This design comes from an exercise in tuning for small area, a short achievable clock period and few clock cycles on the open sky130 flow, not from production work.
Function was checked by simulation only, so behaviour that the tests miss may differ from the original.
The series may have gaps, and a smaller design here may also do less where the tests do not look.
No activity file was given, so power comes from the tool's default toggle rates.

### Signal wires on met2, run 1

(1.5 px per um)
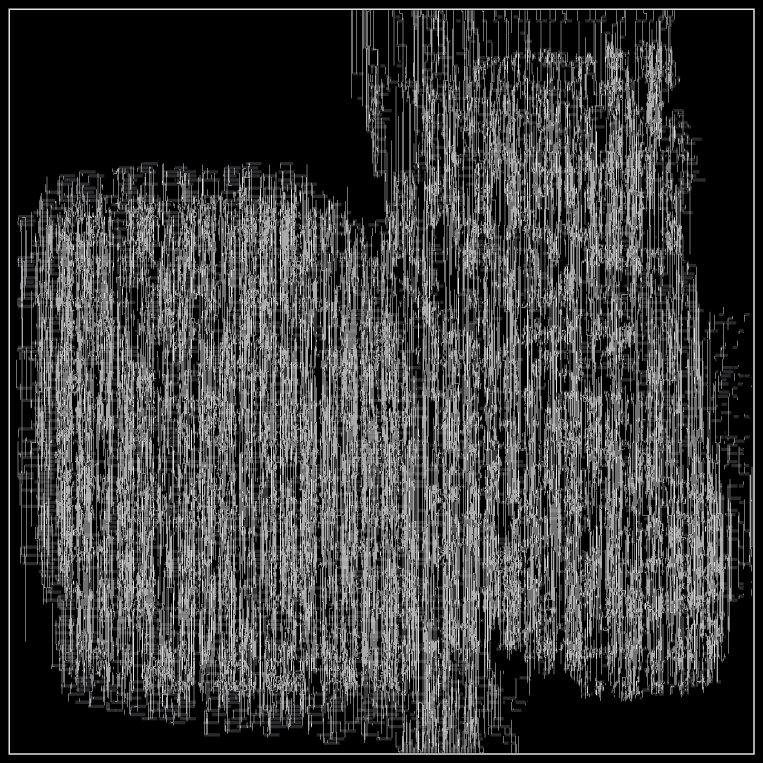
### Sequential cells coloured by instance or generate block, run 1

(1 px per um) Other sequential cells in the stronger grey, the rest of the logic in the fainter grey.
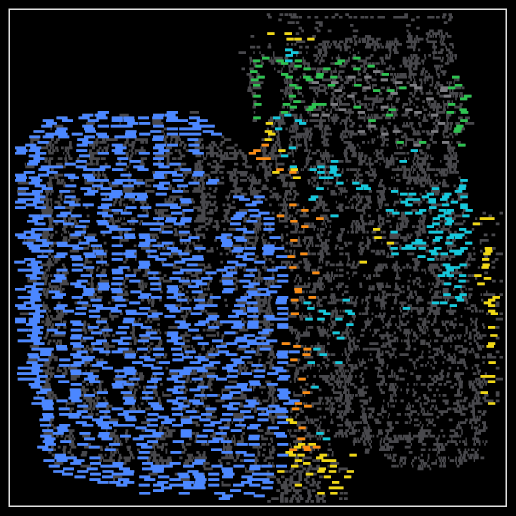
### Congestion heat map, run 1

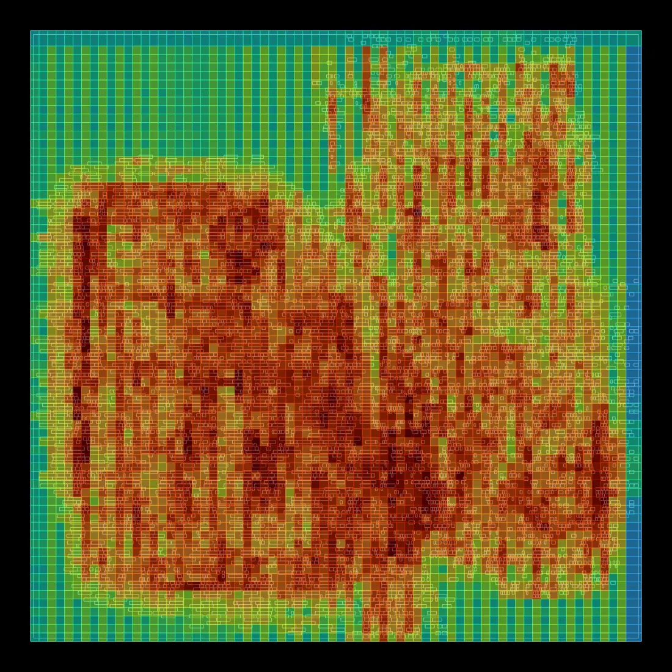
<file path="flow/run.sh">
#!/bin/bash
# synth_recipe.tcl (not shown) runs the flow's synth.tcl, then flattens the netlist and writes it again
# the make line also repeats each setting of config.mk as NAME=value (left out here)
make -C /OpenROAD-flow-scripts/flow DESIGN_CONFIG=/design/flow/config.mk WORK_HOME=/design/flow/orfs CLKGATE_MAP_FILE= SYNTH_SCRIPT=/design/flow/synth_recipe.tcl finish
</file>
<file path="flow/config.mk">
export PLATFORM = sky130hd
export DESIGN_NAME = processor
export DESIGN_NICKNAME = processor
export VERILOG_FILES = /design/flow/design.v
export SDC_FILE = /design/flow/constraint.sdc
export NUM_CORES = 4
export LEC_CHECK = 0
export CAP_MARGIN = 20
export CORE_MARGIN = 2
export CORE_UTILIZATION = 30
export PLACE_DENSITY = 0.45
export SLEW_MARGIN = 20
</file>
<file path="flow/constraint.sdc">
create_clock -name core_clock -period 11.0 [get_ports {CLK}]
set_input_delay 2.2000 -clock core_clock [delete_from_list [all_inputs] [get_ports {CLK}]]
set_output_delay 2.2000 -clock core_clock [all_outputs]
set_load 0.01 [all_outputs]
</file>
<file path="flow/design.v">
module adder 
	#(parameter WIDTH = 32)
	(
		input			[WIDTH-1:0]			a,
		input			[WIDTH-1:0]			b,
		output		[WIDTH-1:0]			out
	);
	assign out = a + b;
endmodule
module mux2_1
	#(parameter DEPTH = 32)
	(
		input 			[DEPTH-1:0]		in0,
		input				[DEPTH-1:0]		in1,
		input									sel,
		output	reg	[DEPTH-1:0]		out
	);	
	always @(*)
		if (sel)
			out <= in1;
		else
			out <= in0;
endmodule
module mux4_1
	#(parameter DEPTH = 32)
	(
		input			[DEPTH-1:0]			in0,
		input			[DEPTH-1:0]			in1,
		input			[DEPTH-1:0]			in2,
		input			[DEPTH-1:0]			in3,
		input			[1:0]					sel,
		output		[DEPTH-1:0]			out
	);
	assign out = sel[1] ? (sel[0] ? in3 : in2) : (sel[0] ? in1: in0);
endmodule
module register 
		#(parameter BUS_WIDTH = 32)
		(
			input									rst,
			input									clk,
			input									en,
			input			[BUS_WIDTH-1:0]	d,
			output reg	[BUS_WIDTH-1:0]	q
		);
		always @(posedge clk)
			if (rst)
				q <= 0;
			else
				if (en)
					q <= d;
endmodule
module flush_unit
	#(parameter WIDTH = 32)
	(
		input			[WIDTH-1:0]		in,
		input								sel,
		output		[WIDTH-1:0]		out
	);
	assign out = sel ? 1'b0 : in;
endmodule
module forwarding_unit
	#(parameter WIDTH = 32)
	(
		input 			[2:0]			ID_FwdRisk,
		input 			[2:0]			EX_FwdRisk,
		input 			[2:0]			MEM_FwdRisk,
		input 			[2:0]			WB_FwdRisk,
		input				[4:0]			ID_rs1,
		input				[4:0]			ID_rs2,
		input				[4:0]			EX_rd,
		input				[4:0]			MEM_rd,
		input				[4:0]			WB_rd,
		output			[1:0]			FwdA,
		output			[1:0]			FwdB
	);
	wire EX_FwdA = EX_FwdRisk[0]&ID_FwdRisk[2]&(EX_rd != 0)&(ID_rs1 == EX_rd);
	wire EX_FwdB = EX_FwdRisk[0]&ID_FwdRisk[1]&(EX_rd != 0)&(ID_rs2 == EX_rd);
	wire MEM_FwdA = MEM_FwdRisk[0]&ID_FwdRisk[2]&(MEM_rd != 0)&(ID_rs1 == MEM_rd)&~(EX_FwdA);
	wire MEM_FwdB = MEM_FwdRisk[0]&ID_FwdRisk[1]&(MEM_rd != 0)&(ID_rs2 == MEM_rd)&~(EX_FwdB);
	wire WB_FwdA = WB_FwdRisk[0]&ID_FwdRisk[2]&(WB_rd != 0)&(ID_rs1 == WB_rd)&~(EX_FwdA)&~(MEM_FwdA);
	wire WB_FwdB = WB_FwdRisk[0]&ID_FwdRisk[1]&(WB_rd != 0)&(ID_rs2 == WB_rd)&~(EX_FwdB)&~(MEM_FwdB);
	assign FwdA = WB_FwdA ? 2'd3 : (MEM_FwdA ? 2'd2 : (EX_FwdA ? 2'd1 : 2'd0));
	assign FwdB = WB_FwdB ? 2'd3 : (MEM_FwdB ? 2'd2 : (EX_FwdB ? 2'd1 : 2'd0));
endmodule
module stalling_unit
	(
		input					EX_MemRead,
		input		[4:0]		EX_rd,
		input		[4:0]		ID_rs1,
		input		[4:0]		ID_rs2,
		output				MemStall
	);
	assign MemStall = EX_MemRead & (EX_rd == ID_rs1 | EX_rd == ID_rs2);
endmodule	
module branch_prediction_unit
	(
		input clk,
		input rst,
		input	correction,
		input en,
		output reg prediction
	);
	parameter SNT = 2'b00;
	parameter NT = 2'b01;
	parameter BT = 2'b10;
	parameter SBT = 2'b11;
	reg [1:0] state, next_state;
	always @(posedge clk)
		if (rst)
			state <= 0;
		else
			state <= next_state;
	always @(*) begin
		next_state = state;
		prediction = 1'b0;
		case (state)
			SNT: begin
				if (en)
					if (correction)
						next_state = NT;
					else
						next_state = SNT;
				prediction = 0;
			end
			NT: begin
				if (en)
					if (correction)
						next_state = BT;
					else
						next_state = SNT;
				prediction = 0;
			end
			BT: begin
				if (en)
					if (correction)
						next_state = SBT;
					else
						next_state = NT;
				prediction = 1'b1;
			end
			SBT: begin
				if (en)
					if (correction)
						next_state = SBT;
					else
						next_state = BT;
				prediction = 1'b1;
			end
			default: begin
				next_state = SNT;
			end
		endcase
	end
endmodule
module pc_selector 
	#(parameter WIDTH=32)
	(
		input 							ID_Jump,
		input 							ID_Branch,
		input 							IF_Branch,
		input				[1:0]			PCSrc,
		input								ID_prediction,
		input 							ID_correction,
		input 							IF_prediction,
		input 			[WIDTH-1:0] ID_pc,
		input 			[WIDTH-1:0]	ID_imm,
		input 			[WIDTH-1:0]	IF_pc,
		input 			[WIDTH-1:0] IF_imm,
		input 			[WIDTH-1:0] imm_pc,
		input 			[WIDTH-1:0] indirect_pc,
		output reg 		[WIDTH-1:0] pc_in
	);
	always @(*) begin
		if (ID_Jump) begin
			if (PCSrc == 2'b10)
				pc_in = indirect_pc;
			else
				pc_in = imm_pc;
		end
		else begin
			if (ID_Branch & (ID_prediction^ID_correction)) begin
					if (ID_correction)
						pc_in = ID_pc + ID_imm;
					else
						pc_in = ID_pc + 32'd4;
			end
			else
				if (IF_Branch)
					if (IF_prediction)
						pc_in = IF_pc + IF_imm;
					else
						pc_in = IF_pc + 32'd4;
				else
					pc_in = IF_pc + 32'd4;
		end
	end
endmodule
module alu
	#(parameter WIDTH = 32)
	(
		input				[WIDTH-1:0]		a,
		input				[WIDTH-1:0]		b,
		input				[3:0]				ALUOp,
		output	reg	[WIDTH-1:0]		out
	);
	always @(*)
		case (ALUOp)
			0: out = a&b;
			1: out = a|b;
			2: out = a + b;
			3: out = a - b;
			4: out = a^b;
			5: out = a<<(b[4:0]);
			6: out = a>>(b[4:0]);
			7: out = $signed(a)>>>(b[4:0]);
			8:	out = ($signed(a) < $signed(b));
			9: out = (a < b);
			default: out = 0;
		endcase
endmodule
module ImmGen
	(
		input			[31:0]		instr,
		output reg	[31:0]		imm
	);
	always @(*)
		case (instr[6:0])
			7'b1100011: imm <= {{20{instr[31]}}, instr[7], instr[30:25], instr[11:8], 1'b0};
			7'b1100111: imm <= {{21{instr[31]}}, instr[30:20]};
			7'b1101111: imm = {{12{instr[31]}}, instr[19:12], instr[20], instr[30:21], 1'b0};
			7'b0110111: imm <= {instr[31:12], 12'b0};
			7'b0010111: imm <= {instr[31:12], 12'b0};
			7'b0010011: imm <= {{21{instr[31]}}, instr[30:20]};
			7'b0110011: imm <= 32'b0;
			7'b0011011: imm <= {{21{instr[31]}}, instr[30:20]};
			7'b0111011: imm <= 32'b0;
			7'b0000011: imm <= {{21{instr[31]}}, instr[30:20]};
			7'b0100011: imm <= {{21{instr[31]}}, instr[30:25], instr[11:7]};
			default: imm <= 32'b0;
		endcase
endmodule
module comparison_unit
	#(parameter WIDTH = 32)
	(
		input			[WIDTH-1:0]			a,
		input			[WIDTH-1:0]			b,
		input			[2:0]					sel,
		output reg							flag
	);
	always @(*)
		case (sel)
			0: flag <= (a == b);
			1: flag <= (a!=b);
			2: flag <= ($signed(a) < $signed(b));
			3: flag <= (a < b);
			4: flag <= ($signed(a) >= $signed(b));
			5: flag <= (a >= b);
			default: flag <= 0;
		endcase
endmodule
module control
	#(parameter WIDTH = 32, parameter SIGNAL_LEN = 23)
	(
		input			[WIDTH-1:0]			instr,
		output		[SIGNAL_LEN-1:0]	signals
	);
	wire [6:0] opcode = instr[6:0];
	wire [2:0] func3 = instr[14:12];
	wire [6:0] func7 = instr[31:25];
	wire BRANCH = (opcode == 7'b1100011);
	wire BEQ = BRANCH&(func3 == 0);
	wire BNE = BRANCH&(func3 == 3'b001);
	wire BLT = BRANCH&(func3 == 3'b100);
	wire BGE = BRANCH&(func3 == 3'b101);
	wire BLTU = BRANCH&(func3 == 3'b110);
	wire BGEU = BRANCH&(func3 == 3'b111);
	wire JALR = (opcode == 7'b1100111)&(func3 == 0);
	wire JAL = (opcode == 7'b1101111);
	wire LUI = (opcode == 7'b0110111);
	wire AUIPC = (opcode == 7'b0010111);
	wire ARITH_IMM = (opcode == 7'b0010011);
	wire ADDI = ARITH_IMM&(func3 == 0);
	wire SLLI = ARITH_IMM&(func3 == 3'b001);
	wire SLTI = ARITH_IMM&(func3 == 3'b010);
	wire SLTIU = ARITH_IMM&(func3 == 3'b011);
	wire XORI = ARITH_IMM&(func3 == 3'b100);
	wire SRLI = ARITH_IMM&(func3 == 3'b101)&(func7 == 7'b0000000);
	wire SRAI = ARITH_IMM&(func3 == 3'b101)&(func7 == 7'b0100000);
	wire ORI = ARITH_IMM&(func3 == 3'b110);
	wire ANDI = ARITH_IMM&(func3 == 3'b111);
	wire ARITH = (opcode == 7'b0110011);
	wire ADD = ARITH&(func3 == 0)&(func7 == 0);
	wire SUB = ARITH&(func3 == 0)&(func7 == 7'b0100000);
	wire SLL = ARITH&(func3 == 3'b001);
	wire SLT = ARITH&(func3 == 3'b010);
	wire SLTU = ARITH&(func3 == 3'b011);
	wire XOR = ARITH&(func3 == 3'b100);
	wire SRL = ARITH&(func3 == 3'b101)&(func7 == 0);
	wire SRA = ARITH&(func3 == 3'b101)&(func7 == 7'b0100000);
	wire OR = ARITH&(func3 == 3'b110);
	wire AND = ARITH&(func3 == 3'b111);
	wire LOAD = (opcode == 7'b0000011);
	wire LB = LOAD&(func3 == 0);
	wire LH = LOAD&(func3 == 3'b001);
	wire LW = LOAD&(func3 == 3'b010);
	wire LBU = LOAD&(func3 == 3'b100);
	wire LHU = LOAD&(func3 == 3'b101);
	wire STORE = (opcode == 7'b0100011);
	wire SB = STORE&(func3 == 0);
	wire SH = STORE&(func3 == 3'b001);
	wire SW = STORE&(func3 == 3'b010);
	wire RegWrite = JALR|JAL|LUI|AUIPC|ARITH_IMM|ARITH|LOAD;
	wire MemWrite = STORE;
	wire MemRead = LOAD;
	wire [1:0] PCSrc = BRANCH|JAL ? 2'd1 : (JALR ? 2'd2 : 2'd0);
	wire [2:0] ALUSrc = JALR|JAL ? 3'd2 : (LUI ? 3'd5 : (AUIPC ? 3'd3 : (ARITH_IMM|LOAD|STORE ? 3'd1 : (ARITH ? 3'd0 : 3'd0))));
	wire [3:0] ALUOp = (JALR|JAL|LUI|AUIPC|ADDI|ADD|LOAD|STORE) ? 4'b0010 : (SLLI|SLL ? 4'b0101 : (SLTI|SLT ? 4'b1000 : (SLTIU|SLTU ? 4'b1001 : (XORI|XOR ? 4'b0100 : (SRLI|SRL ? 4'b0110 : (SRAI|SRA ? 4'b0111 : (ORI|OR ? 4'b0001 : (ANDI|AND ? 4'b0 : (SUB ? 4'b0011 : 4'b0)))))))));
	wire [2:0] FlagSel = BEQ ? 3'd0 : (BNE ? 3'd1 : (BLT ? 3'd2 : (BGE ? 3'd4 : (BLTU ? 3'd3 : (BGEU ? 3'd5 : 3'd5)))));
	wire [2:0] MemLen = LB|SB ? 3'b001 : (LH|SH ? 3'b010 : (LW|SW ? 3'b011 : (LBU ? 3'b101 : (LHU ? 3'b110 : 3'b000))));
	wire [2:0] FwdRisk = JALR|ARITH_IMM|LOAD ? 3'b101 : (JAL|LUI|AUIPC ? 3'b001 : (ARITH ? 3'b111 : (STORE ? 3'b110 : (BRANCH ? 3'b110 : 3'b0))));
	wire Branch = BRANCH;
	wire Jump = JALR|JAL;
	assign signals = {RegWrite, MemWrite, MemRead, PCSrc, ALUSrc, ALUOp, FlagSel, MemLen, FwdRisk, Branch, Jump}; 
endmodule
module register_file (
	input						clk,
	input			[4:0]		rs1,
	input			[4:0]		rs2,
	input			[4:0]		rd,
	input						RegWrite,
	input			[31:0]	in,
	output		[31:0]	out1,
	output		[31:0]	out2
	);
	wire [31:0] data [31:0];
	assign data[0] = 32'd0;
	genvar i;
	generate
		for (i=1; i<=31; i=i+1) begin : regs
			register register (
				.clk(clk),
				.rst(1'b0),
				.en((rd == i)&RegWrite),
				.d(in&{32{~(i == 0)}}),
				.q(data[i])
			);
		end
	endgenerate
	assign out1 = data[rs1];
	assign out2 = data[rs2];
endmodule
module processor
	#(parameter WIDTH = 32)
	(
		input CLK,
		input RST,
		output [WIDTH-1:0] IF_pc,
		input  [WIDTH-1:0] IF_instr,
		output [WIDTH-1:0] MEM_mem_in,
		output [WIDTH-1:0] MEM_alu_out,
		output  [2:0] 		 MEM_MemLen,
		output 				 MEM_MemRead,
		output 						 MEM_MemWrite,
		input  [WIDTH-1:0] MEM_mem_out
	);
	wire [22:0] ID_preflush;
	wire ID_RegWrite, EX_RegWrite, MEM_RegWrite, WB_RegWrite;
	wire ID_MemWrite, EX_MemWrite, WB_MemWrite;
	wire ID_MemRead, EX_MemRead, WB_MemRead;
	wire [1:0] ID_PCSrc, EX_PCSrc, MEM_PCSrc, WB_PCSrc;
	wire [2:0] ID_ALUSrc, EX_ALUSrc, MEM_ALUSrc, WB_ALUSrc;
	wire [3:0] ID_ALUOp, EX_ALUOp, MEM_ALUOp, WB_ALUOp;
	wire [2:0] ID_FlagSel, EX_FlagSel, MEM_FlagSel, WB_FlagSel;
	wire [2:0] ID_MemLen, EX_MemLen, WB_MemLen;
	wire [2:0] ID_FwdRisk, EX_FwdRisk, MEM_FwdRisk, WB_FwdRisk;
	wire ID_Branch, EX_Branch, MEM_Branch, WB_Branch;
	wire ID_Jump, EX_Jump, MEM_Jump, WB_Jump;
	wire [22:0] ID_signals, EX_signals, MEM_signals, WB_signals;
	assign {ID_RegWrite, ID_MemWrite, ID_MemRead, ID_PCSrc, ID_ALUSrc, ID_ALUOp, ID_FlagSel, ID_MemLen, ID_FwdRisk, ID_Branch, ID_Jump} = ID_signals;
	assign {EX_RegWrite, EX_MemWrite, EX_MemRead, EX_PCSrc, EX_ALUSrc, EX_ALUOp, EX_FlagSel, EX_MemLen, EX_FwdRisk, EX_Branch, EX_Jump} = EX_signals;
	assign {MEM_RegWrite, MEM_MemWrite, MEM_MemRead, MEM_PCSrc, MEM_ALUSrc, MEM_ALUOp, MEM_FlagSel, MEM_MemLen, MEM_FwdRisk, MEM_Branch, MEM_Jump} = MEM_signals;
	assign {WB_RegWrite, WB_MemWrite, WB_MemRead, WB_PCSrc, WB_ALUSrc, WB_ALUOp, WB_FlagSel, WB_MemLen, WB_FwdRisk, WB_Branch, WB_Jump} = WB_signals;
	wire ID_Flush, ID_CompFlag, MemStall;
	wire [1:0] FwdA, FwdB;
	wire [2:0] FlagSel;
	wire [WIDTH-1:0] ID_pc, EX_pc, MEM_pc;
	wire [WIDTH-1:0] pc_in, sequential_pc, imm_pc, indirect_pc, ID_instr;
	wire [WIDTH-1:0] ID_imm, EX_imm;
	wire [WIDTH-1:0] MEM_wb_out;
	wire [WIDTH-1:0] WB_wb_out;
	wire [WIDTH-1:0] ID_reg_out1, ID_reg_out2;
	wire [4:0] ID_rs1, ID_rs2, ID_rd, EX_rd, MEM_rd, WB_rd;
	assign ID_rs1 = ID_instr[19:15];
	assign ID_rs2 = ID_instr[24:20];
	assign ID_rd = ID_instr[11:7];
	wire [WIDTH-1:0] ID_alu_in1, ID_alu_in2, EX_alu_out, EX_alu_in1, EX_alu_in2, alu_in1, alu_in2;
	register PC (
		.rst(RST),
		.en(~MemStall),  
		.clk(CLK),
		.d(pc_in),
		.q(IF_pc)
	);
	adder #(.WIDTH(WIDTH)) sequential_adder (
		.a(IF_pc),
		.b(32'd4),
		.out(sequential_pc)
	);
	wire IF_Branch = (IF_instr[6:0] == 7'b1100011);
	wire [31:0] IF_imm = {{20{IF_instr[31]}}, IF_instr[7], IF_instr[30:25], IF_instr[11:8], 1'b0};
	wire IF_prediction, ID_prediction;
	wire ID_correction = ID_Branch&ID_CompFlag;
	branch_prediction_unit branch_prediction_unit (
		.clk(CLK),
		.rst(RST),
		.en(ID_Branch),
		.correction(ID_correction),
		.prediction(IF_prediction)
	);
	pc_selector #(.WIDTH(32)) pc_selector (
		.ID_Jump(ID_Jump),
		.ID_Branch(ID_Branch),
		.IF_Branch(IF_Branch),
		.PCSrc(ID_PCSrc),
		.ID_prediction(ID_prediction),
		.ID_correction(ID_correction),
		.IF_prediction(IF_prediction),
		.ID_pc(ID_pc),
		.ID_imm(ID_imm),
		.IF_pc(IF_pc),
		.IF_imm(IF_imm),
		.imm_pc(imm_pc),
		.indirect_pc(indirect_pc),
		.pc_in(pc_in)
	);
	register #(.BUS_WIDTH(2*32+1)) IF_ID_register (
		.rst(((ID_correction!=ID_prediction)&ID_Branch)|RST|ID_Jump),  
		.en(~MemStall),  
		.clk(CLK),
		.d({IF_instr, IF_pc, IF_prediction}),
		.q({ID_instr, ID_pc, ID_prediction})
	);
	register_file register_file (
		.clk(CLK),
		.rs1(ID_rs1),
		.rs2(ID_rs2),
		.rd(WB_rd),
		.RegWrite(WB_RegWrite),
		.in(WB_wb_out),
		.out1(ID_reg_out1),
		.out2(ID_reg_out2)
	);
	ImmGen ImmGen (
		.instr(ID_instr),
		.imm(ID_imm)
	);
	mux4_1 FwdA_mux (
		.in0(ID_reg_out1),
		.in1(EX_alu_out),
		.in2(MEM_wb_out),
		.in3(WB_wb_out),
		.sel(FwdA),
		.out(ID_alu_in1)
	);
	mux4_1 FwdB_mux (
		.in0(ID_reg_out2),
		.in1(EX_alu_out),
		.in2(MEM_wb_out),
		.in3(WB_wb_out),
		.sel(FwdB),
		.out(ID_alu_in2)
	);
	adder #(.WIDTH(WIDTH)) immediate_pc_adder (
		.a(ID_pc),
		.b(ID_imm),
		.out(imm_pc)
	);
	adder #(.WIDTH(WIDTH)) indirect_pc_adder (
		.a(ID_imm),
		.b(ID_alu_in1),
		.out(indirect_pc)
	);
	comparison_unit #(.WIDTH(WIDTH)) comparison_unit (
		.a(ID_alu_in1),
		.b(ID_alu_in2),
		.sel(ID_FlagSel),
		.flag(ID_CompFlag)
	);
	control #(.WIDTH(WIDTH), .SIGNAL_LEN(23)) control_unit (
		.instr(ID_instr),
		.signals(ID_preflush)
	);
	flush_unit #(.WIDTH(23)) ID_flush_unit (
		.in(ID_preflush),
		.sel(ID_Flush),
		.out(ID_signals)
	);
	register #(.BUS_WIDTH(4*32+23+5)) ID_EX_register (
		.rst(RST),
		.en(1'b1),
		.clk(CLK),
		.d({ID_pc, ID_imm, ID_alu_in1, ID_alu_in2, ID_rd, ID_signals}),
		.q({EX_pc, EX_imm, EX_alu_in1, EX_alu_in2, EX_rd, EX_signals})
	);
	mux4_1 #(.DEPTH(WIDTH)) alu_muxA (
		.in0(EX_alu_in1),
		.in1(EX_pc),
		.in2(32'b0),
		.in3(32'b0),
		.sel(EX_ALUSrc[2:1]),
		.out(alu_in1)
	);
	mux4_1 #(.DEPTH(WIDTH)) alu_muxB (
		.in0(EX_alu_in2),
		.in1(EX_imm),
		.in2(32'd4),
		.in3(EX_imm),
		.sel(EX_ALUSrc[1:0]),
		.out(alu_in2)
	);
	alu #(.WIDTH(WIDTH)) alu (
		.a(alu_in1),
		.b(alu_in2),
		.ALUOp(EX_ALUOp),
		.out(EX_alu_out)
	);
	register #(.BUS_WIDTH(3*32+23+5)) EX_MEM_register (
		.rst(RST),
		.en(1'b1),
		.clk(CLK),
		.d({EX_pc, EX_alu_out, EX_alu_in2, EX_rd, EX_signals}),
		.q({MEM_pc, MEM_alu_out, MEM_mem_in, MEM_rd, MEM_signals})
	);
	mux2_1 #(.DEPTH(WIDTH)) mem_mux (
		.in0(MEM_alu_out),
		.in1(MEM_mem_out),
		.sel(MEM_MemRead),
		.out(MEM_wb_out)
	);
	register #(.BUS_WIDTH(32+23+5)) MEM_WB_register (
		.rst(RST),
		.en(1'b1),
		.clk(CLK),
		.d({MEM_wb_out, MEM_signals, MEM_rd}),
		.q({WB_wb_out, WB_signals, WB_rd})
	);
	forwarding_unit #(.WIDTH(WIDTH)) forwarding_unit (
		.ID_FwdRisk(ID_FwdRisk),
		.EX_FwdRisk(EX_FwdRisk),
		.MEM_FwdRisk(MEM_FwdRisk),
		.WB_FwdRisk(WB_FwdRisk),
		.ID_rs1(ID_rs1),
		.ID_rs2(ID_rs2),
		.EX_rd(EX_rd),
		.MEM_rd(MEM_rd),
		.WB_rd(WB_rd),
		.FwdA(FwdA),
		.FwdB(FwdB)
	);
	stalling_unit stalling_unit (
		.EX_MemRead(EX_MemRead),
		.EX_rd(EX_rd),
		.ID_rs1(ID_rs1),
		.ID_rs2(ID_rs2),
		.MemStall(MemStall)
	);
	assign ID_Flush = MemStall;
endmodule
</file>
==> impl_results.md, run 1 <==
- Status: no timing/DRC/antenna violations
- Flop pwr share: 0.438
- Number of synthesized register bits: 1353
- Adder and majority gate portion of the synthesized area: 0.0399
- Worst-path clk slew: 0.06 ns
- FP Rows: 180
- Seq. pwr: 5.53 mW
- Xor-xnor portion of the synthesized cell area: 0.0209
- Psw: 3.59 mW
- # IOs: 167
- Root Buffer: clkbuf_16
- Post-Synth Simple-Gate Area: 0.125
- Warning count from the yosys run: 12
- Starting density of the core: 0.302
- Cell variety after synth: 108
- Die area: 0.246 mm2
- Sequential share of the synthesized area: 0.511
- Switching Share: 0.285
- Worst setup path endpoint: PC.q[3]$_SDFFE_PP0N_
- Peak VDD IR: 0.000125 V
- Place WS: 1.27 ns
- Final setup viols: 0
- Most frequent cells in the layout: 992 x edfxtp_1, 624 x a22oi_1, 571 x nand2_1
- Setup crit start kind: register
- Placed inst area: 0.0787 mm2
- First drt pass iteration count: 14
- Post-route insts no fill: 10.3k
- Syn Area/Cell: 10.5 um2
- Synth-to-Final Area Change: 16.2%
- PnR worst setup slack: 0.825 ns
- R2R Setup Slk: 0.83 ns
- GR Layer Usage met3: 0.102
- Critical R2R Launch: ID_EX_register.q[16]$_SDFF_PP0_
- Skew-Pair Late Insertion Delay: 0.88 ns
- Worst-Margin Slew: 1.24 ns
- Commonest non-fill, non-tap cell in the layout: edfxtp_1
- Hold endpoint: MEM_WB_register.q[27]$_SDFF_PP0_
- Pins Over Slew Limit: 0
- Setup TNS: 0 ns
- Nets: 7246
- Worst setup startpoint: ID_EX_register.q[16]$_SDFF_PP0_
- Avg WL per Cell: 40.9 um
- Antenna violations before repair: 31
- Placed Cells: 9971
- CP max stage delay: 0.98 ns
- Final Skew: 0.0811 ns
- CP required: 11.75 ns
- Core area: 0.240 mm2
- First-pass GRT wire length: 558000 um
- Combinational fraction of design power: 0.127
- WP depth: 27
- Period utilization: 0.925
- Final Hold Vio Count: 0
- FF-to-FF End: PC.q[3]$_SDFFE_PP0N_
- CP top delay family: compound AO/OA/AOI/OAI gates
- Combinational family with the most area after synthesis: compound AO/OA/AOI/OAI gates
- Crit path DAT: 10.93 ns
- Wl on met1: 154000 um
- Die width: 496 um
- Lkg Pwr: 29.2 nW
- PwrDens: 150 mW/mm2
- Main synth FF type: edfxtp_1
- Final ANT Viol Nets: 0
- Post-synth EDFFs: 992
- Synthesized instance count: 6901
- Clock buffer depth: 3
- Launch point of the worst hold path: EX_MEM_register.q[22]$_SDFF_PP0_
- CTS tree: built
- Int Power: 9.02 mW
- Largest net degree at the start of global routing: 92
- Vias per cell: 6.58
- Clock Sinks: 1353
- Met3 wire len: 50300 um
- Drt initial violations: 12.3k
- DRC: 0
- Highest metal used: met5
- Drt total wl: 420000 um
- Fmax: 0.0983 GHz
- Power Combinational: 1.60 mW
- RSZ-0062 raised after global routing: no
- CP endpoint kind: register
- Layout cells sized above 1: 0.110
- Hold WC Path Type: reg -> reg
- Cts hold-fix bufs: 0
- R2R depth: 27
- Post-layout minimum cycle time: 10.17 ns
- CP max FO: 83
- Met2 wire len: 184000 um
- Power Clock: 5.49 mW
- Overall power: 12.6 mW
- GRT met2 Usage: 0.504
- Post-DP HPWL: 274000 um
- Synth Cell Area: 0.0725 mm2
- Max-cap violations: 0
- Grt peak-use layer: met2
- Hold Slack: 0.454 ns
- Post-CTS Resized: 0
- Synth async-reset ratio: 0
- Port Buffer Count: 166
- Hold Path Depth: 1
- Post-CTS Setup Bufs: 0
Testbench counts for the RTL of run 1, summed over its fixed seeds: cycles 34,034.
About 'Signal wires on met2':
longest straight run: 191 um
nets with wire on the layer: 6088

About 'Sequential cells coloured by instance or generate block':
[green] `IF_ID_register` | sequential cells: 65
[blue] `register_file` | sequential cells: 992
[cyan] `ID_EX_register` | sequential cells: 147 | where: middle right
[orange] `MEM_WB_register` | sequential cells: 39
[yellow] `EX_MEM_register` | sequential cells: 76

About 'Congestion heat map':
gr usage total: 0.330
post-layout util: 0.350

==> run 1: registers in the layout, indices dropped and copies added (netlist names) <==
register and cells:
IF_ID_register.q 65, MEM_WB_register.q 39, PC.q 32, register_file.regs.register.q 992, ID_EX_register.q 147, branch_prediction_unit.state 2
EX_MEM_register.q 76
==> run 1: area by class of cell <==
cell class | instances | area [um2]
Timing Repair Buffer | 431 | 3930
Tap cell | 3185 | 3990
Antenna cell | 9 | 22.5
Sequential cell | 1353 | 37000
Clock buffer | 193 | 4190
Multi-Input combinational cell | 4870 | 33400
Inverter | 136 | 510
Fill cell | 23800 | 156000
Clock inverter | 101 | 1140
==> run 1: Yosys cell counts, types with 101 or more instances <==
cell type	instances	area share
ha_1	223	0.039
dfxtp_1	361	0.10
clkbuf_1	329	0.017
nor2_1	484	0.025
nand2_1	571	0.030
nor2b_1	169	0.015
o211ai_1	129	0.013
a221oi_1	189	0.023
xnor2_1	101	0.012
nand3_1	175	0.012
edfxtp_1	992	0.41
a22oi_1	624	0.065
nor3_1	112	0.0077
o21ai_0	241	0.017
mux2i_1	125	0.017
nand4_1	115	0.0099
inv_1	131	0.0068
a21oi_1	379	0.026
a22o_1	175	0.021
## Run 2: files that changed since run 1, shown whole
==> flow/design.v <==
module register_file (
	input				clk,
	input		[4:0]	rs1,
	input		[4:0]	rs2,
	input		[4:0]	rd,
	input				we,
	input		[31:0]	in,
	output		[31:0]	out1,
	output		[31:0]	out2
	);
	wire [31:0] data [31:0];
	assign data[0] = 32'd0;
	genvar i;
	generate
		for (i = 1; i <= 31; i = i + 1) begin : regs
			reg [31:0] q;
			always @(posedge clk)
				if (we && rd == i)
					q <= in;
			assign data[i] = q;
		end
	endgenerate
	assign out1 = data[rs1];
	assign out2 = data[rs2];
endmodule
module processor
	#(parameter WIDTH = 32)
	(
		input CLK,
		input RST,
		output [WIDTH-1:0] IF_pc,
		input  [WIDTH-1:0] IF_instr,
		output [WIDTH-1:0] MEM_mem_in,
		output [WIDTH-1:0] MEM_alu_out,
		output  [2:0] 		 MEM_MemLen,
		output 				 MEM_MemRead,
		output 						 MEM_MemWrite,
		input  [WIDTH-1:0] MEM_mem_out
	);
	reg  [31:2] pc;       
	reg         xv;       
	reg  [31:0] ir;       
	reg  [31:2] xpc;      
	reg  [31:0] xa, xb;   
	assign IF_pc = {pc, 2'b00};
	wire [6:0] op = ir[6:0];
	wire [2:0] f3 = ir[14:12];
	wire [4:0] rd = ir[11:7];
	wire is_ctl   = op[6];                        
	wire is_br    = op[6] & ~op[2];
	wire is_jalr  = op[6] & op[2] & ~op[3];
	wire is_mem   = ~op[6] & ~op[4];              
	wire is_ld    = is_mem & ~op[5];
	wire is_st    = is_mem & op[5];
	wire is_u     = ~op[6] & op[4] & op[2];       
	wire is_lui   = is_u & op[5];
	wire is_auipc = is_u & ~op[5];
	wire is_alu   = ~op[6] & op[4] & ~op[2];      
	wire is_op    = is_alu & op[5];
	wire x_pred = ir[31];                         
	wire [31:0] imm_i = {{20{ir[31]}}, ir[31:20]};
	wire [31:0] imm_s = {{20{ir[31]}}, ir[31:25], ir[11:7]};
	wire [31:0] imm_b = {{19{ir[31]}}, ir[31], ir[7], ir[30:25], ir[11:8], 1'b0};
	wire [31:0] imm_u = {ir[31:12], 12'b0};
	wire [31:0] addr = xa + ((op[5] & ~op[2]) ? imm_s : imm_i);
	wire [31:0] alu_a = is_ctl | is_auipc ? {xpc, 2'b00} : (is_lui ? 32'd0 : xa);
	wire [31:0] imm_x = is_ctl ? ((is_br & ~x_pred) ? imm_b : 32'd4) : (op[2] ? imm_u : imm_i);
	wire [31:0] alu_b = is_op ? xb : imm_x;
	wire [2:0] fn = is_alu ? f3 : 3'b000;
	wire sub = (is_op & ir[30] & (fn == 3'b000)) | (fn[2:1] == 2'b01);
	wire [32:0] sum = {1'b0, alu_a} + {1'b0, alu_b ^ {32{sub}}} + {32'd0, sub};
	wire sltu = ~sum[32];
	wire slt = (alu_a[31] ^ alu_b[31]) ? alu_a[31] : sum[31];
	wire left = ~fn[2];
	wire [31:0] a_rev;
	genvar gi;
	generate
		for (gi = 0; gi < 32; gi = gi + 1) begin : rev_in
			assign a_rev[gi] = alu_a[31-gi];
		end
	endgenerate
	wire [31:0] sh_in = left ? a_rev : alu_a;
	wire sh_fill = ~left & ir[30] & alu_a[31];
	wire [32:0] sh_full = $signed({sh_fill, sh_in}) >>> alu_b[4:0];
	wire [31:0] sh_r = sh_full[31:0];
	wire [31:0] sh_rev;
	generate
		for (gi = 0; gi < 32; gi = gi + 1) begin : rev_out
			assign sh_rev[gi] = sh_r[31-gi];
		end
	endgenerate
	reg [31:0] alu_out;
	always @(*)
		case (fn)
			3'b000: alu_out = sum[31:0];
			3'b001: alu_out = sh_rev;
			3'b010: alu_out = {31'd0, slt};
			3'b011: alu_out = {31'd0, sltu};
			3'b100: alu_out = alu_a ^ alu_b;
			3'b101: alu_out = sh_r;
			3'b110: alu_out = alu_a | alu_b;
			default: alu_out = alu_a & alu_b;
		endcase
	wire [31:0] wb = is_ld ? MEM_mem_out : alu_out;
	wire x_we = xv & (rd != 5'd0) & ~is_br & ~is_st;
	wire eq  = (xa == xb);
	wire ltu = (xa < xb);
	wire lt  = ($signed(xa) < $signed(xb));
	wire cond = (f3[2] ? (f3[1] ? ltu : lt) : eq) ^ f3[0];
	wire redirect = xv & ((is_br & (cond ^ x_pred)) | is_jalr);
	wire [31:2] x_target = is_jalr ? addr[31:2] : sum[31:2];
	assign MEM_alu_out  = addr;
	assign MEM_mem_in   = xb;
	assign MEM_MemLen   = {f3[2], f3[1:0] + 2'd1};
	assign MEM_MemRead  = xv & is_ld;
	assign MEM_MemWrite = xv & is_st;
	wire [31:0] fi = IF_instr;
	wire f_jal = fi[6] & fi[3];
	wire f_br  = fi[6] & ~fi[2];
	wire f_taken = f_jal | (f_br & fi[31]);
	wire [31:2] f_imm_b = {{19{fi[31]}}, fi[31], fi[7], fi[30:25], fi[11:9]};
	wire [31:2] f_imm_j = {{11{fi[31]}}, fi[31], fi[19:12], fi[20], fi[30:22]};
	wire [31:2] f_inc = f_taken ? (f_jal ? f_imm_j : f_imm_b) : 30'd1;
	wire [31:2] f_next = pc + f_inc;
	wire [31:0] rf1, rf2;
	register_file register_file (
		.clk(CLK),
		.rs1(fi[19:15]),
		.rs2(fi[24:20]),
		.rd(rd),
		.we(x_we),
		.in(wb),
		.out1(rf1),
		.out2(rf2)
	);
	wire fwd1 = x_we & (rd == fi[19:15]);
	wire fwd2 = x_we & (rd == fi[24:20]);
	always @(posedge CLK) begin
		if (RST) begin
			pc <= 30'd0;
			xv <= 1'b0;
		end else begin
			pc <= redirect ? x_target : f_next;
			xv <= ~redirect;
		end
		ir  <= fi;
		xpc <= pc;
		xa  <= fwd1 ? wb : rf1;
		xb  <= fwd2 ? wb : rf2;
	end
endmodule
### Signal wires on met2, run 2

(1.5 px per um)
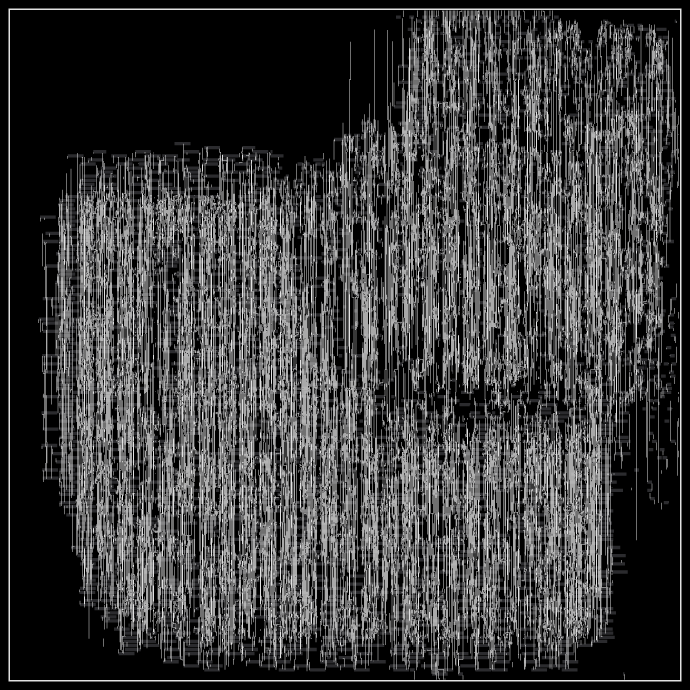
GRT met2 Usage: 0.501
vias: 54.2k
drt total wl: 351000 um

### Congestion heat map, run 2

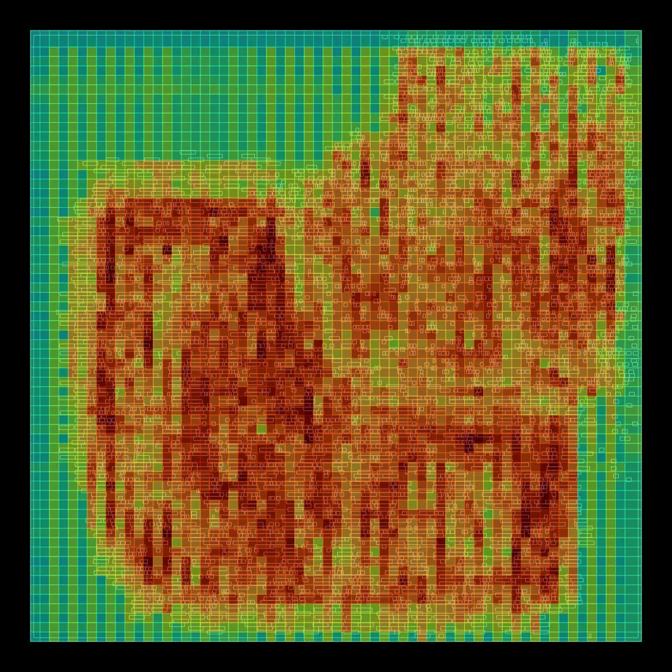
grt peak-use layer: met2
GR Util met1: 0.445
post-layout util: 0.356
GR Layer Usage met3: 0.0978

### Where the registers sit, run 2

(1.5 px per um) Other sequential cells in the stronger grey, the rest of the logic in the fainter grey.
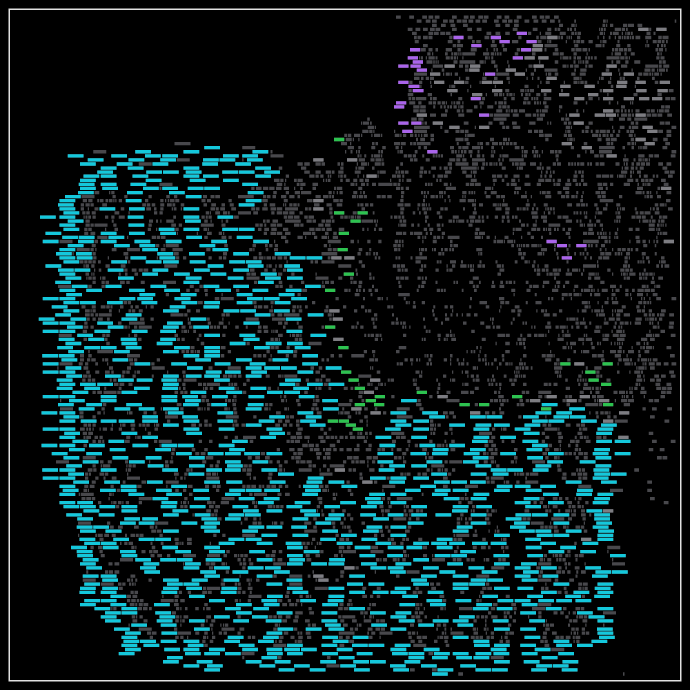
[green] `xa` | sequential cells: 32 | where: centre
[purple] `ir` | sequential cells: 30
[cyan] `register_file.regs.q` | sequential cells: 992
not coloured: 93

### Routed metal, one colour a layer, run 2

(1 px per um)
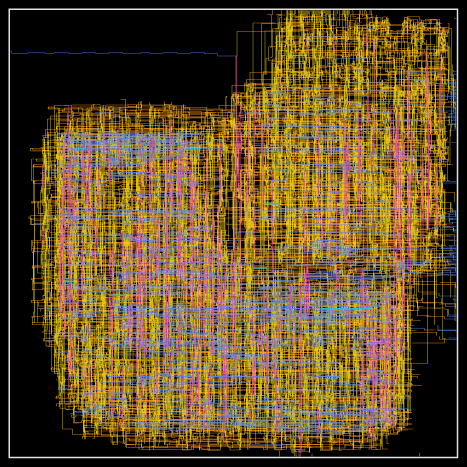
[orange] metal 1 | wire length: 134 mm
[cyan] metal 5 | wire length: 125 um
[yellow] metal 2 | wire length: 149 mm
[magenta] metal 4 | wire length: 23.5 mm
[blue] metal 3 | wire length: 44.1 mm

==> run 2 against run 1 <==
Count of clock-buffer cells in the layout decreased by 30. Combinational power increased by 84%. First-iteration DRC count decreased by 17%. Register-to-register slack improved by 2.5 ns. Area after synthesis decreased by 19%. Largest cell class unchanged. Largest power group unchanged.
==> impl_results.md, run 2 <==
- Sequential cells: 1147 (was 1353)
- Worst-path clk slew: 0.06 ns (about the same)
- Crit path DAT: 5.90 ns (was 10.93 ns)
- Period utilization: 0.736 (was 0.925)
- CTS tree: built (unchanged)
- Biggest regs: register_file.regs.q (992), xa (32), xb (32) (was register_file.regs.register.q (992), ID_EX_register.q (147), EX_MEM_register.q (76))
- Post-route insts no fill: 7947 (was 10.3k)
- CP required: 8.80 ns (was 11.75 ns)
- First-pass GRT wire length: 459000 um (was 558000 um)
- Launch point of the worst hold path: pc[9]$_SDFF_PP0_ (was EX_MEM_register.q[22]$_SDFF_PP0_)
- CP max FO: 24 (was 83)
- Max-cap violations: 0 (unchanged)
- Setup crit start kind: register (unchanged)
- Largest Register: register_file.regs.q (was register_file.regs.register.q)
- Starting density of the core: 0.302 (about the same)
- Max reg flops: 992 (unchanged)
- Hold WC Path Type: reg -> reg (unchanged)
- Multi-input combinational area share: 0.358 (was 0.396)
- Sequential share of cell area: 0.474 (was 0.440)
- Largest net degree at the start of global routing: 80 (was 92)
- Synth async-reset ratio: 0 (unchanged)
- TAP cells: 2624 (was 3185)
- Worst setup startpoint: ir[5]$_DFF_P_ (was ID_EX_register.q[16]$_SDFF_PP0_)
- Power Clock: 4.56 mW (was 5.49 mW)
- Layout clock buffer count: 163 (was 193)
- Hold endpoint: xpc[9]$_DFF_P_ (was MEM_WB_register.q[27]$_SDFF_PP0_)
- Vias per cell: 6.82 (was 6.58)
- R2R depth: 16 (was 27)
- First drt pass iteration count: 9 (was 14)
- Inverter count: 152 (was 136)
- Layout cells sized above 1: 0.120 (was 0.110)
- Avg WL per Cell: 44.1 um (was 40.9 um)
- Post-DP HPWL: 219000 um (was 274000 um)
- CP endpoint kind: output port (was register)
- Fmax: 0.124 GHz (was 0.0983 GHz)
- Clock buffer depth: 3 (unchanged)
- Combinational fraction of design power: 0.228 (was 0.127)
- CP top delay family: compound AO/OA/AOI/OAI gates (unchanged)
- Port Buffer Count: 162 (was 166)
- Die width: 447 um (was 496 um)
- Xor-xnor portion of the synthesized cell area: 0.0173 (was 0.0209)
- Sequential share of the synthesized area: 0.559 (was 0.511)
- Gr usage total: 0.340 (was 0.330)
- Drt initial violations: 10.2k (was 12.3k)
- Cell variety after synth: 104 (was 108)
- # IOs: 167 (unchanged)
- FF-to-FF End: register_file.regs[9].q[13]$_DFFE_PP_ (was PC.q[3]$_SDFFE_PP0N_)
- Pins Over Slew Limit: 0 (unchanged)
- Hold Path Depth: 0 (was 1)
- Biggest Area Class: registers (unchanged)
- Nets: 5472 (was 7246)
- Final Skew: 0.0604 ns (was 0.0811 ns)
- Synthesized instance count: 5047 (was 6901)
- Synth top area cells: edfxtp_1 51%, a22oi_1 7.2%, dfxtp_1 5.3%, ha_1 4.0%, a22o_1 3.0% (was edfxtp_1 41%, dfxtp_1 10%, a22oi_1 6.5%, ha_1 3.9%, nand2_1 3.0%)
- FP Rows: 162 (was 180)
- Placed Cells: 7704 (was 9971)
- PwrDens: 187 mW/mm2 (was 150 mW/mm2)
- Critical R2R Launch: ir[2]$_DFF_P_ (was ID_EX_register.q[16]$_SDFF_PP0_)
- Final Hold Vio Count: 0 (unchanged)
- ClkCell Share: 0.0628 (was 0.0633)
- Worst setup path endpoint: MEM_alu_out[30] (was PC.q[3]$_SDFFE_PP0N_)
- Synth Cell Area: 0.0588 mm2 (was 0.0725 mm2)
- Switching Share: 0.328 (was 0.285)
- Multi-input gates: 3385 (was 4870)
- Setup TNS: 0 ns (unchanged)
- Worst-Margin Slew: 1.29 ns (was 1.24 ns)
- R2R Setup Slk: 3.28 ns (was 0.83 ns)
- Antenna violations before repair: 20 (was 31)
- Cts hold-fix bufs: 0 (unchanged)
- Core area: 0.195 mm2 (was 0.240 mm2)
- WP depth: 14 (was 27)
- Lkg Pwr: 24.0 nW (was 29.2 nW)
- Int Power: 8.70 mW (was 9.02 mW)
- Post-layout minimum cycle time: 8.10 ns (was 10.17 ns)
- Seq. pwr: 5.42 mW (was 5.53 mW)
- Final setup viols: 0 (unchanged)
- DRC: 0 (unchanged)
- Status: no timing/DRC/antenna violations (unchanged)
- CP max stage delay: 0.78 ns (was 0.98 ns)
- Main synth FF type: edfxtp_1 (unchanged)
- Post-CTS Resized: 0 (unchanged)
- Number of synthesized register bits: 1147 (was 1353)
- Psw: 4.24 mW (was 3.59 mW)
Testbench counts for the RTL of run 2, summed over its fixed seeds: cycles 32,867.
==> run 2: changes by cell type in the layout (fill, tap and decap cells not counted), sizes merged, moves of 56 or more <==
cell    change
nor2      -240
dfxtp     -206
nand2     -199
a21oi     -193
a221o     +163
nor2b     -155
a221oi    -151
o21ai     -141
mux2i     -112
o211ai     -93
nand3      -87
a22oi      -64
nand4      -56
==> run 2: per-layer routing <==
metal / track usage / up-vias / wire length [um]
met4: 0.191 / 14 / 23500
met3: 0.0978 / 1179 / 44100
met2: 0.501 / 4802 / 149000
li1: - / 20900 / -
met5: 0.00171 / - / 125
met1: 0.445 / 27300 / 134000
==> run 2: per-stage QoR <==
stage               hold slack, ns  setup WS (ns)  instance area [um2]  utilization  total power, mW
finish                       0.387           2.90                69300        0.356             12.9
detailed placement           0.382           3.72                64900        0.333             8.35
CTS                          0.389           2.90                69300        0.356             12.8
global route                 0.392           2.66                69300        0.356             13.2
global placement             0.379           3.66                64800        0.333             8.34
floorplan                    0.397           4.09                58800            -             6.82
==> run 2 -> run 3 <==
--- a/flow/design.v
+++ b/flow/design.v
@@ -42,6 +42,7 @@
 	reg  [31:0] ir;       
 	reg  [31:2] xpc;      
 	reg  [31:0] xa, xb;   
+	reg  [4:0]  xlo;      
 	assign IF_pc = {pc, 2'b00};
 	wire [6:0] op = ir[6:0];
 	wire [2:0] f3 = ir[14:12];
@@ -57,12 +58,11 @@
 	wire is_auipc = is_u & ~op[5];
 	wire is_alu   = ~op[6] & op[4] & ~op[2];      
 	wire is_op    = is_alu & op[5];
-	wire x_pred = ir[31];                         
+	wire x_pred = ir[31] | ir[12];                
 	wire [31:0] imm_i = {{20{ir[31]}}, ir[31:20]};
-	wire [31:0] imm_s = {{20{ir[31]}}, ir[31:25], ir[11:7]};
 	wire [31:0] imm_b = {{19{ir[31]}}, ir[31], ir[7], ir[30:25], ir[11:8], 1'b0};
 	wire [31:0] imm_u = {ir[31:12], 12'b0};
-	wire [31:0] addr = xa + ((op[5] & ~op[2]) ? imm_s : imm_i);
+	wire [31:0] addr = xa + {{20{ir[31]}}, ir[31:25], xlo};
 	wire [31:0] alu_a = is_ctl | is_auipc ? {xpc, 2'b00} : (is_lui ? 32'd0 : xa);
 	wire [31:0] imm_x = is_ctl ? ((is_br & ~x_pred) ? imm_b : 32'd4) : (op[2] ? imm_u : imm_i);
 	wire [31:0] alu_b = is_op ? xb : imm_x;
@@ -117,7 +117,7 @@
 	wire [31:0] fi = IF_instr;
 	wire f_jal = fi[6] & fi[3];
 	wire f_br  = fi[6] & ~fi[2];
-	wire f_taken = f_jal | (f_br & fi[31]);
+	wire f_taken = f_jal | (f_br & (fi[31] | fi[12]));
 	wire [31:2] f_imm_b = {{19{fi[31]}}, fi[31], fi[7], fi[30:25], fi[11:9]};
 	wire [31:2] f_imm_j = {{11{fi[31]}}, fi[31], fi[19:12], fi[20], fi[30:22]};
 	wire [31:2] f_inc = f_taken ? (f_jal ? f_imm_j : f_imm_b) : 30'd1;
@@ -144,6 +144,7 @@
 			xv <= ~redirect;
 		end
 		ir  <= fi;
+		xlo <= (fi[5] & ~fi[2]) ? fi[11:7] : fi[24:20];
 		xpc <= pc;
 		xa  <= fwd1 ? wb : rf1;
 		xb  <= fwd2 ? wb : rf2;
--- a/flow/config.mk
+++ b/flow/config.mk
@@ -7,6 +7,7 @@
 export LEC_CHECK = 0
 export CAP_MARGIN = 20
 export CORE_MARGIN = 2
-export CORE_UTILIZATION = 30
-export PLACE_DENSITY = 0.45
+export CORE_UTILIZATION = 70
+export PLACE_DENSITY = 0.8
+export SETUP_SLACK_MARGIN = 5
 export SLEW_MARGIN = 20
==> run 3 against run 2 <==
The run now fails in global routing. Synthesized cell count down 4.8%. Area after synthesis down 1.5%.
==> impl_results.md, run 3 <==
- Synth top area cells: edfxtp_1 51%, dfxtp_1 5.5%, a22oi_1 4.8%, a22o_1 4.5%, a221oi_1 4.4% (was edfxtp_1 51%, a22oi_1 7.2%, dfxtp_1 5.3%, ha_1 4.0%, a22o_1 3.0%)
- GR Layer Usage met3: 0.807
- Warning count from the yosys run: 2 (unchanged)
- Grt peak-use layer: met2
- Cell variety after synth: 96 (was 104)
- Clock Sinks: 1152 (was 1147)
- First Err: [ERROR GRT-0232] Routing congestion too high. Check the congestion heatmap in the GUI.
- Most instantiated cells after synthesis: 992 x edfxtp_1, 367 x a22oi_1, 297 x a22o_1 (was 992 x edfxtp_1, 562 x a22oi_1, 372 x nand2_1)
- Port Buffer Count: 162 (unchanged)
- Gr usage total: 0.869
- FP Rows: 105 (was 162)
- Synth async-reset ratio: 0 (unchanged)
- Clock buffer depth: 3 (unchanged)
- Largest net degree at the start of global routing: 67
- Main synth FF type: edfxtp_1 (unchanged)
- Synthesized instance count: 4806 (was 5047)
- # IOs: 167 (unchanged)
- Top-count cell post-synth: edfxtp_1 (unchanged)
- GR Util met1: 0.863
- Sequential share of the synthesized area: 0.570 (was 0.559)
- Starting density of the core: 0.707 (was 0.302)
- Post-synthesis compound-gate area fraction: 0.247 (was 0.248)
- Halt Stage: global routing
- Die width: 292 um (was 447 um)
- Placer Congestion: 1.14 (was 1.04)
- Xor-xnor portion of the synthesized cell area: 0.0174 (was 0.0173)
- Cell type with the largest total area after synthesis: edfxtp_1 (unchanged)
- Combinational family with the most area after synthesis: compound AO/OA/AOI/OAI gates (unchanged)
- Adder and majority gate portion of the synthesized area: 0.0414 (was 0.0408)
- Placed Cells: 5849 (was 7704)
- Post-DP HPWL: 164000 um (was 219000 um)
- GRT met2 Usage: 0.958
- Status: aborted with a tool error (was no timing/DRC/antenna violations)
- Die Y: 292 um (was 447 um)
- Post-Synth Simple-Gate Area: 0.0790 (was 0.0942)
- Post-synthesis mux area share: 0.0116 (was 0.00528)
- Post-synth EDFFs: 992 (unchanged)
- Synth Cell Area: 0.0579 mm2 (was 0.0588 mm2)
- Total global routing overflow: 156
- Placed inst area: 0.0615 mm2 (was 0.0649 mm2)
- Worst EP post-GRT repair: MEM_alu_out[29]
- Syn Area/Cell: 12.1 um2 (was 11.7 um2)
- Cts hold-fix bufs: 0 (unchanged)
- Num CTS Buffers: 106 (was 133)
- Root Buffer: clkbuf_16 (unchanged)
- H-Tree Depth: 3 (was 4)
- Number of synthesized register bits: 1152 (was 1147)
- Area share of the largest cell type after synthesis: 0.514 (was 0.507)
- Place WS: 3.95 ns (was 3.72 ns)
- Type of pin the worst path ends at: top-level output
Testbench counts for the RTL of run 3, summed over its fixed seeds: cycles 32,266.
run 3: cell types whose count changed after synthesis, moves of 35 or more:
cell      delta
a22o_1      +96
mux2i_1     +35
a21oi_1     +43
a221oi_1   +257
nand3_1     +83
a22oi_1    -195
nand2_1    -242
a221o_1    -164
nor4_1      -50
nand4_1     +45
run 3: worst max-delay path by stage:
stage | from | endpoint | slack [ns] | depth (start not counted)
CTS | xa[0]$_DFF_P_ | MEM_alu_out[28] | 4.88 | 13
detailed placement | ir[6]$_DFF_P_ | register_file.regs[9].q[15]$_DFFE_PP_ | 3.95 | 17
global placement | ir[6]$_DFF_P_ | register_file.regs[24].q[15]$_DFFE_PP_ | 3.88 | 17
floorplan | ir[31]$_DFF_P_ | register_file.regs[10].q[30]$_DFFE_PP_ | 5.51 | 16
run 3: power by group through the flow:
stage	clock, mW	combinational [mW]	sequential [mW]
global placement	0	2.37	5.52
floorplan	0	1.35	5.40
detailed placement	0	2.42	5.52
CTS	3.84	2.52	5.43
run 3: what timing repair did:
item	4_1_cts
gates cloned	5
pin swaps	12
buffers inserted	18
endpoints found under the setup margin	736
gates resized for setup	65
==> run 3 -> run 4 <==
--- a/flow/config.mk
+++ b/flow/config.mk
@@ -7,7 +7,7 @@
 export LEC_CHECK = 0
 export CAP_MARGIN = 20
 export CORE_MARGIN = 2
-export CORE_UTILIZATION = 70
-export PLACE_DENSITY = 0.8
+export CORE_UTILIZATION = 55
+export PLACE_DENSITY = 0.65
 export SETUP_SLACK_MARGIN = 5
 export SLEW_MARGIN = 20
### Signal wires on met2, run 4

(2 px per um)
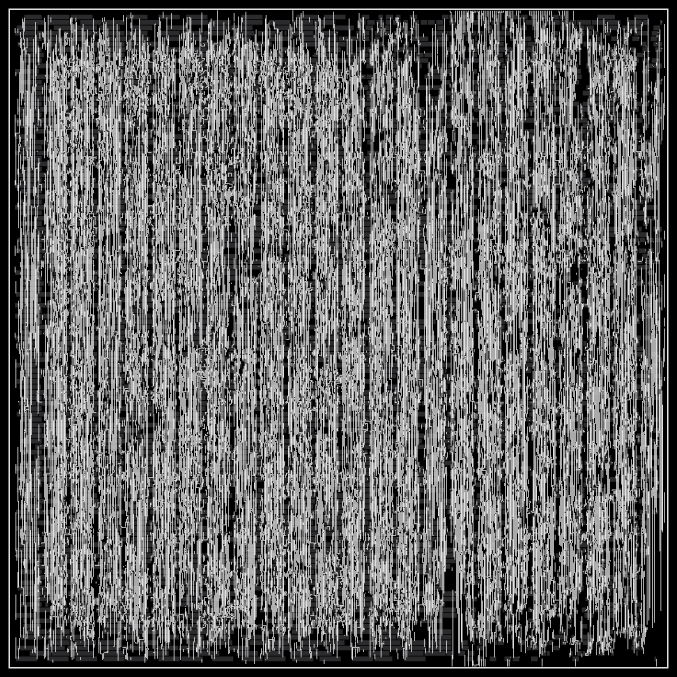
nets with wire on the layer: 4547
share of all routed wire: 40%
longest straight run: 116 um
wire length on this layer: 120 mm
main direction: vertical

### Congestion heat map, run 4

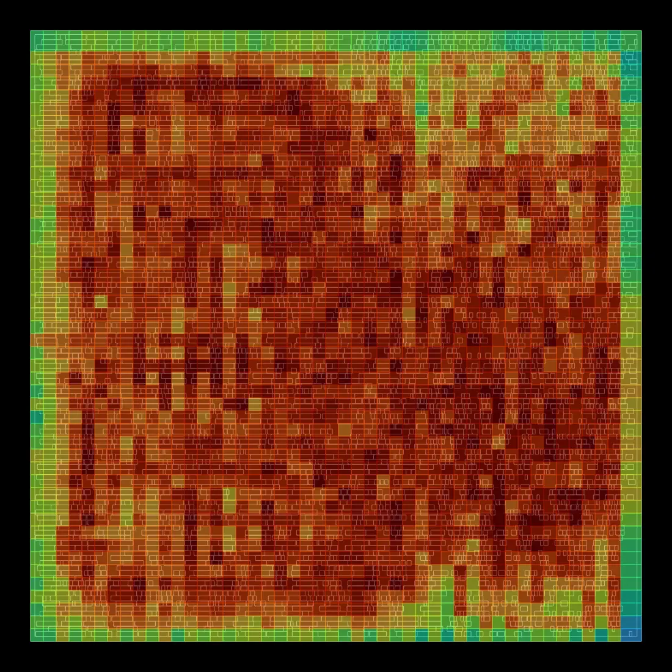
GR Layer Usage met3: 0.259
GRT met2 Usage: 0.756

### Where the registers sit, run 4

(2 px per um) Other sequential cells in the stronger grey, the rest of the logic in the fainter grey.
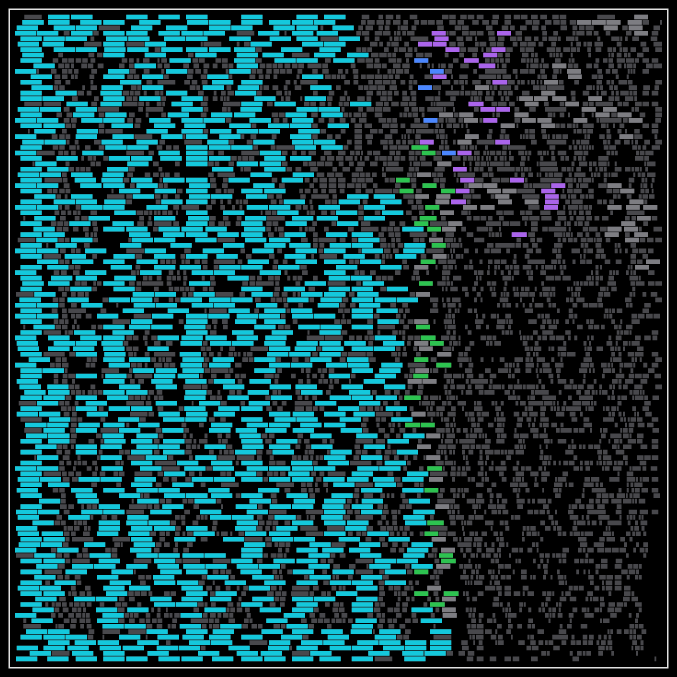
post-layout util: 0.639
Seq. pwr: 5.44 mW

### Clock wires, drivers and flops, run 4

(1.5 px per um)
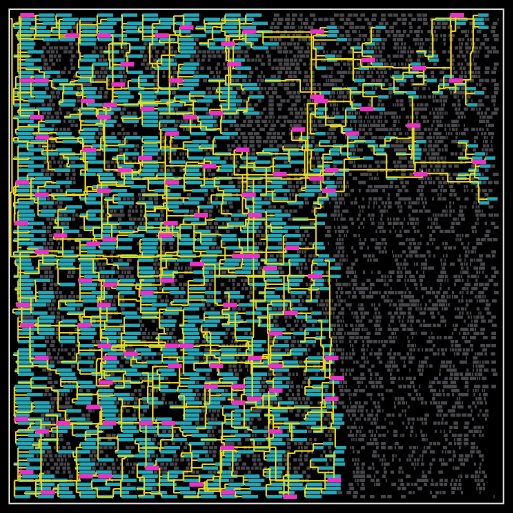
[magenta] clock drivers | count: 112
[cyan] flip-flops | count: 1152
[yellow] clock wires | length: 13100 um
routed clock nets: 113

==> run 4 against run 3 <==
Now clean on timing, DRC and antenna. Area after synthesis stayed put. Synthesized cell count unchanged.
==> impl_results.md, run 4 <==
- Commonest non-fill, non-tap cell in the layout: edfxtp_1
- Main synth FF type: edfxtp_1 (unchanged)
- Die width: 329 um (was 292 um)
- Final ANT Viol Nets: 0
- Post-DP HPWL: 174000 um (was 164000 um)
- Syn Area/Cell: 12.1 um2 (unchanged)
- Multi-input gates: 3160
- Gr usage total: 0.539
- CP required: 11.49 ns
- Synth Cell Area: 0.0579 mm2 (unchanged)
- Highest metal used: met5
- Signal buffers: 383
- Fmax: 0.163 GHz
- Die Y: 329 um (was 292 um)
- Peak VDD IR: 0.000191 V
- Multi-input combinational area share: 0.362
- Lkg Pwr: 23.0 nW
- Cts hold-fix bufs: 0 (unchanged)
- R2R Setup Slk: 4.86 ns
- Placer Congestion: 1.09 (was 1.14)
- PwrDens: 185 mW/mm2
- Biggest Area Class: registers
- CP top delay family: compound AO/OA/AOI/OAI gates
- Final Hold Vio Count: 0
- Final Skew: 0.0334 ns
- GR Util met1: 0.618
- # IOs: 167 (unchanged)
- Core area: 0.105 mm2
- Largest Register: register_file.regs.q
- CP max FO: 40
- Psw: 3.94 mW
- Flop pwr share: 0.439
- CTS tree: built
- Post-layout minimum cycle time: 6.14 ns
- Max-cap violations: 0
- Setup crit start kind: register
- Layout clock buffer count: 153
- Antenna violations before repair: 19
- Overall power: 12.4 mW
- Layout cells sized above 1: 0.133
- Most instantiated cells after synthesis: 992 x edfxtp_1, 367 x a22oi_1, 297 x a22o_1 (unchanged)
- Power Clock: 4.08 mW
- Die area: 0.108 mm2
- Pins Over Slew Limit: 0
- Synth async-reset ratio: 0 (unchanged)
- Status: no timing/DRC/antenna violations (was aborted with a tool error)
- Place WS: 3.91 ns (was 3.95 ns)
- Synth-to-Final Area Change: 15.6%
- Area share of the largest cell type after synthesis: 0.514 (unchanged)
- First drt pass iteration count: 12
- FP Rows: 119 (was 105)
- Period utilization: 0.558
- Vias per cell: 8.31
- # fillers: 8187
- Combinational fraction of design power: 0.232
- Max reg flops: 992
- Vias: 53.8k
- Hold Slack: 0.381 ns
- Synth top area cells: edfxtp_1 51%, dfxtp_1 5.5%, a22oi_1 4.8%, a22o_1 4.5%, a221oi_1 4.4% (unchanged)
- Worst-Margin Slew: 1.43 ns
- Setup TNS: 0 ns
- Skew-Pair Late Insertion Delay: 0.73 ns
- Top-count cell post-synth: edfxtp_1 (unchanged)
- Inverter count: 161
- Met2 wire len: 120000 um
- Crit path DAT: 6.63 ns
- RSZ-0062 raised after global routing: yes
-- run 4: cell counts after synthesis --
Identical to the previous run, type by type.
-- run 4: logic make-up after synthesis --
kind of cell	after synthesis	share of synthesized area
other	1	0.0000647
and+or+nand+nor	902	0.0790
DFF	1152	0.570
muxes	62	0.0116
AOI/OAI and AO/OA	1886	0.247
buffers and inverters	498	0.0343
xor gates and xnor gates	115	0.0174
adders and majority gates	190	0.0414
-- run 4: path summary, 6_finish.rpt --
check / from / to / cells after the start
max: ir[6]$_DFF_P_ / register_file.regs[1].q[21]$_DFFE_PP_ / 17
min: pc[19]$_SDFF_PP0_ / xpc[19]$_DFF_P_ / 0
max reg2reg: ir[6]$_DFF_P_ / register_file.regs[1].q[21]$_DFFE_PP_ / 17
min reg2reg: pc[19]$_SDFF_PP0_ / xpc[19]$_DFF_P_ / 0
-- run 4: through the flow --
step,utilization,area (um2),std cells
floorplan,-,57900,4807
global placement,0.592,62000,6187
detailed placement,0.592,62000,6188
CTS,0.634,66500,6432
global route,0.638,66900,6458
finish,0.639,66900,6470
-- run 4: timing repair --
item,CTS,global route
setup buffers,29,11
gates cloned,8,5
pin swaps,20,14
endpoints found under the setup margin,770,615
resized for setup,85,46
==> run 5: a larger rewrite; changed files in full <==
removed: flow/run.sh
==> flow/design.v <==
module register_file (
	input				clk,
	input		[4:0]	rs1,
	input		[4:0]	rs2,
	input		[4:0]	rd,
	input				we,
	input		[31:0]	in,
	output		[31:0]	out1,
	output		[31:0]	out2
	);
	wire [31:0] data [31:0];
	assign data[0] = 32'd0;
	genvar i;
	generate
		for (i = 1; i <= 31; i = i + 1) begin : regs
			reg [31:0] q;
			always @(posedge clk)
				if (we && rd == i)
					q <= in;
			assign data[i] = q;
		end
	endgenerate
	assign out1 = data[rs1];
	assign out2 = data[rs2];
endmodule
module processor
	#(parameter WIDTH = 32)
	(
		input CLK,
		input RST,
		output [WIDTH-1:0] IF_pc,
		input  [WIDTH-1:0] IF_instr,
		output [WIDTH-1:0] MEM_mem_in,
		output [WIDTH-1:0] MEM_alu_out,
		output  [2:0] 		 MEM_MemLen,
		output 				 MEM_MemRead,
		output 						 MEM_MemWrite,
		input  [WIDTH-1:0] MEM_mem_out
	);
	reg  [31:2] pc;       
	reg         xv;       
	reg  [31:0] ir;       
	reg  [31:2] xpc;      
	reg  [31:0] xa, xb;   
	reg  [4:0]  xlo;      
	reg b_reg, b_immi, b_immu, b_immb, b_four;   
	reg a_reg, a_pc;                              
	reg sub;                                      
	reg r_add, r_sll, r_slt, r_sltu, r_xor, r_srl, r_or, r_and;   
	reg sh_arith;                                 
	reg x_ld, x_st, x_br, x_jalr, x_wr, x_pred;
	assign IF_pc = {pc, 2'b00};
	wire [2:0] f3 = ir[14:12];
	wire [4:0] rd = ir[11:7];
	wire [31:0] imm_i = {{20{ir[31]}}, ir[31:20]};
	wire [31:0] imm_b = {{19{ir[31]}}, ir[31], ir[7], ir[30:25], ir[11:8], 1'b0};
	wire [31:0] imm_u = {ir[31:12], 12'b0};
	wire [31:0] addr = xa + {{20{ir[31]}}, ir[31:25], xlo};
	wire [31:0] alu_a = ({32{a_reg}} & xa) | ({32{a_pc}} & {xpc, 2'b00});
	wire [31:0] alu_b = ({32{b_reg}} & xb) | ({32{b_immi}} & imm_i) | ({32{b_immu}} & imm_u) |
	                    ({32{b_immb}} & imm_b) | {29'd0, b_four, 2'b00};
	wire [32:0] sum = {1'b0, alu_a} + {1'b0, alu_b ^ {32{sub}}} + {32'd0, sub};
	wire sltu = ~sum[32];
	wire slt = (xa[31] ^ alu_b[31]) ? xa[31] : sum[31];
	wire [31:0] a_rev;
	genvar gi;
	generate
		for (gi = 0; gi < 32; gi = gi + 1) begin : rev_in
			assign a_rev[gi] = xa[31-gi];
		end
	endgenerate
	wire [31:0] sh_in = r_sll ? a_rev : xa;
	wire sh_fill = sh_arith & xa[31];
	wire [32:0] sh_full = $signed({sh_fill, sh_in}) >>> alu_b[4:0];
	wire [31:0] sh_r = sh_full[31:0];
	wire [31:0] sh_rev;
	generate
		for (gi = 0; gi < 32; gi = gi + 1) begin : rev_out
			assign sh_rev[gi] = sh_r[31-gi];
		end
	endgenerate
	wire [31:0] alu_out = ({32{r_add}} & sum[31:0]) |
	                      ({32{r_sll}} & sh_rev) |
	                      ({32{r_srl}} & sh_r) |
	                      {31'd0, (r_slt & slt) | (r_sltu & sltu)} |
	                      ({32{r_xor}} & (xa ^ alu_b)) |
	                      ({32{r_or}} & (xa | alu_b)) |
	                      ({32{r_and}} & (xa & alu_b));
	wire [31:0] wb = x_ld ? MEM_mem_out : alu_out;
	wire x_we = xv & x_wr;
	wire eq  = (xa == xb);
	wire ltu = (xa < xb);
	wire lt  = ($signed(xa) < $signed(xb));
	wire cond = (f3[2] ? (f3[1] ? ltu : lt) : eq) ^ f3[0];
	wire redirect = xv & ((x_br & (cond ^ x_pred)) | x_jalr);
	wire [31:2] x_target = x_jalr ? addr[31:2] : sum[31:2];
	assign MEM_alu_out  = addr;
	assign MEM_mem_in   = xb;
	assign MEM_MemLen   = {f3[2], f3[1:0] + 2'd1};
	assign MEM_MemRead  = xv & x_ld;
	assign MEM_MemWrite = xv & x_st;
	wire [31:0] fi = IF_instr;
	wire [6:0] fop = fi[6:0];
	wire [2:0] ff3 = fi[14:12];
	wire f_ctl   = fop[6];                          
	wire f_br    = fop[6] & ~fop[2];
	wire f_jal   = fop[6] & fop[3];
	wire f_jalr  = fop[6] & fop[2] & ~fop[3];
	wire f_mem   = ~fop[6] & ~fop[4];               
	wire f_ld    = f_mem & ~fop[5];
	wire f_st    = f_mem & fop[5];
	wire f_u     = ~fop[6] & fop[4] & fop[2];       
	wire f_auipc = f_u & ~fop[5];
	wire f_alu   = ~fop[6] & fop[4] & ~fop[2];      
	wire f_op    = f_alu & fop[5];
	wire f_pred  = f_br & (fi[31] | fi[12]);
	wire f_taken = f_jal | f_pred;
	wire [2:0] fn = f_alu ? ff3 : 3'b000;
	wire [31:2] f_imm_b = {{19{fi[31]}}, fi[31], fi[7], fi[30:25], fi[11:9]};
	wire [31:2] f_imm_j = {{11{fi[31]}}, fi[31], fi[19:12], fi[20], fi[30:22]};
	wire [31:2] f_inc = f_taken ? (f_jal ? f_imm_j : f_imm_b) : 30'd1;
	wire [31:2] f_next = pc + f_inc;
	wire [31:0] rf1, rf2;
	register_file register_file (
		.clk(CLK),
		.rs1(fi[19:15]),
		.rs2(fi[24:20]),
		.rd(rd),
		.we(x_we),
		.in(wb),
		.out1(rf1),
		.out2(rf2)
	);
	wire fwd1 = x_we & (rd == fi[19:15]);
	wire fwd2 = x_we & (rd == fi[24:20]);
	always @(posedge CLK) begin
		if (RST) begin
			pc <= 30'd0;
			xv <= 1'b0;
		end else begin
			pc <= redirect ? x_target : f_next;
			xv <= ~redirect;
		end
		ir  <= fi;
		xlo <= (fop[5] & ~fop[2]) ? fi[11:7] : fi[24:20];
		xpc <= pc;
		xa  <= fwd1 ? wb : rf1;
		xb  <= fwd2 ? wb : rf2;
		b_reg  <= f_op;
		b_immi <= f_alu & ~fop[5];
		b_immu <= f_u;
		b_immb <= f_br & ~f_pred;
		b_four <= f_ctl & ~(f_br & ~f_pred);
		a_reg  <= f_alu;
		a_pc   <= f_ctl | f_auipc;
		sub    <= (f_op & fi[30] & (fn == 3'b000)) | (fn[2:1] == 2'b01);
		r_add  <= (fn == 3'b000);
		r_sll  <= (fn == 3'b001);
		r_slt  <= (fn == 3'b010);
		r_sltu <= (fn == 3'b011);
		r_xor  <= (fn == 3'b100);
		r_srl  <= (fn == 3'b101);
		r_or   <= (fn == 3'b110);
		r_and  <= (fn == 3'b111);
		sh_arith <= fi[30];
		x_ld   <= f_ld;
		x_st   <= f_st;
		x_br   <= f_br;
		x_jalr <= f_jalr;
		x_wr   <= ~f_br & ~f_st & (fi[11:7] != 5'd0);
		x_pred <= f_pred;
	end
endmodule
==> flow/flow/run.sh <==
#!/bin/bash
set -euo pipefail
bash standard.sh SETUP_SLACK_MARGIN=7 \
	"BUFFER_PORTS_ARGS=-buffer_cell sky130_fd_sc_hd__buf_4" \
	finish > flow.log 2>&1
==> flow/standard.sh <==
#!/bin/bash
# synth_recipe.tcl (not shown) runs the flow's synth.tcl, then flattens the netlist and writes it again
# the make line also repeats each setting of config.mk as NAME=value (left out here)
make -C /OpenROAD-flow-scripts/flow DESIGN_CONFIG=/design/flow/config.mk WORK_HOME=/design/flow/orfs CLKGATE_MAP_FILE= SYNTH_SCRIPT=/design/flow/synth_recipe.tcl "${@:-finish}"
==> flow/config.mk <==
export PLATFORM = sky130hd
export DESIGN_NAME = processor
export DESIGN_NICKNAME = processor
export VERILOG_FILES = /design/flow/design.v
export SDC_FILE = /design/flow/constraint.sdc
export NUM_CORES = 4
export LEC_CHECK = 0
export CAP_MARGIN = 20
export CORE_MARGIN = 2
export CORE_UTILIZATION = 55
export PLACE_DENSITY = 0.65
export SETUP_SLACK_MARGIN = 5
export SLEW_MARGIN = 20
export TNS_END_PERCENT = 5
### Congestion heat map, run 5

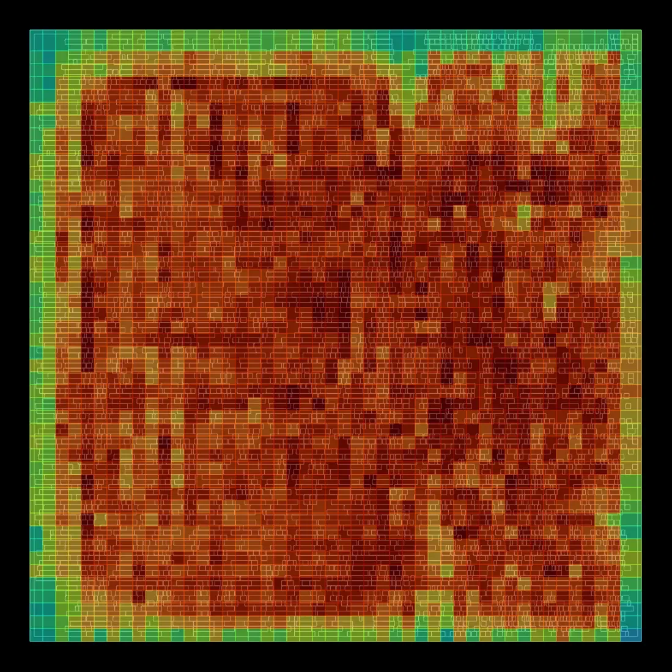
GR Util met1: 0.618
GR Layer Usage met3: 0.266
Avg WL per Cell: 45.4 um

### Where the registers sit, run 5

(2 px per um) Other sequential cells in the stronger grey, the rest of the logic in the fainter grey.
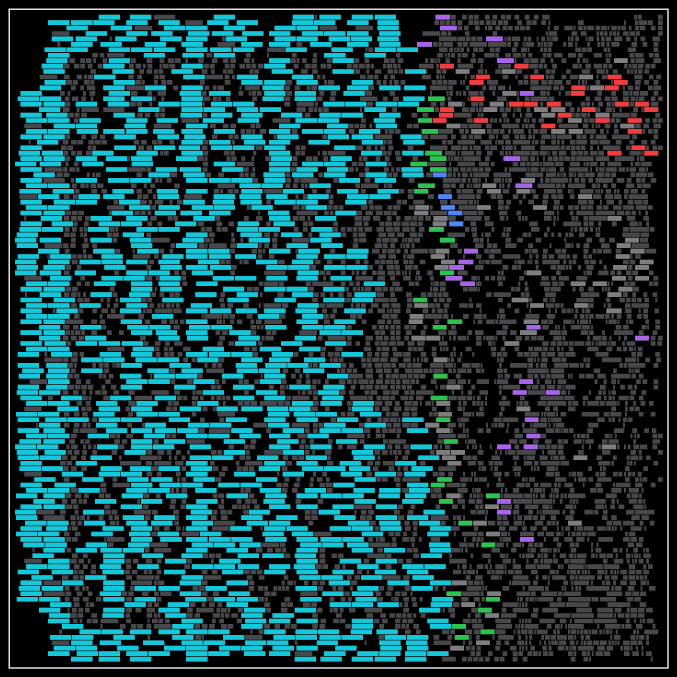
[green] `xa` | sequential cells: 32
[cyan] `register_file.regs.q` | sequential cells: 992
[purple] `ir` | sequential cells: 25
[blue] `xlo` | sequential cells: 5
[red] `pc` | sequential cells: 30 | where: upper right
not coloured: 85

### Signal wires on met2, run 5

(2 px per um)
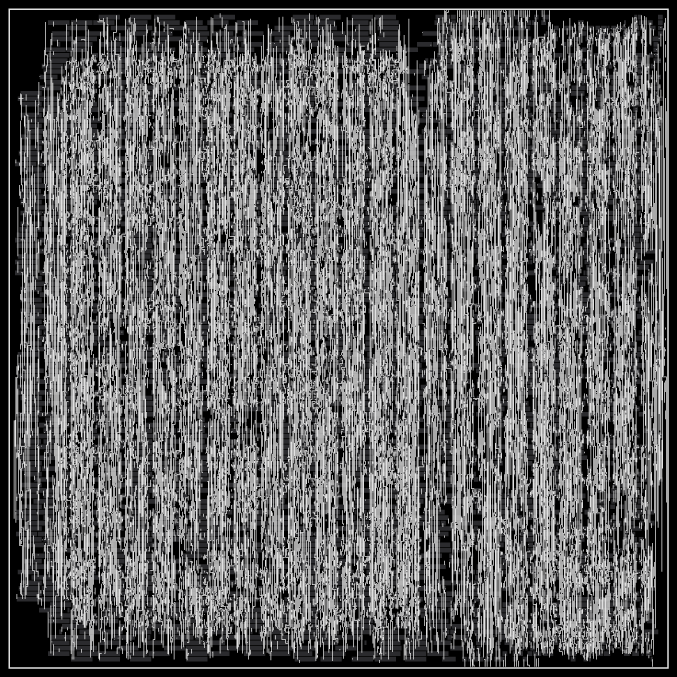
longest straight run: 115 um
wire length on this layer: 119 mm
main direction: vertical
share of all routed wire: 40%
nets with wire on the layer: 4646

### Routed metal, one colour a layer, run 5

(1 px per um)
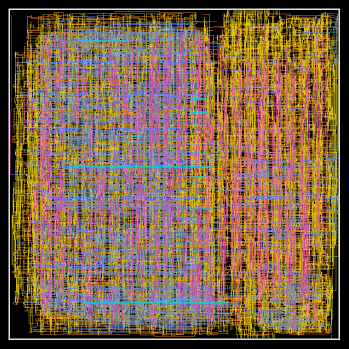
[yellow] metal 2 | wire length: 119 mm
[cyan] metal 5 | wire length: 463 um
[blue] metal 3 | wire length: 54.0 mm
[magenta] metal 4 | wire length: 32.5 mm
[orange] metal 1 | wire length: 90.8 mm

==> run 5 against run 4 <==
Still clean on timing, DRC and antenna. Area after synthesis about the same. Worst setup slack improved by 0.50 ns. Via count about the same. Non-clock buffer count increased by 145. Global-route usage decreased by 0.46 points. Largest cell class unchanged.
==> impl_results.md, run 5 <==
- R2R Setup Slk: 6.02 ns (was 4.86 ns)
- CP max FO: 2 (was 40)
- Fmax: 0.177 GHz (was 0.163 GHz)
- Setup TNS: 0 ns (unchanged)
- Drt initial violations: 12.6k (was 13.4k)
- Lkg Pwr: 24.6 nW (was 23.0 nW)
- Layout clock buffer count: 138 (was 153)
- Main synth FF type: edfxtp_1 (unchanged)
- Overall power: 12.2 mW (was 12.4 mW)
- Place WS: 4.57 ns (was 3.91 ns)
- Multi-input gates: 3059 (was 3160)
- DRC: 0 (unchanged)
- Nets: 5282 (was 5226)
- Signal buffers: 528 (was 383)
- Die area: 0.108 mm2 (about the same)
- CP required: 8.80 ns (was 11.49 ns)
- Layout cells sized above 1: 0.229 (was 0.133)
- Hold WC Path Type: reg -> reg (unchanged)
- Status: no timing/DRC/antenna violations (unchanged)
- Peak VDD IR: 0.000155 V (was 0.000191 V)
- Hold Path Depth: 0 (unchanged)
- Post-Synth Simple-Gate Area: 0.0815 (was 0.0790)
- PnR worst setup slack: 5.36 ns (was 4.86 ns)
- Cell variety after synth: 89 (was 96)
- Placed inst area: 0.0621 mm2 (was 0.0620 mm2)
- Drt total wl: 297000 um (was 300000 um)
- Clock buffer depth: 3 (unchanged)
- Num CTS Buffers: 115 (was 112)
- Max-cap violations: 0 (unchanged)
- Worst setup path endpoint: MEM_alu_out[20] (was register_file.regs[1].q[21]$_DFFE_PP_)
- # fillers: 7787 (was 8187)
- Biggest regs: register_file.regs.q (992), xa (32), xb (32) (unchanged)
- FF-to-FF End: register_file.regs[18].q[15]$_DFFE_PP_ (was register_file.regs[1].q[21]$_DFFE_PP_)
- Period utilization: 0.512 (was 0.558)
- ClkCell Share: 0.0555 (was 0.0575)
- Largest net degree at the start of global routing: 49 (was 78)
- Skew-Pair Late Insertion Delay: 0.74 ns (was 0.73 ns)
- Final setup viols: 0 (unchanged)
- Biggest Area Class: registers (unchanged)
- Post-synthesis compound-gate area fraction: 0.227 (was 0.247)
- Sequential cells: 1169 (was 1152)
- Syn Area/Cell: 12.3 um2 (was 12.1 um2)
- Cts hold-fix bufs: 0 (unchanged)
- Vias per cell: 8.24 (was 8.31)
- Post-synth EDFFs: 992 (unchanged)
- R2R depth: 17 (unchanged)
- Worst setup startpoint: xa[0]$_DFF_P_ (was ir[6]$_DFF_P_)
- Placed Cells: 6103 (was 6188)
- Final instance area: 0.0698 mm2 (was 0.0669 mm2)
- Total global routing overflow: 0 (unchanged)
- Die width: 329 um (about the same)
- Critical R2R Launch: b_immi$_DFF_P_ (was ir[6]$_DFF_P_)
- # IOs: 167 (unchanged)
- Pins Over Slew Limit: 0 (unchanged)
- Sequential share of the synthesized area: 0.575 (was 0.570)
- First-pass GRT wire length: 395000 um (was 397000 um)
- Synth async-reset ratio: 0 (unchanged)
- N_diodes: 11 (was 16)
- Final Hold Vio Count: 0 (unchanged)
- CP endpoint kind: output port (was register)
- RSZ-0062 raised after global routing: yes (unchanged)
- Most instantiated cells after synthesis: 992 x edfxtp_1, 419 x a22oi_1, 292 x a22o_1 (was 992 x edfxtp_1, 367 x a22oi_1, 297 x a22o_1)
- TAP cells: 1391 (unchanged)
- Xor-xnor portion of the synthesized cell area: 0.0169 (was 0.0174)
- Area share of the largest cell type after synthesis: 0.514 (about the same)
- Max reg flops: 992 (unchanged)
- Combinational family with the most area after synthesis: compound AO/OA/AOI/OAI gates (unchanged)
- Multi-input combinational area share: 0.365 (was 0.362)
- WP depth: 13 (was 17)
- Number of synthesized register bits: 1169 (was 1152)
- Root Buffer: clkbuf_16 (unchanged)
- Psw: 3.74 mW (was 3.94 mW)
- Port Buffer Count: 162 (unchanged)
- Sequential share of cell area: 0.478 (was 0.493)
- Flop pwr share: 0.439 (about the same)
- Vias: 53.8k (about the same)
- Hold endpoint: xpc[6]$_DFF_P_ (was xpc[19]$_DFF_P_)
- Inverter count: 153 (was 161)
- Area occupied by registers: 0.0334 mm2 (was 0.0330 mm2)
- Int Power: 8.46 mW (was 8.45 mW)
- Synthesized instance count: 4698 (was 4806)
- Starting density of the core: 0.552 (was 0.553)
- Hold Slack: 0.400 ns (was 0.381 ns)
- Combinational fraction of design power: 0.225 (was 0.232)
- FP Rows: 119 (unchanged)
- Commonest non-fill, non-tap cell in the layout: edfxtp_1 (unchanged)
- Final Skew: 0.0339 ns (was 0.0334 ns)
- Most frequent cells in the layout: 992 x edfxtp_1, 451 x buf_4, 415 x a22oi_1 (was 992 x edfxtp_1, 366 x a22oi_1, 297 x a22o_1)
- Antenna violations before repair: 14 (was 19)
- Largest Register: register_file.regs.q (unchanged)
- Post-DP HPWL: 172000 um (was 174000 um)
- Synth-to-Final Area Change: 20.5% (was 15.6%)
- Post-route insts no fill: 6528 (was 6470)
- Worst-path clk slew: 0.06 ns (about the same)
- CP top delay family: compound AO/OA/AOI/OAI gates (unchanged)
- Post-layout util: 0.665 (was 0.639)
- Non-clock buffer share: 0.0665 (was 0.0508)
- Clock Sinks: 1169 (was 1152)
- First drt pass iteration count: 13 (was 12)
- Placer Congestion: 1.08 (was 1.09)
- Area of the multi-input gates: 0.0255 mm2 (was 0.0242 mm2)
- Switching Share: 0.307 (was 0.318)
- Setup crit start kind: register (unchanged)
- Warning count from the yosys run: 2 (unchanged)
Testbench counts for the RTL of run 5, summed over its fixed seeds: cycles 32,266.
==> run 5: power groups by stage <==
stage | sequential (mW) | combinational (mW) | clock (mW)
global route | 5.35 | 2.81 | 4.24
finish | 5.36 | 2.74 | 4.11
floorplan | 5.35 | 1.17 | 0
global placement | 5.45 | 2.13 | 0
detailed placement | 5.45 | 2.15 | 0
CTS | 5.34 | 2.41 | 4.07
==> run 5: logic make-up (layout without fill, tap and decap cells) <==
kind of cell	after synthesis	count (layout)
XOR/XNOR	112	112
adder cells (fa/ha/maj)	190	190
AO/OA/AOI/OAI	1680	1680
AND/OR/NAND/NOR	961	964
flip-flops	1169	1169
multiplexers	111	111
buffers and inverters	474	898
other	1	13
==> run 5: repair_timing <==
action / 4_1_cts / 5_1_grt
setup endpoints to repair: 1090 / 1120
cloned: 10 / 7
setup buffers: 74 / 102
resized for setup: 248 / 180
pin swaps: 60 / 73
==> run 5: metal layers <==
metal	part of all wire	vias to the layer above	track usage	wire length, um
met4	0.11	22	0.430	32500
met1	0.31	25600	0.618	90800
met2	0.40	6202	0.746	119000
met5	0.0016	-	0.0169	462
met3	0.18	1992	0.266	54000
li1	-	20000	-	-
==> run 5 -> run 6 <==
==> flow/run.sh (new file) <==
#!/bin/bash
# synth_recipe.tcl (not shown) runs the flow's synth.tcl, then flattens the netlist and writes it again
# the make line also repeats each setting of config.mk as NAME=value (left out here)
make -C /OpenROAD-flow-scripts/flow DESIGN_CONFIG=/design/flow/config.mk WORK_HOME=/design/flow/orfs CLKGATE_MAP_FILE= SYNTH_SCRIPT=/design/flow/synth_recipe.tcl finish
--- a/flow/config.mk
+++ b/flow/config.mk
@@ -8,6 +8,8 @@
 export CAP_MARGIN = 20
 export CORE_MARGIN = 2
 export CORE_UTILIZATION = 55
+export CTS_CLUSTER_DIAMETER = 100
+export CTS_CLUSTER_SIZE = 25
 export PLACE_DENSITY = 0.65
 export SETUP_SLACK_MARGIN = 5
 export SLEW_MARGIN = 20
removed: flow/flow/run.sh
removed: flow/standard.sh
### Where the registers sit, run 6

(2 px per um) Other sequential cells in the stronger grey, the rest of the logic in the fainter grey.
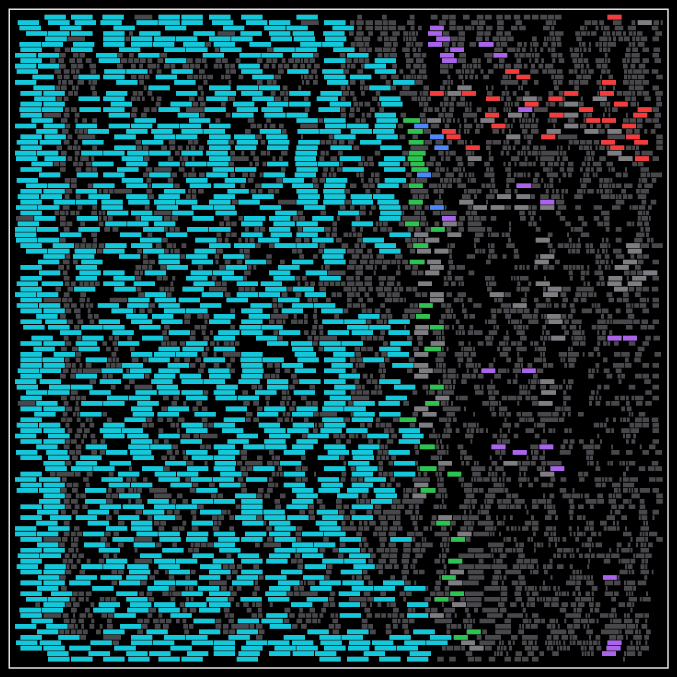
[cyan] `register_file.regs.q` | sequential cells: 992
[purple] `ir` | sequential cells: 25
[red] `pc` | sequential cells: 30 | where: upper right
[blue] `xlo` | sequential cells: 5
[green] `xa` | sequential cells: 32

### Signal wires on met2, run 6

(2 px per um)
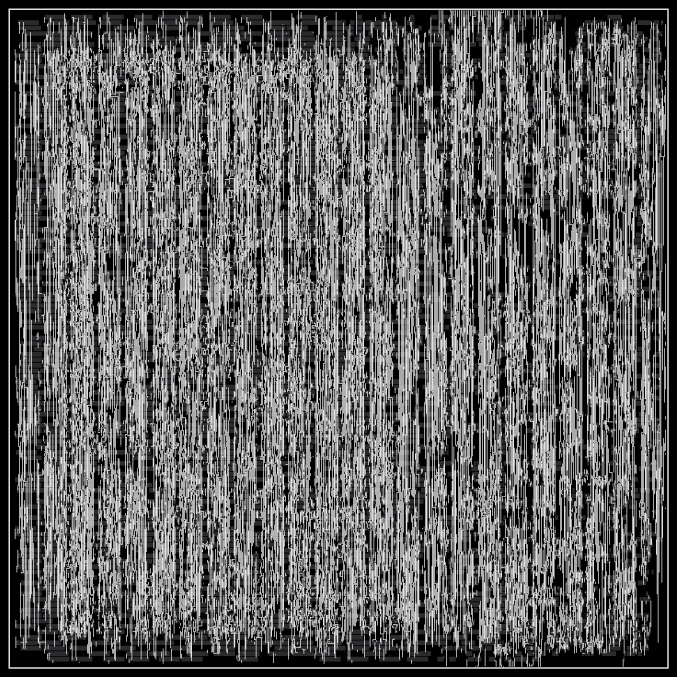
vias: 51.8k
drt total wl: 286000 um
GRT met2 Usage: 0.729

### Congestion heat map, run 6

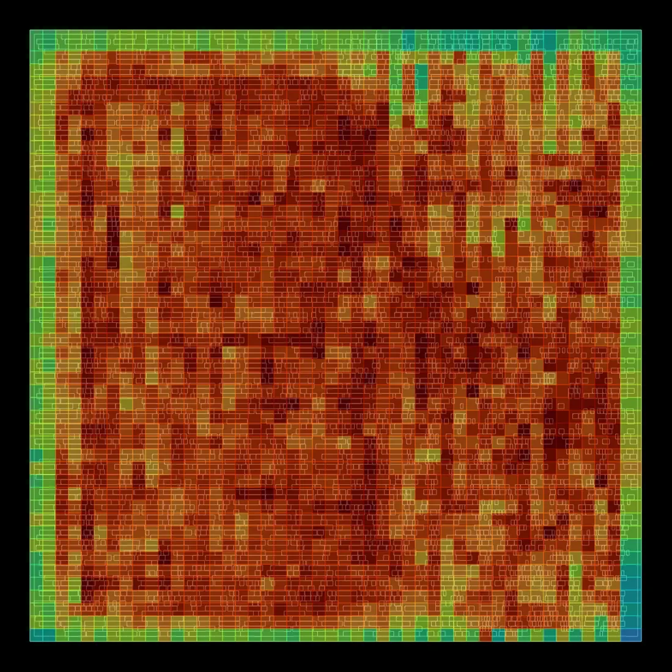
Avg WL per Cell: 46.0 um
post-layout util: 0.612
GR Layer Usage met3: 0.240
gr usage total: 0.517
GR Util met1: 0.609

### Clock wires, drivers and flops, run 6

(1.5 px per um)
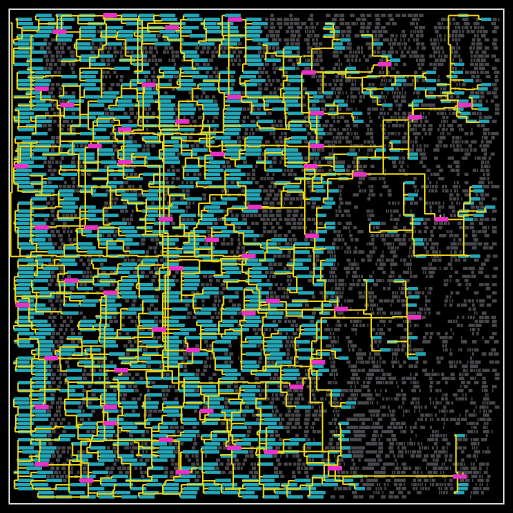
[magenta] clock drivers | count: 56
[yellow] clock wires | length: 12200 um
[cyan] flip-flops | count: 1169
routed clock nets: 57

==> run 6 against run 5 <==
Still clean on timing, DRC and antenna. Combinational power decreased by 15%. Fmax decreased by 9.3%. First-iteration DRC count decreased by 2.4%. Die area unchanged. Non-clock buffer count decreased by 174. Clock skew increased by 0.020 ns. Core utilization decreased by 5.3 points. Final cell count decreased by 4.8%. Critical path type is now in -> reg. Critical endpoint is now xa[0]$_DFF_P_. Largest cell class unchanged. Highest routed layer unchanged.
==> impl_results.md, run 6 <==
- Met2 wire len: 115000 um (was 119000 um)
- Highest metal used: met5 (unchanged)
- Cell variety after synth: 89 (unchanged)
- Die Y: 329 um (unchanged)
- Placer Congestion: 1.04 (was 1.08)
- Commonest non-fill, non-tap cell in the layout: edfxtp_1 (unchanged)
- R2R depth: 16 (was 17)
- Setup TNS: 0 ns (unchanged)
- Met3 wire len: 50100 um (was 54000 um)
- FP Rows: 119 (unchanged)
- Skew-Pair Late Insertion Delay: 0.76 ns (was 0.74 ns)
- Placed inst area: 0.0623 mm2 (was 0.0621 mm2)
- Max reg flops: 992 (unchanged)
- Post-synthesis mux area share: 0.0260 (unchanged)
- Cell type with the largest total area after synthesis: edfxtp_1 (unchanged)
- Max-cap violations: 0 (unchanged)
- Flop pwr share: 0.529 (was 0.439)
- Cts hold-fix bufs: 0 (unchanged)
- Sequential share of the synthesized area: 0.575 (unchanged)
- PwrDens: 158 mW/mm2 (was 175 mW/mm2)
- Place WS: 4.29 ns (was 4.57 ns)
- Post-DP HPWL: 169000 um (was 172000 um)
- Area share of the largest cell type after synthesis: 0.514 (unchanged)
- Synth top area cells: edfxtp_1 51%, dfxtp_1 6.1%, a22oi_1 5.4%, a22o_1 4.4%, ha_1 4.0% (unchanged)
- Top-count cell post-synth: edfxtp_1 (unchanged)
- Status: no timing/DRC/antenna violations (unchanged)
- Post-route insts no fill: 6213 (was 6528)
- # IOs: 167 (unchanged)
- Launch point of the worst hold path: pc[23]$_SDFF_PP0_ (was pc[6]$_SDFF_PP0_)
- First drt pass iteration count: 14 (was 13)
- Nets: 5043 (was 5282)
- Combinational family with the most area after synthesis: compound AO/OA/AOI/OAI gates (unchanged)
- CTS tree: built (unchanged)
- Final ANT Viol Nets: 0 (unchanged)
- Crit path DAT: 6.80 ns (was 3.44 ns)
- Warning count from the yosys run: 2 (unchanged)
- Hold Slack: 0.383 ns (was 0.400 ns)
- Fmax: 0.161 GHz (was 0.177 GHz)
- Synth Cell Area: 0.0580 mm2 (unchanged)
- Most instantiated cells after synthesis: 992 x edfxtp_1, 419 x a22oi_1, 292 x a22o_1 (unchanged)
- Final setup viols: 0 (unchanged)
- Period utilization: 0.565 (was 0.512)
- Area of the multi-input gates: 0.0238 mm2 (was 0.0255 mm2)
- CP max FO: 14 (was 2)
- Post-CTS Resized: 52 (was 248)
- Most frequent cells in the layout: 992 x edfxtp_1, 419 x a22oi_1, 292 x a22o_1 (was 992 x edfxtp_1, 451 x buf_4, 415 x a22oi_1)
- Final Hold Vio Count: 0 (unchanged)
- Power Clock: 2.45 mW (was 4.11 mW)
- Vias per cell: 8.34 (was 8.24)
- CP max stage delay: 1.03 ns (was 0.35 ns)
- Layout cells sized above 1: 0.103 (was 0.229)
- Number of synthesized register bits: 1169 (unchanged)
- Final instance area: 0.0643 mm2 (was 0.0698 mm2)
- Starting density of the core: 0.552 (unchanged)
- Clock buffer depth: 3 (unchanged)
- Critical R2R Launch: b_immi$_DFF_P_ (unchanged)
- Int Power: 6.90 mW (was 8.46 mW)
- Peak VDD IR: 0.000185 V (was 0.000155 V)
- Total global routing overflow: 0 (unchanged)
- Num CTS Buffers: 56 (was 115)
- Switching Share: 0.319 (was 0.307)
- Clock Sinks: 1169 (unchanged)
- Post-layout minimum cycle time: 6.22 ns (was 5.64 ns)
- Die width: 329 um (unchanged)
- Hold Path Depth: 0 (unchanged)
- RSZ-0062 raised after global routing: yes (unchanged)
- Psw: 3.24 mW (was 3.74 mW)
- Port Buffer Count: 162 (unchanged)
- Largest net degree at the start of global routing: 60 (was 49)
- Synth-to-Final Area Change: 10.9% (was 20.5%)
- DRC: 0 (unchanged)
- Hold endpoint: xpc[23]$_DFF_P_ (was xpc[6]$_DFF_P_)
- H-Tree Depth: 2 (was 3)
- Root Buffer: clkbuf_16 (unchanged)
- Top pwr grp: registers (unchanged)
- Die area: 0.108 mm2 (unchanged)
- Power Combinational: 2.33 mW (was 2.74 mW)
- Core area: 0.105 mm2 (unchanged)
- Synth async-reset ratio: 0 (unchanged)
- Worst-path clk slew: 0.10 ns (was 0.06 ns)
- Biggest regs: register_file.regs.q (992), xa (32), xb (32) (unchanged)
- Post-synthesis compound-gate area fraction: 0.227 (unchanged)
- Antenna violations before repair: 17 (was 14)
- Final Skew: 0.0534 ns (was 0.0339 ns)
- Wl on met1: 90300 um (was 90800 um)
- R2R Setup Slk: 5.07 ns (was 6.02 ns)
- Adder and majority gate portion of the synthesized area: 0.0414 (unchanged)
- Area occupied by registers: 0.0334 mm2 (about the same)
- Hold WC Path Type: reg -> reg (unchanged)
- Combinational fraction of design power: 0.229 (was 0.225)
- Drt initial violations: 12.3k (was 12.6k)
- Seq. pwr: 5.36 mW (about the same)
- Grt peak-use layer: met2 (unchanged)
-- run 6: cell counts after synthesis --
No cell type changed its count.
-- run 6: worst max-delay path: cells and delay by family --
family,cells,cell delay (ns)
buffers and inverters,3,1.61
AOI/OAI and AO/OA,3,0.60
and+or+nand+nor,4,2.34
-- run 6: how the worst max path moves through the flow --
stage	slack [ns]	cells after the start	start	end
finish	4.78	10	IF_instr[15]	xa[0]$_DFF_P_
global route	4.68	9	xa[10]$_DFF_P_	MEM_alu_out[21]
detailed placement	4.29	17	b_reg$_DFF_P_	register_file.regs[23].q[28]$_DFFE_PP_
global placement	4.34	17	b_reg$_DFF_P_	register_file.regs[19].q[28]$_DFFE_PP_
CTS	4.87	15	b_immi$_DFF_P_	register_file.regs[12].q[15]$_DFFE_PP_
floorplan	5.63	16	ir[31]$_DFF_P_	register_file.regs[10].q[30]$_DFFE_PP_
-- run 6: layout make-up --
type | count | share of cell area
Sequential cell | 1169 | 0.519
Multi-Input combinational cell | 3057 | 0.371
Timing Repair Buffer | 354 | 0.0479
Tap cell | 1391 | 0.0271
Clock buffer | 67 | 0.0228
Inverter | 149 | 0.00880
Clock inverter | 12 | 0.00278
Antenna cell | 14 | 0.000545
==> run 6 -> run 7 <==
==> flow/flow/run.sh (new file) <==
#!/bin/bash
set -euo pipefail
bash standard.sh SETUP_SLACK_MARGIN=6 \
	"BUFFER_PORTS_ARGS=-buffer_cell sky130_fd_sc_hd__buf_2" \
	finish > flow.log 2>&1
==> flow/standard.sh (new file) <==
#!/bin/bash
# synth_recipe.tcl (not shown) runs the flow's synth.tcl, then flattens the netlist and writes it again
# the make line also repeats each setting of config.mk as NAME=value (left out here)
make -C /OpenROAD-flow-scripts/flow DESIGN_CONFIG=/design/flow/config.mk WORK_HOME=/design/flow/orfs CLKGATE_MAP_FILE= SYNTH_SCRIPT=/design/flow/synth_recipe.tcl "${@:-finish}"
removed: flow/run.sh
### Clock wires, drivers and flops, run 7

(1.5 px per um)
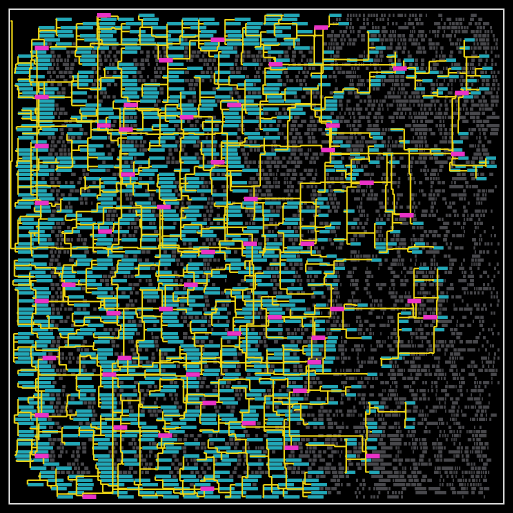
[cyan] flip-flops | count: 1169
[yellow] clock wires | length: 12300 um
[magenta] clock drivers | count: 56
routed clock nets: 57

### Routed metal, one colour a layer, run 7

(1 px per um)
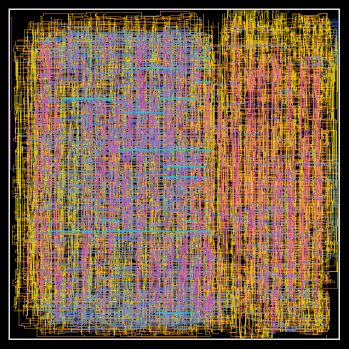
[magenta] metal 4 | wire length: 31.2 mm
[orange] metal 1 | wire length: 89.7 mm
[yellow] metal 2 | wire length: 115 mm
[blue] metal 3 | wire length: 50.0 mm
[cyan] metal 5 | wire length: 592 um

### Signal wires on met2, run 7

(2 px per um)
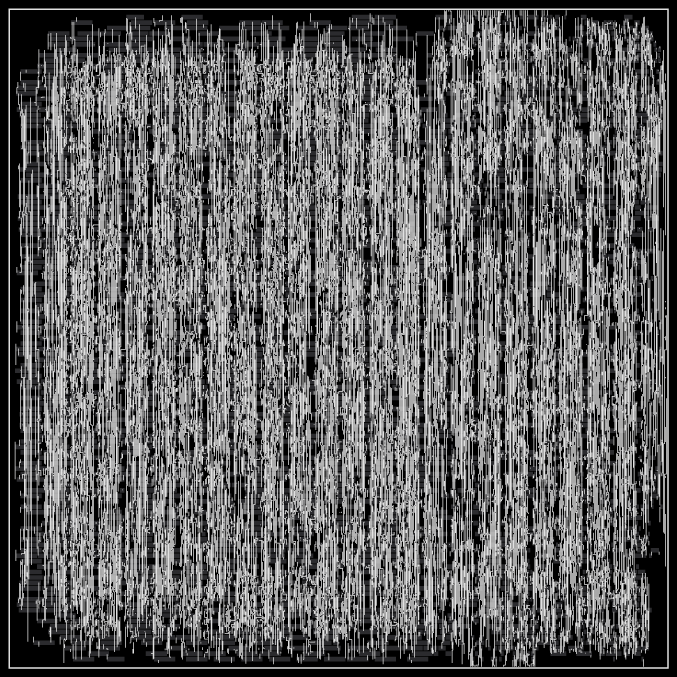
wire length on this layer: 115 mm
share of all routed wire: 40%

### Congestion heat map, run 7

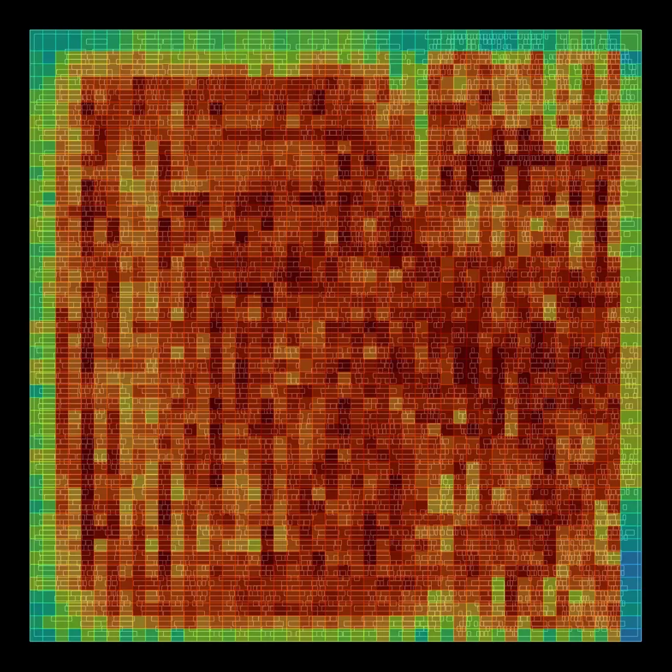
GRT met2 Usage: 0.724
Avg WL per Cell: 46.0 um
GR Layer Usage met3: 0.237
gr usage total: 0.517

==> run 7 against run 6 <==
Still clean. Global-route usage about the same. Worst setup slack better by 0.51 ns. Synthesized cell count unchanged. Core utilization down 0.11 points. Sequential cell count unchanged. Design area down 0.18%. Worst hold slack better by 0.0093 ns. Final cell count up 0.27%. Sequential share of layout area up 0.14 points. Fmax up 8.9%. Die area unchanged. Routed wire length up 0.18%. Largest cell class unchanged.
==> impl_results.md, run 7 <==
- RSZ-0062 raised after global routing: yes (unchanged)
- Peak VDD IR: 0.000139 V (was 0.000185 V)
- Top-count cell post-synth: edfxtp_1 (unchanged)
- Vias: 51.7k (was 51.8k)
- Port Buffer Count: 162 (unchanged)
- Lkg Pwr: 22.2 nW (was 21.9 nW)
- Cts hold-fix bufs: 0 (unchanged)
- Final ANT Viol Nets: 0 (unchanged)
- Combinational family with the most area after synthesis: compound AO/OA/AOI/OAI gates (unchanged)
- Int Power: 6.85 mW (was 6.90 mW)
- Switching Share: 0.324 (was 0.319)
- Power Combinational: 2.36 mW (was 2.33 mW)
- Overall power: 10.1 mW (about the same)
- Setup TNS: 0 ns (unchanged)
- Flop pwr share: 0.526 (was 0.529)
- Worst-Margin Slew: 1.33 ns (about the same)
- Xor-xnor portion of the synthesized cell area: 0.0169 (unchanged)
- Starting density of the core: 0.552 (unchanged)
- Post-CTS Resized: 85 (was 52)
- Status: no timing/DRC/antenna violations (unchanged)
- Hold Slack: 0.392 ns (was 0.383 ns)
- Post-synthesis mux area share: 0.0260 (unchanged)
- Skew-Pair Late Insertion Delay: 0.76 ns (about the same)
- Die Y: 329 um (unchanged)
- Post-synth EDFFs: 992 (unchanged)
- PnR worst setup slack: 5.29 ns (was 4.78 ns)
- First drt pass iteration count: 11 (was 14)
- Synth-to-Final Area Change: 10.7% (was 10.9%)
- Final Hold Vio Count: 0 (unchanged)
- FP Rows: 119 (unchanged)
- Max-cap violations: 0 (unchanged)
- Post-layout util: 0.611 (was 0.612)
- Warning count from the yosys run: 2 (unchanged)
- Worst setup startpoint: xa[0]$_DFF_P_ (was IF_instr[15])
- Die width: 329 um (unchanged)
- Total global routing overflow: 0 (unchanged)
- Synth top area cells: edfxtp_1 51%, dfxtp_1 6.1%, a22oi_1 5.4%, a22o_1 4.4%, ha_1 4.0% (unchanged)
- Final Skew: 0.0632 ns (was 0.0534 ns)
- Worst-path clk slew: 0.11 ns (was 0.10 ns)
- Antenna violations before repair: 19 (was 17)
- Most frequent cells in the layout: 992 x edfxtp_1, 419 x a22oi_1, 292 x a22o_1 (unchanged)
- Launch point of the worst hold path: pc[23]$_SDFF_PP0_ (unchanged)
- Post-route insts no fill: 6230 (was 6213)
- Post-CTS Setup Bufs: 22 (was 6)
- Commonest non-fill, non-tap cell in the layout: edfxtp_1 (unchanged)
- Clock Sinks: 1169 (unchanged)
- PwrDens: 158 mW/mm2 (about the same)
- Clock buffer depth: 3 (unchanged)
- R2R Setup Slk: 5.49 ns (was 5.07 ns)
- Number of synthesized register bits: 1169 (unchanged)
- Cell type with the largest total area after synthesis: edfxtp_1 (unchanged)
- Placed Cells: 6106 (was 6112)
- Combinational fraction of design power: 0.233 (was 0.229)
- Final setup viols: 0 (unchanged)
- Num CTS Buffers: 56 (unchanged)
- Final instance area: 0.0642 mm2 (was 0.0643 mm2)
==> run 7: cell types whose count changed in the layout (fill, tap and decap cells not counted), moves of 7 or more <==
cell and change:
clkdlybuf4s50_1 -158, o21ai_2 +7, ha_4 +10, ha_1 -12, inv_6 +7, dfxtp_1 -7
buf_2 +161, dfxtp_4 +9, buf_4 +13, diode_2 -8, buf_6 +10
==> run 7: area by class of cell <==
cell class	count	area, um2
Inverter	149	569
Tap cell	1391	1740
Clock buffer	66	1440
Antenna cell	6	15.0
Sequential cell	1169	33400
Timing Repair Buffer	380	2560
Fill cell	8410	40800
Multi-Input combinational cell	3057	24300
Clock inverter	12	174
==> run 7: critical path, delay by kind of cell, from the launching register on <==
family,cells,cell delay (ns)
buffers and inverters,2,0.23
AO/OA/AOI/OAI,5,1.34
AND/OR/NAND/NOR,3,0.25
adder cells (fa/ha/maj),2,0.38
flip-flops,1,0.37
XOR/XNOR,1,0.17
==> run 7: per-layer routing <==
metal | vias to the layer above | track usage | wire [um]
li1 | 19500 | - | -
met1 | 24700 | 0.606 | 89700
met2 | 5710 | 0.724 | 115000
met3 | 1782 | 0.237 | 50000
met4 | 30 | 0.421 | 31200
met5 | - | 0.0155 | 591
==> run 7 -> run 8 <==
--- a/flow/design.v
+++ b/flow/design.v
@@ -49,6 +49,13 @@
 	reg r_add, r_sll, r_slt, r_sltu, r_xor, r_srl, r_or, r_and;   
 	reg sh_arith;                                 
 	reg x_ld, x_st, x_br, x_jalr, x_wr, x_pred;
+	reg         mv;       
+	reg  [31:0] maddr;    
+	reg  [31:0] mdata;    
+	reg  [31:0] mres;     
+	reg  [4:0]  mrd;
+	reg  [2:0]  mf3;
+	reg         m_ld, m_st, m_wr;
 	assign IF_pc = {pc, 2'b00};
 	wire [2:0] f3 = ir[14:12];
 	wire [4:0] rd = ir[11:7];
@@ -86,19 +93,19 @@
 	                      ({32{r_xor}} & (xa ^ alu_b)) |
 	                      ({32{r_or}} & (xa | alu_b)) |
 	                      ({32{r_and}} & (xa & alu_b));
-	wire [31:0] wb = x_ld ? MEM_mem_out : alu_out;
-	wire x_we = xv & x_wr;
+	wire [31:0] m_wb = m_ld ? MEM_mem_out : mres;
+	wire m_we = mv & m_wr;
 	wire eq  = (xa == xb);
 	wire ltu = (xa < xb);
 	wire lt  = ($signed(xa) < $signed(xb));
 	wire cond = (f3[2] ? (f3[1] ? ltu : lt) : eq) ^ f3[0];
 	wire redirect = xv & ((x_br & (cond ^ x_pred)) | x_jalr);
 	wire [31:2] x_target = x_jalr ? addr[31:2] : sum[31:2];
-	assign MEM_alu_out  = addr;
-	assign MEM_mem_in   = xb;
-	assign MEM_MemLen   = {f3[2], f3[1:0] + 2'd1};
-	assign MEM_MemRead  = xv & x_ld;
-	assign MEM_MemWrite = xv & x_st;
+	assign MEM_alu_out  = maddr;
+	assign MEM_mem_in   = mdata;
+	assign MEM_MemLen   = {mf3[2], mf3[1:0] + 2'd1};
+	assign MEM_MemRead  = mv & m_ld;
+	assign MEM_MemWrite = mv & m_st;
 	wire [31:0] fi = IF_instr;
 	wire [6:0] fop = fi[6:0];
 	wire [2:0] ff3 = fi[14:12];
@@ -125,27 +132,46 @@
 		.clk(CLK),
 		.rs1(fi[19:15]),
 		.rs2(fi[24:20]),
-		.rd(rd),
-		.we(x_we),
-		.in(wb),
+		.rd(mrd),
+		.we(m_we),
+		.in(m_wb),
 		.out1(rf1),
 		.out2(rf2)
 	);
-	wire fwd1 = x_we & (rd == fi[19:15]);
-	wire fwd2 = x_we & (rd == fi[24:20]);
+	wire x_fw = xv & x_wr;
+	wire fx1 = x_fw & (rd == fi[19:15]);
+	wire fx2 = x_fw & (rd == fi[24:20]);
+	wire fm1 = m_we & (mrd == fi[19:15]);
+	wire fm2 = m_we & (mrd == fi[24:20]);
+	wire f_use1 = ~f_u & ~f_jal;
+	wire f_use2 = f_op | f_st | f_br;
+	wire stall = x_ld & ((fx1 & f_use1) | (fx2 & f_use2));
 	always @(posedge CLK) begin
 		if (RST) begin
 			pc <= 30'd0;
 			xv <= 1'b0;
+			mv <= 1'b0;
 		end else begin
-			pc <= redirect ? x_target : f_next;
-			xv <= ~redirect;
+			if (redirect)
+				pc <= x_target;
+			else if (~stall)
+				pc <= f_next;
+			xv <= ~redirect & ~stall;
+			mv <= xv;
 		end
+		maddr <= addr;
+		mdata <= xb;
+		mres  <= alu_out;
+		mrd   <= rd;
+		mf3   <= f3;
+		m_ld  <= x_ld;
+		m_st  <= x_st;
+		m_wr  <= x_wr;
 		ir  <= fi;
 		xlo <= (fop[5] & ~fop[2]) ? fi[11:7] : fi[24:20];
 		xpc <= pc;
-		xa  <= fwd1 ? wb : rf1;
-		xb  <= fwd2 ? wb : rf2;
+		xa  <= fx1 ? alu_out : (fm1 ? m_wb : rf1);
+		xb  <= fx2 ? alu_out : (fm2 ? m_wb : rf2);
 		b_reg  <= f_op;
 		b_immi <= f_alu & ~fop[5];
 		b_immu <= f_u;
==> flow/flow/run.sh (replaced) <==
#!/bin/bash
set -euo pipefail
bash standard.sh SETUP_SLACK_MARGIN=7 \
	"BUFFER_PORTS_ARGS=-buffer_cell sky130_fd_sc_hd__buf_4" \
	finish > flow.log 2>&1
--- a/flow/config.mk
+++ b/flow/config.mk
@@ -9,7 +9,7 @@
 export CORE_MARGIN = 2
 export CORE_UTILIZATION = 55
 export CTS_CLUSTER_DIAMETER = 100
-export CTS_CLUSTER_SIZE = 25
+export CTS_CLUSTER_SIZE = 20
 export PLACE_DENSITY = 0.65
 export SETUP_SLACK_MARGIN = 5
 export SLEW_MARGIN = 20
### Clock wires, drivers and flops, run 8

(1.5 px per um)
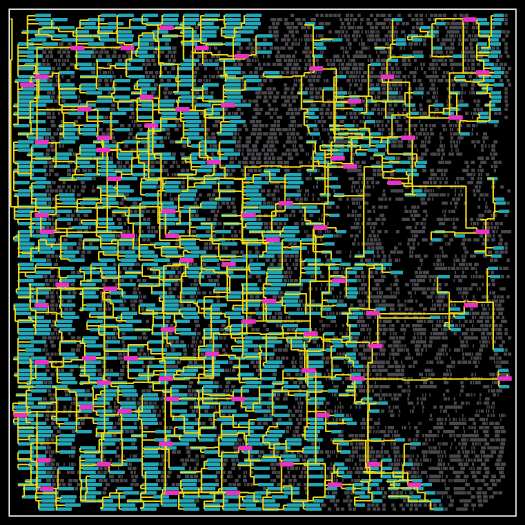
Clock power frac: 0.259
Final Skew: 0.0508 ns
Power Clock: 2.98 mW
Skew-Pair Late Insertion Delay: 0.72 ns

### Where the registers sit, run 8

(2 px per um) Other sequential cells in the stronger grey, the rest of the logic in the fainter grey.
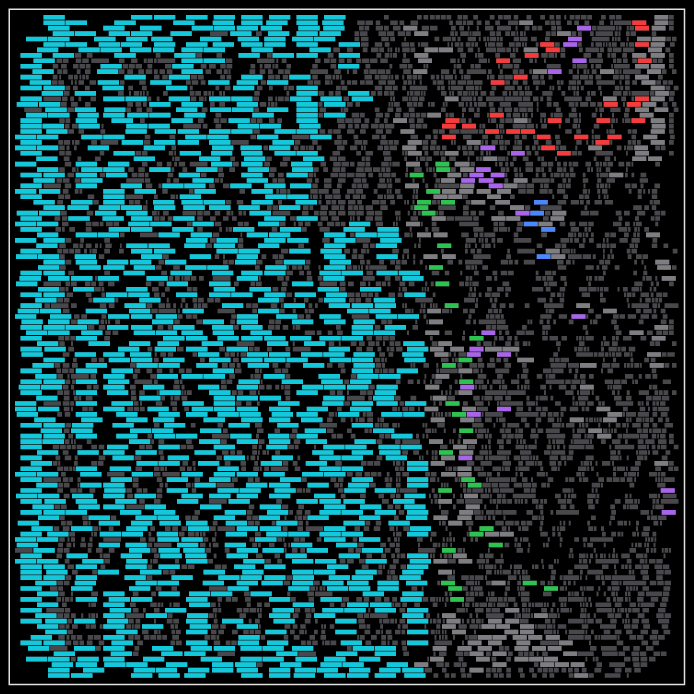
[purple] `ir` | sequential cells: 25
[green] `xa` | sequential cells: 32
[red] `pc` | sequential cells: 30 | where: upper right
[blue] `xlo` | sequential cells: 5
[cyan] `register_file.regs.q` | sequential cells: 992
not coloured: 193

### Signal wires on met2, run 8

(2 px per um)
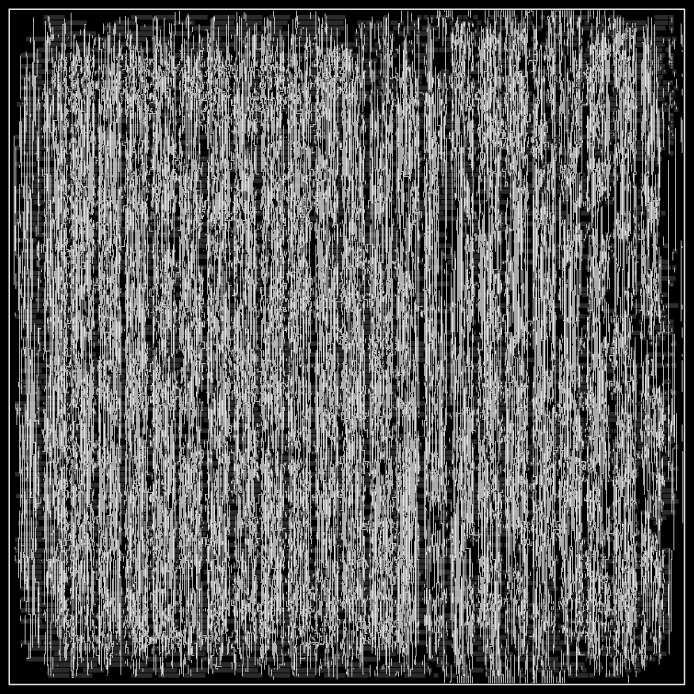
main direction: vertical
share of all routed wire: 41%
longest straight run: 108 um
wire length on this layer: 120 mm

### Routed metal, one colour a layer, run 8

(1 px per um)
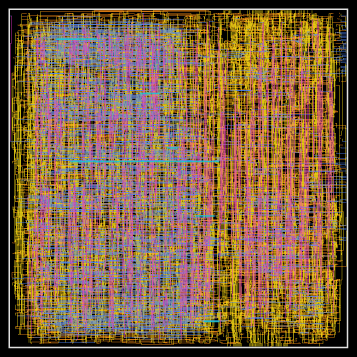
[cyan] metal 5 | wire length: 245 um
[blue] metal 3 | wire length: 48.9 mm
[yellow] metal 2 | wire length: 120 mm
[orange] metal 1 | wire length: 93.7 mm
[magenta] metal 4 | wire length: 33.1 mm

==> run 8 against run 7 <==
Core utilization grew 1.2 points. Clock power is 22% higher. Routed wire length up 3.3%. Global-route usage is 0.66 points lower. Count of clock-buffer cells in the layout grew 21. Combinational power rose by 11%. Final cell count increased by 7.4%. Sequential cell count rose by 108. Register-to-register slack gained 0.86 ns. First-iteration DRC count increased by 6.8%. Design area increased by 7.1%.
==> impl_results.md, run 8 <==
- FP Rows: 122 (was 119)
- Num CTS Buffers: 76 (was 56)
- Grt peak-use layer: met2 (unchanged)
- Clock buffer depth: 3 (unchanged)
- Antenna violations before repair: 15 (was 19)
- First drt pass iteration count: 13 (was 11)
- Hold endpoint: m_st$_DFF_P_ (was xpc[23]$_DFF_P_)
- Hold WC Path Type: reg -> reg (unchanged)
- Wl on met1: 93700 um (was 89700 um)
- Switching Share: 0.317 (was 0.324)
- Nets: 5421 (was 5069)
- Flop pwr share: 0.515 (was 0.526)
- Placer Congestion: 1.02 (was 1.05)
- Placed inst area: 0.0646 mm2 (was 0.0615 mm2)
- Cell variety after synth: 89 (unchanged)
- CP max FO: 31 (was 3)
- Root Buffer: clkbuf_16 (unchanged)
- Post-Synth Simple-Gate Area: 0.0798 (was 0.0815)
- R2R depth: 12 (was 16)
- CP endpoint kind: register (was output port)
- Post-DP HPWL: 169000 um (was 171000 um)
- GRT met2 Usage: 0.726 (was 0.724)
- Warning count from the yosys run: 2 (unchanged)
- Post-route insts no fill: 6689 (was 6230)
- Gr usage total: 0.510 (was 0.517)
- Area share of the largest cell type after synthesis: 0.489 (was 0.514)
- Hold Slack: 0.331 ns (was 0.392 ns)
- Hold Path Depth: 0 (unchanged)
- Avg WL per Cell: 44.3 um (was 46.0 um)
- Top-count cell post-synth: edfxtp_1 (unchanged)
- Total global routing overflow: 0 (unchanged)
- Die area: 0.113 mm2 (was 0.108 mm2)
- Worst setup startpoint: IF_instr[20] (was xa[0]$_DFF_P_)
- R2R Setup Slk: 6.35 ns (was 5.49 ns)
- Pins Over Slew Limit: 0 (unchanged)
- Combinational family with the most area after synthesis: compound AO/OA/AOI/OAI gates (unchanged)
- Combinational fraction of design power: 0.226 (was 0.233)
- Most instantiated cells after synthesis: 992 x edfxtp_1, 453 x nand2_1, 370 x a22o_1 (was 992 x edfxtp_1, 419 x a22oi_1, 292 x a22o_1)
- Number of synthesized register bits: 1277 (was 1169)
- Die Y: 337 um (was 329 um)
- Starting density of the core: 0.553 (was 0.552)
- Synth Cell Area: 0.0609 mm2 (was 0.0580 mm2)
- Max reg flops: 992 (unchanged)
- Final ANT Viol Nets: 0 (unchanged)
- FF-to-FF End: pc[6]$_SDFFE_PP0P_ (was register_file.regs[31].q[8]$_DFFE_PP_)
- Clock Sinks: 1277 (was 1169)
- Cell type with the largest total area after synthesis: edfxtp_1 (unchanged)
- Post-synthesis mux area share: 0.0301 (was 0.0260)
- CTS tree: built (unchanged)
- Seq. pwr: 5.94 mW (was 5.33 mW)
- Met2 wire len: 120000 um (was 115000 um)
- DRC: 0 (unchanged)
- Post-layout minimum cycle time: 5.15 ns (was 5.71 ns)
- Post-synthesis compound-gate area fraction: 0.216 (was 0.227)
- Worst-Margin Slew: 1.25 ns (was 1.33 ns)
- GR Util met1: 0.596 (was 0.606)
- Launch point of the worst hold path: x_st$_DFF_P_ (was pc[23]$_SDFF_PP0_)
- Worst setup path endpoint: xb[23]$_DFF_P_ (was MEM_alu_out[20])
- Largest Register: register_file.regs.q (unchanged)
- Vias: 53.1k (was 51.7k)
- PwrDens: 168 mW/mm2 (was 158 mW/mm2)
- Power Combinational: 2.61 mW (was 2.36 mW)
- Final instance area: 0.0687 mm2 (was 0.0642 mm2)
- Synth async-reset ratio: 0 (unchanged)
- CP required: 11.57 ns (was 8.80 ns)
- Int Power: 7.87 mW (was 6.85 mW)
- Post-synth EDFFs: 992 (unchanged)
- Synth-to-Final Area Change: 12.7% (was 10.7%)
- Met3 wire len: 48900 um (was 50000 um)
- Largest net degree at the start of global routing: 66 (was 45)
- Final Hold Vio Count: 0 (unchanged)
- PnR worst setup slack: 5.85 ns (was 5.29 ns)
- Layout cells sized above 1: 0.157 (was 0.155)
- Adder and majority gate portion of the synthesized area: 0.0394 (was 0.0414)
- Main synth FF type: edfxtp_1 (unchanged)
- Fmax: 0.194 GHz (was 0.175 GHz)
- Max-cap violations: 0 (unchanged)
- Overall power: 11.5 mW (was 10.1 mW)
- Synth top area cells: edfxtp_1 49%, dfxtp_1 9.4%, a22o_1 5.3%, ha_1 3.8%, a22oi_1 3.7% (was edfxtp_1 51%, dfxtp_1 6.1%, a22oi_1 5.4%, a22o_1 4.4%, ha_1 4.0%)
- Core area: 0.110 mm2 (was 0.105 mm2)
- Lkg Pwr: 25.0 nW (was 22.2 nW)
- Critical R2R Launch: xa[31]$_DFF_P_ (was ir[8]$_DFF_P_)
- Highest metal used: met5 (unchanged)
- Most frequent cells in the layout: 992 x edfxtp_1, 447 x nand2_1, 369 x a22o_1 (was 992 x edfxtp_1, 419 x a22oi_1, 292 x a22o_1)
- Setup crit start kind: primary input (was register)
- Commonest non-fill, non-tap cell in the layout: edfxtp_1 (unchanged)
- RSZ-0062 raised after global routing: yes (unchanged)
- Vias per cell: 7.94 (was 8.30)
- Placed Cells: 6486 (was 6106)
- Place WS: 4.87 ns (was 4.72 ns)
- Status: no timing/DRC/antenna violations (unchanged)
- Die width: 337 um (was 329 um)
- Crit path DAT: 5.72 ns (was 3.51 ns)
- Post-layout util: 0.623 (was 0.611)
- GR Layer Usage met3: 0.221 (was 0.237)
- Period utilization: 0.468 (was 0.519)
- Sequential share of the synthesized area: 0.583 (was 0.575)
- Setup TNS: 0 ns (unchanged)
- Synthesized instance count: 5025 (was 4698)
- H-Tree Depth: 3 (was 2)
- Worst-path clk slew: 0.08 ns (was 0.11 ns)
- Psw: 3.66 mW (was 3.28 mW)
- Xor-xnor portion of the synthesized cell area: 0.0192 (was 0.0169)
Testbench counts for the RTL of run 8, summed over its fixed seeds: cycles 32,761.
[run 8: final cells by class]
type | count | area [um2]
Antenna cell | 14 | 35.0
Clock buffer | 87 | 1960
Clock inverter | 13 | 223
Fill cell | 8712 | 41500
Inverter | 170 | 659
Multi-Input combinational cell | 3240 | 25000
Sequential cell | 1277 | 35500
Tap cell | 1488 | 1860
Timing Repair Buffer | 400 | 3470
[run 8: timing repair]
item / CTS / global route
setup endpoints to repair: 127 / 124
resized for setup: 169 / 50
pin swaps: 53 / 32
cloned: 9 / 0
buffers inserted: 73 / 7
[run 8: kinds of logic after synthesis]
| group | after synthesis |
|---|---|
| buf+inv | 510 |
| xor+xnor | 133 |
| other cells | 1 |
| compound gates | 1700 |
| flops | 1277 |
| mux | 154 |
| fa+ha+maj | 190 |
| simple gates | 1060 |
[run 8: critical path, stage by stage]
cell and delay, ns:
buf_4 0.25, nand2b_2 0.50, nor2_4 0.09, buf_4 0.43, a22o_1 0.30, a221oi_1 0.20, nand4_1 0.13, o21ai_0 0.86
nand2_1 0.44, nand2_1 0.19, o21ai_0 0.09

==> gallery <==
Routed metal, one colour a layer.
(1 px per um)
(a)
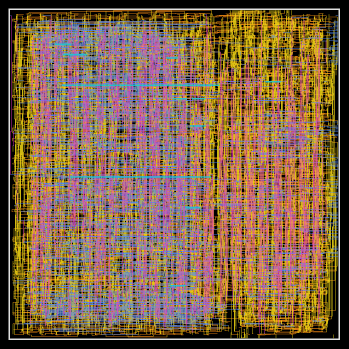
(b)
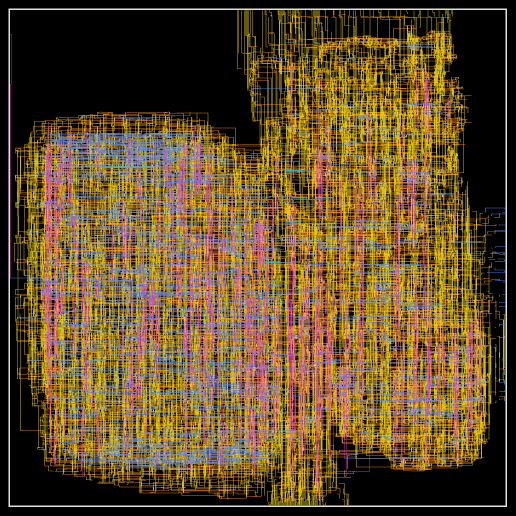
- run 1 = (b)
- run 4 = (a)
- most wire: (b)

Key to (a):
[blue] metal 3 | wire length: 52.6 mm
[magenta] metal 4 | wire length: 33.6 mm
[orange] metal 1 | wire length: 92.8 mm
[cyan] metal 5 | wire length: 422 um
[yellow] metal 2 | wire length: 120 mm

-- what the ideal ports hide --
In the flow no input, the clock included, has a driving cell. The finished layouts below were timed again as built, in two steps. Step 1: set_driving_cell puts a clkbuf_16 on CLK and a buf_2 on each other input, an assumption about the parent block. Step 2 also shifts input and output timing later by t, the mid clock arrival at the registers, as if the neighbouring blocks saw the same clock. Three values: ideal, step 1, step 2; two values: the first two.
| run | shift t [ns] | setup slack, ns | hold WS [ns] | worst register clock-pin slew, ns |
|---|---|---|---|---|
| run 1 | 0.938 | 0.825 / 0.825 / 0.825 | 0.454 / 0.454 / 0.454 | 0.07 / 0.07 |
| run 2 | 0.876 | 2.904 / 2.825 / 3.279 | 0.387 / 0.387 / 0.387 | 0.07 / 0.07 |
| run 4 | 0.790 | 4.861 / 4.861 / 4.261 | 0.381 / 0.381 / 0.381 | 0.07 / 0.07 |
| run 5 | 0.798 | 5.363 / 5.291 / 5.222 | 0.400 / 0.400 / 0.400 | 0.07 / 0.07 |
| run 6 | 0.809 | 4.784 / 4.742 / 4.021 | 0.383 / 0.383 / 0.383 | 0.11 / 0.11 |
| run 7 | 0.795 | 5.294 / 5.222 / 4.736 | 0.392 / 0.392 / 0.392 | 0.11 / 0.11 |
| run 8 | 0.772 | 5.854 / 5.901 / 5.129 | 0.331 / 0.331 / 0.331 | 0.09 / 0.09 |
After both steps every run listed still meets setup and hold. For run 6, which loses most, drivers alone change the setup slack by -0.042 ns; drivers and shift together by -0.763 ns.
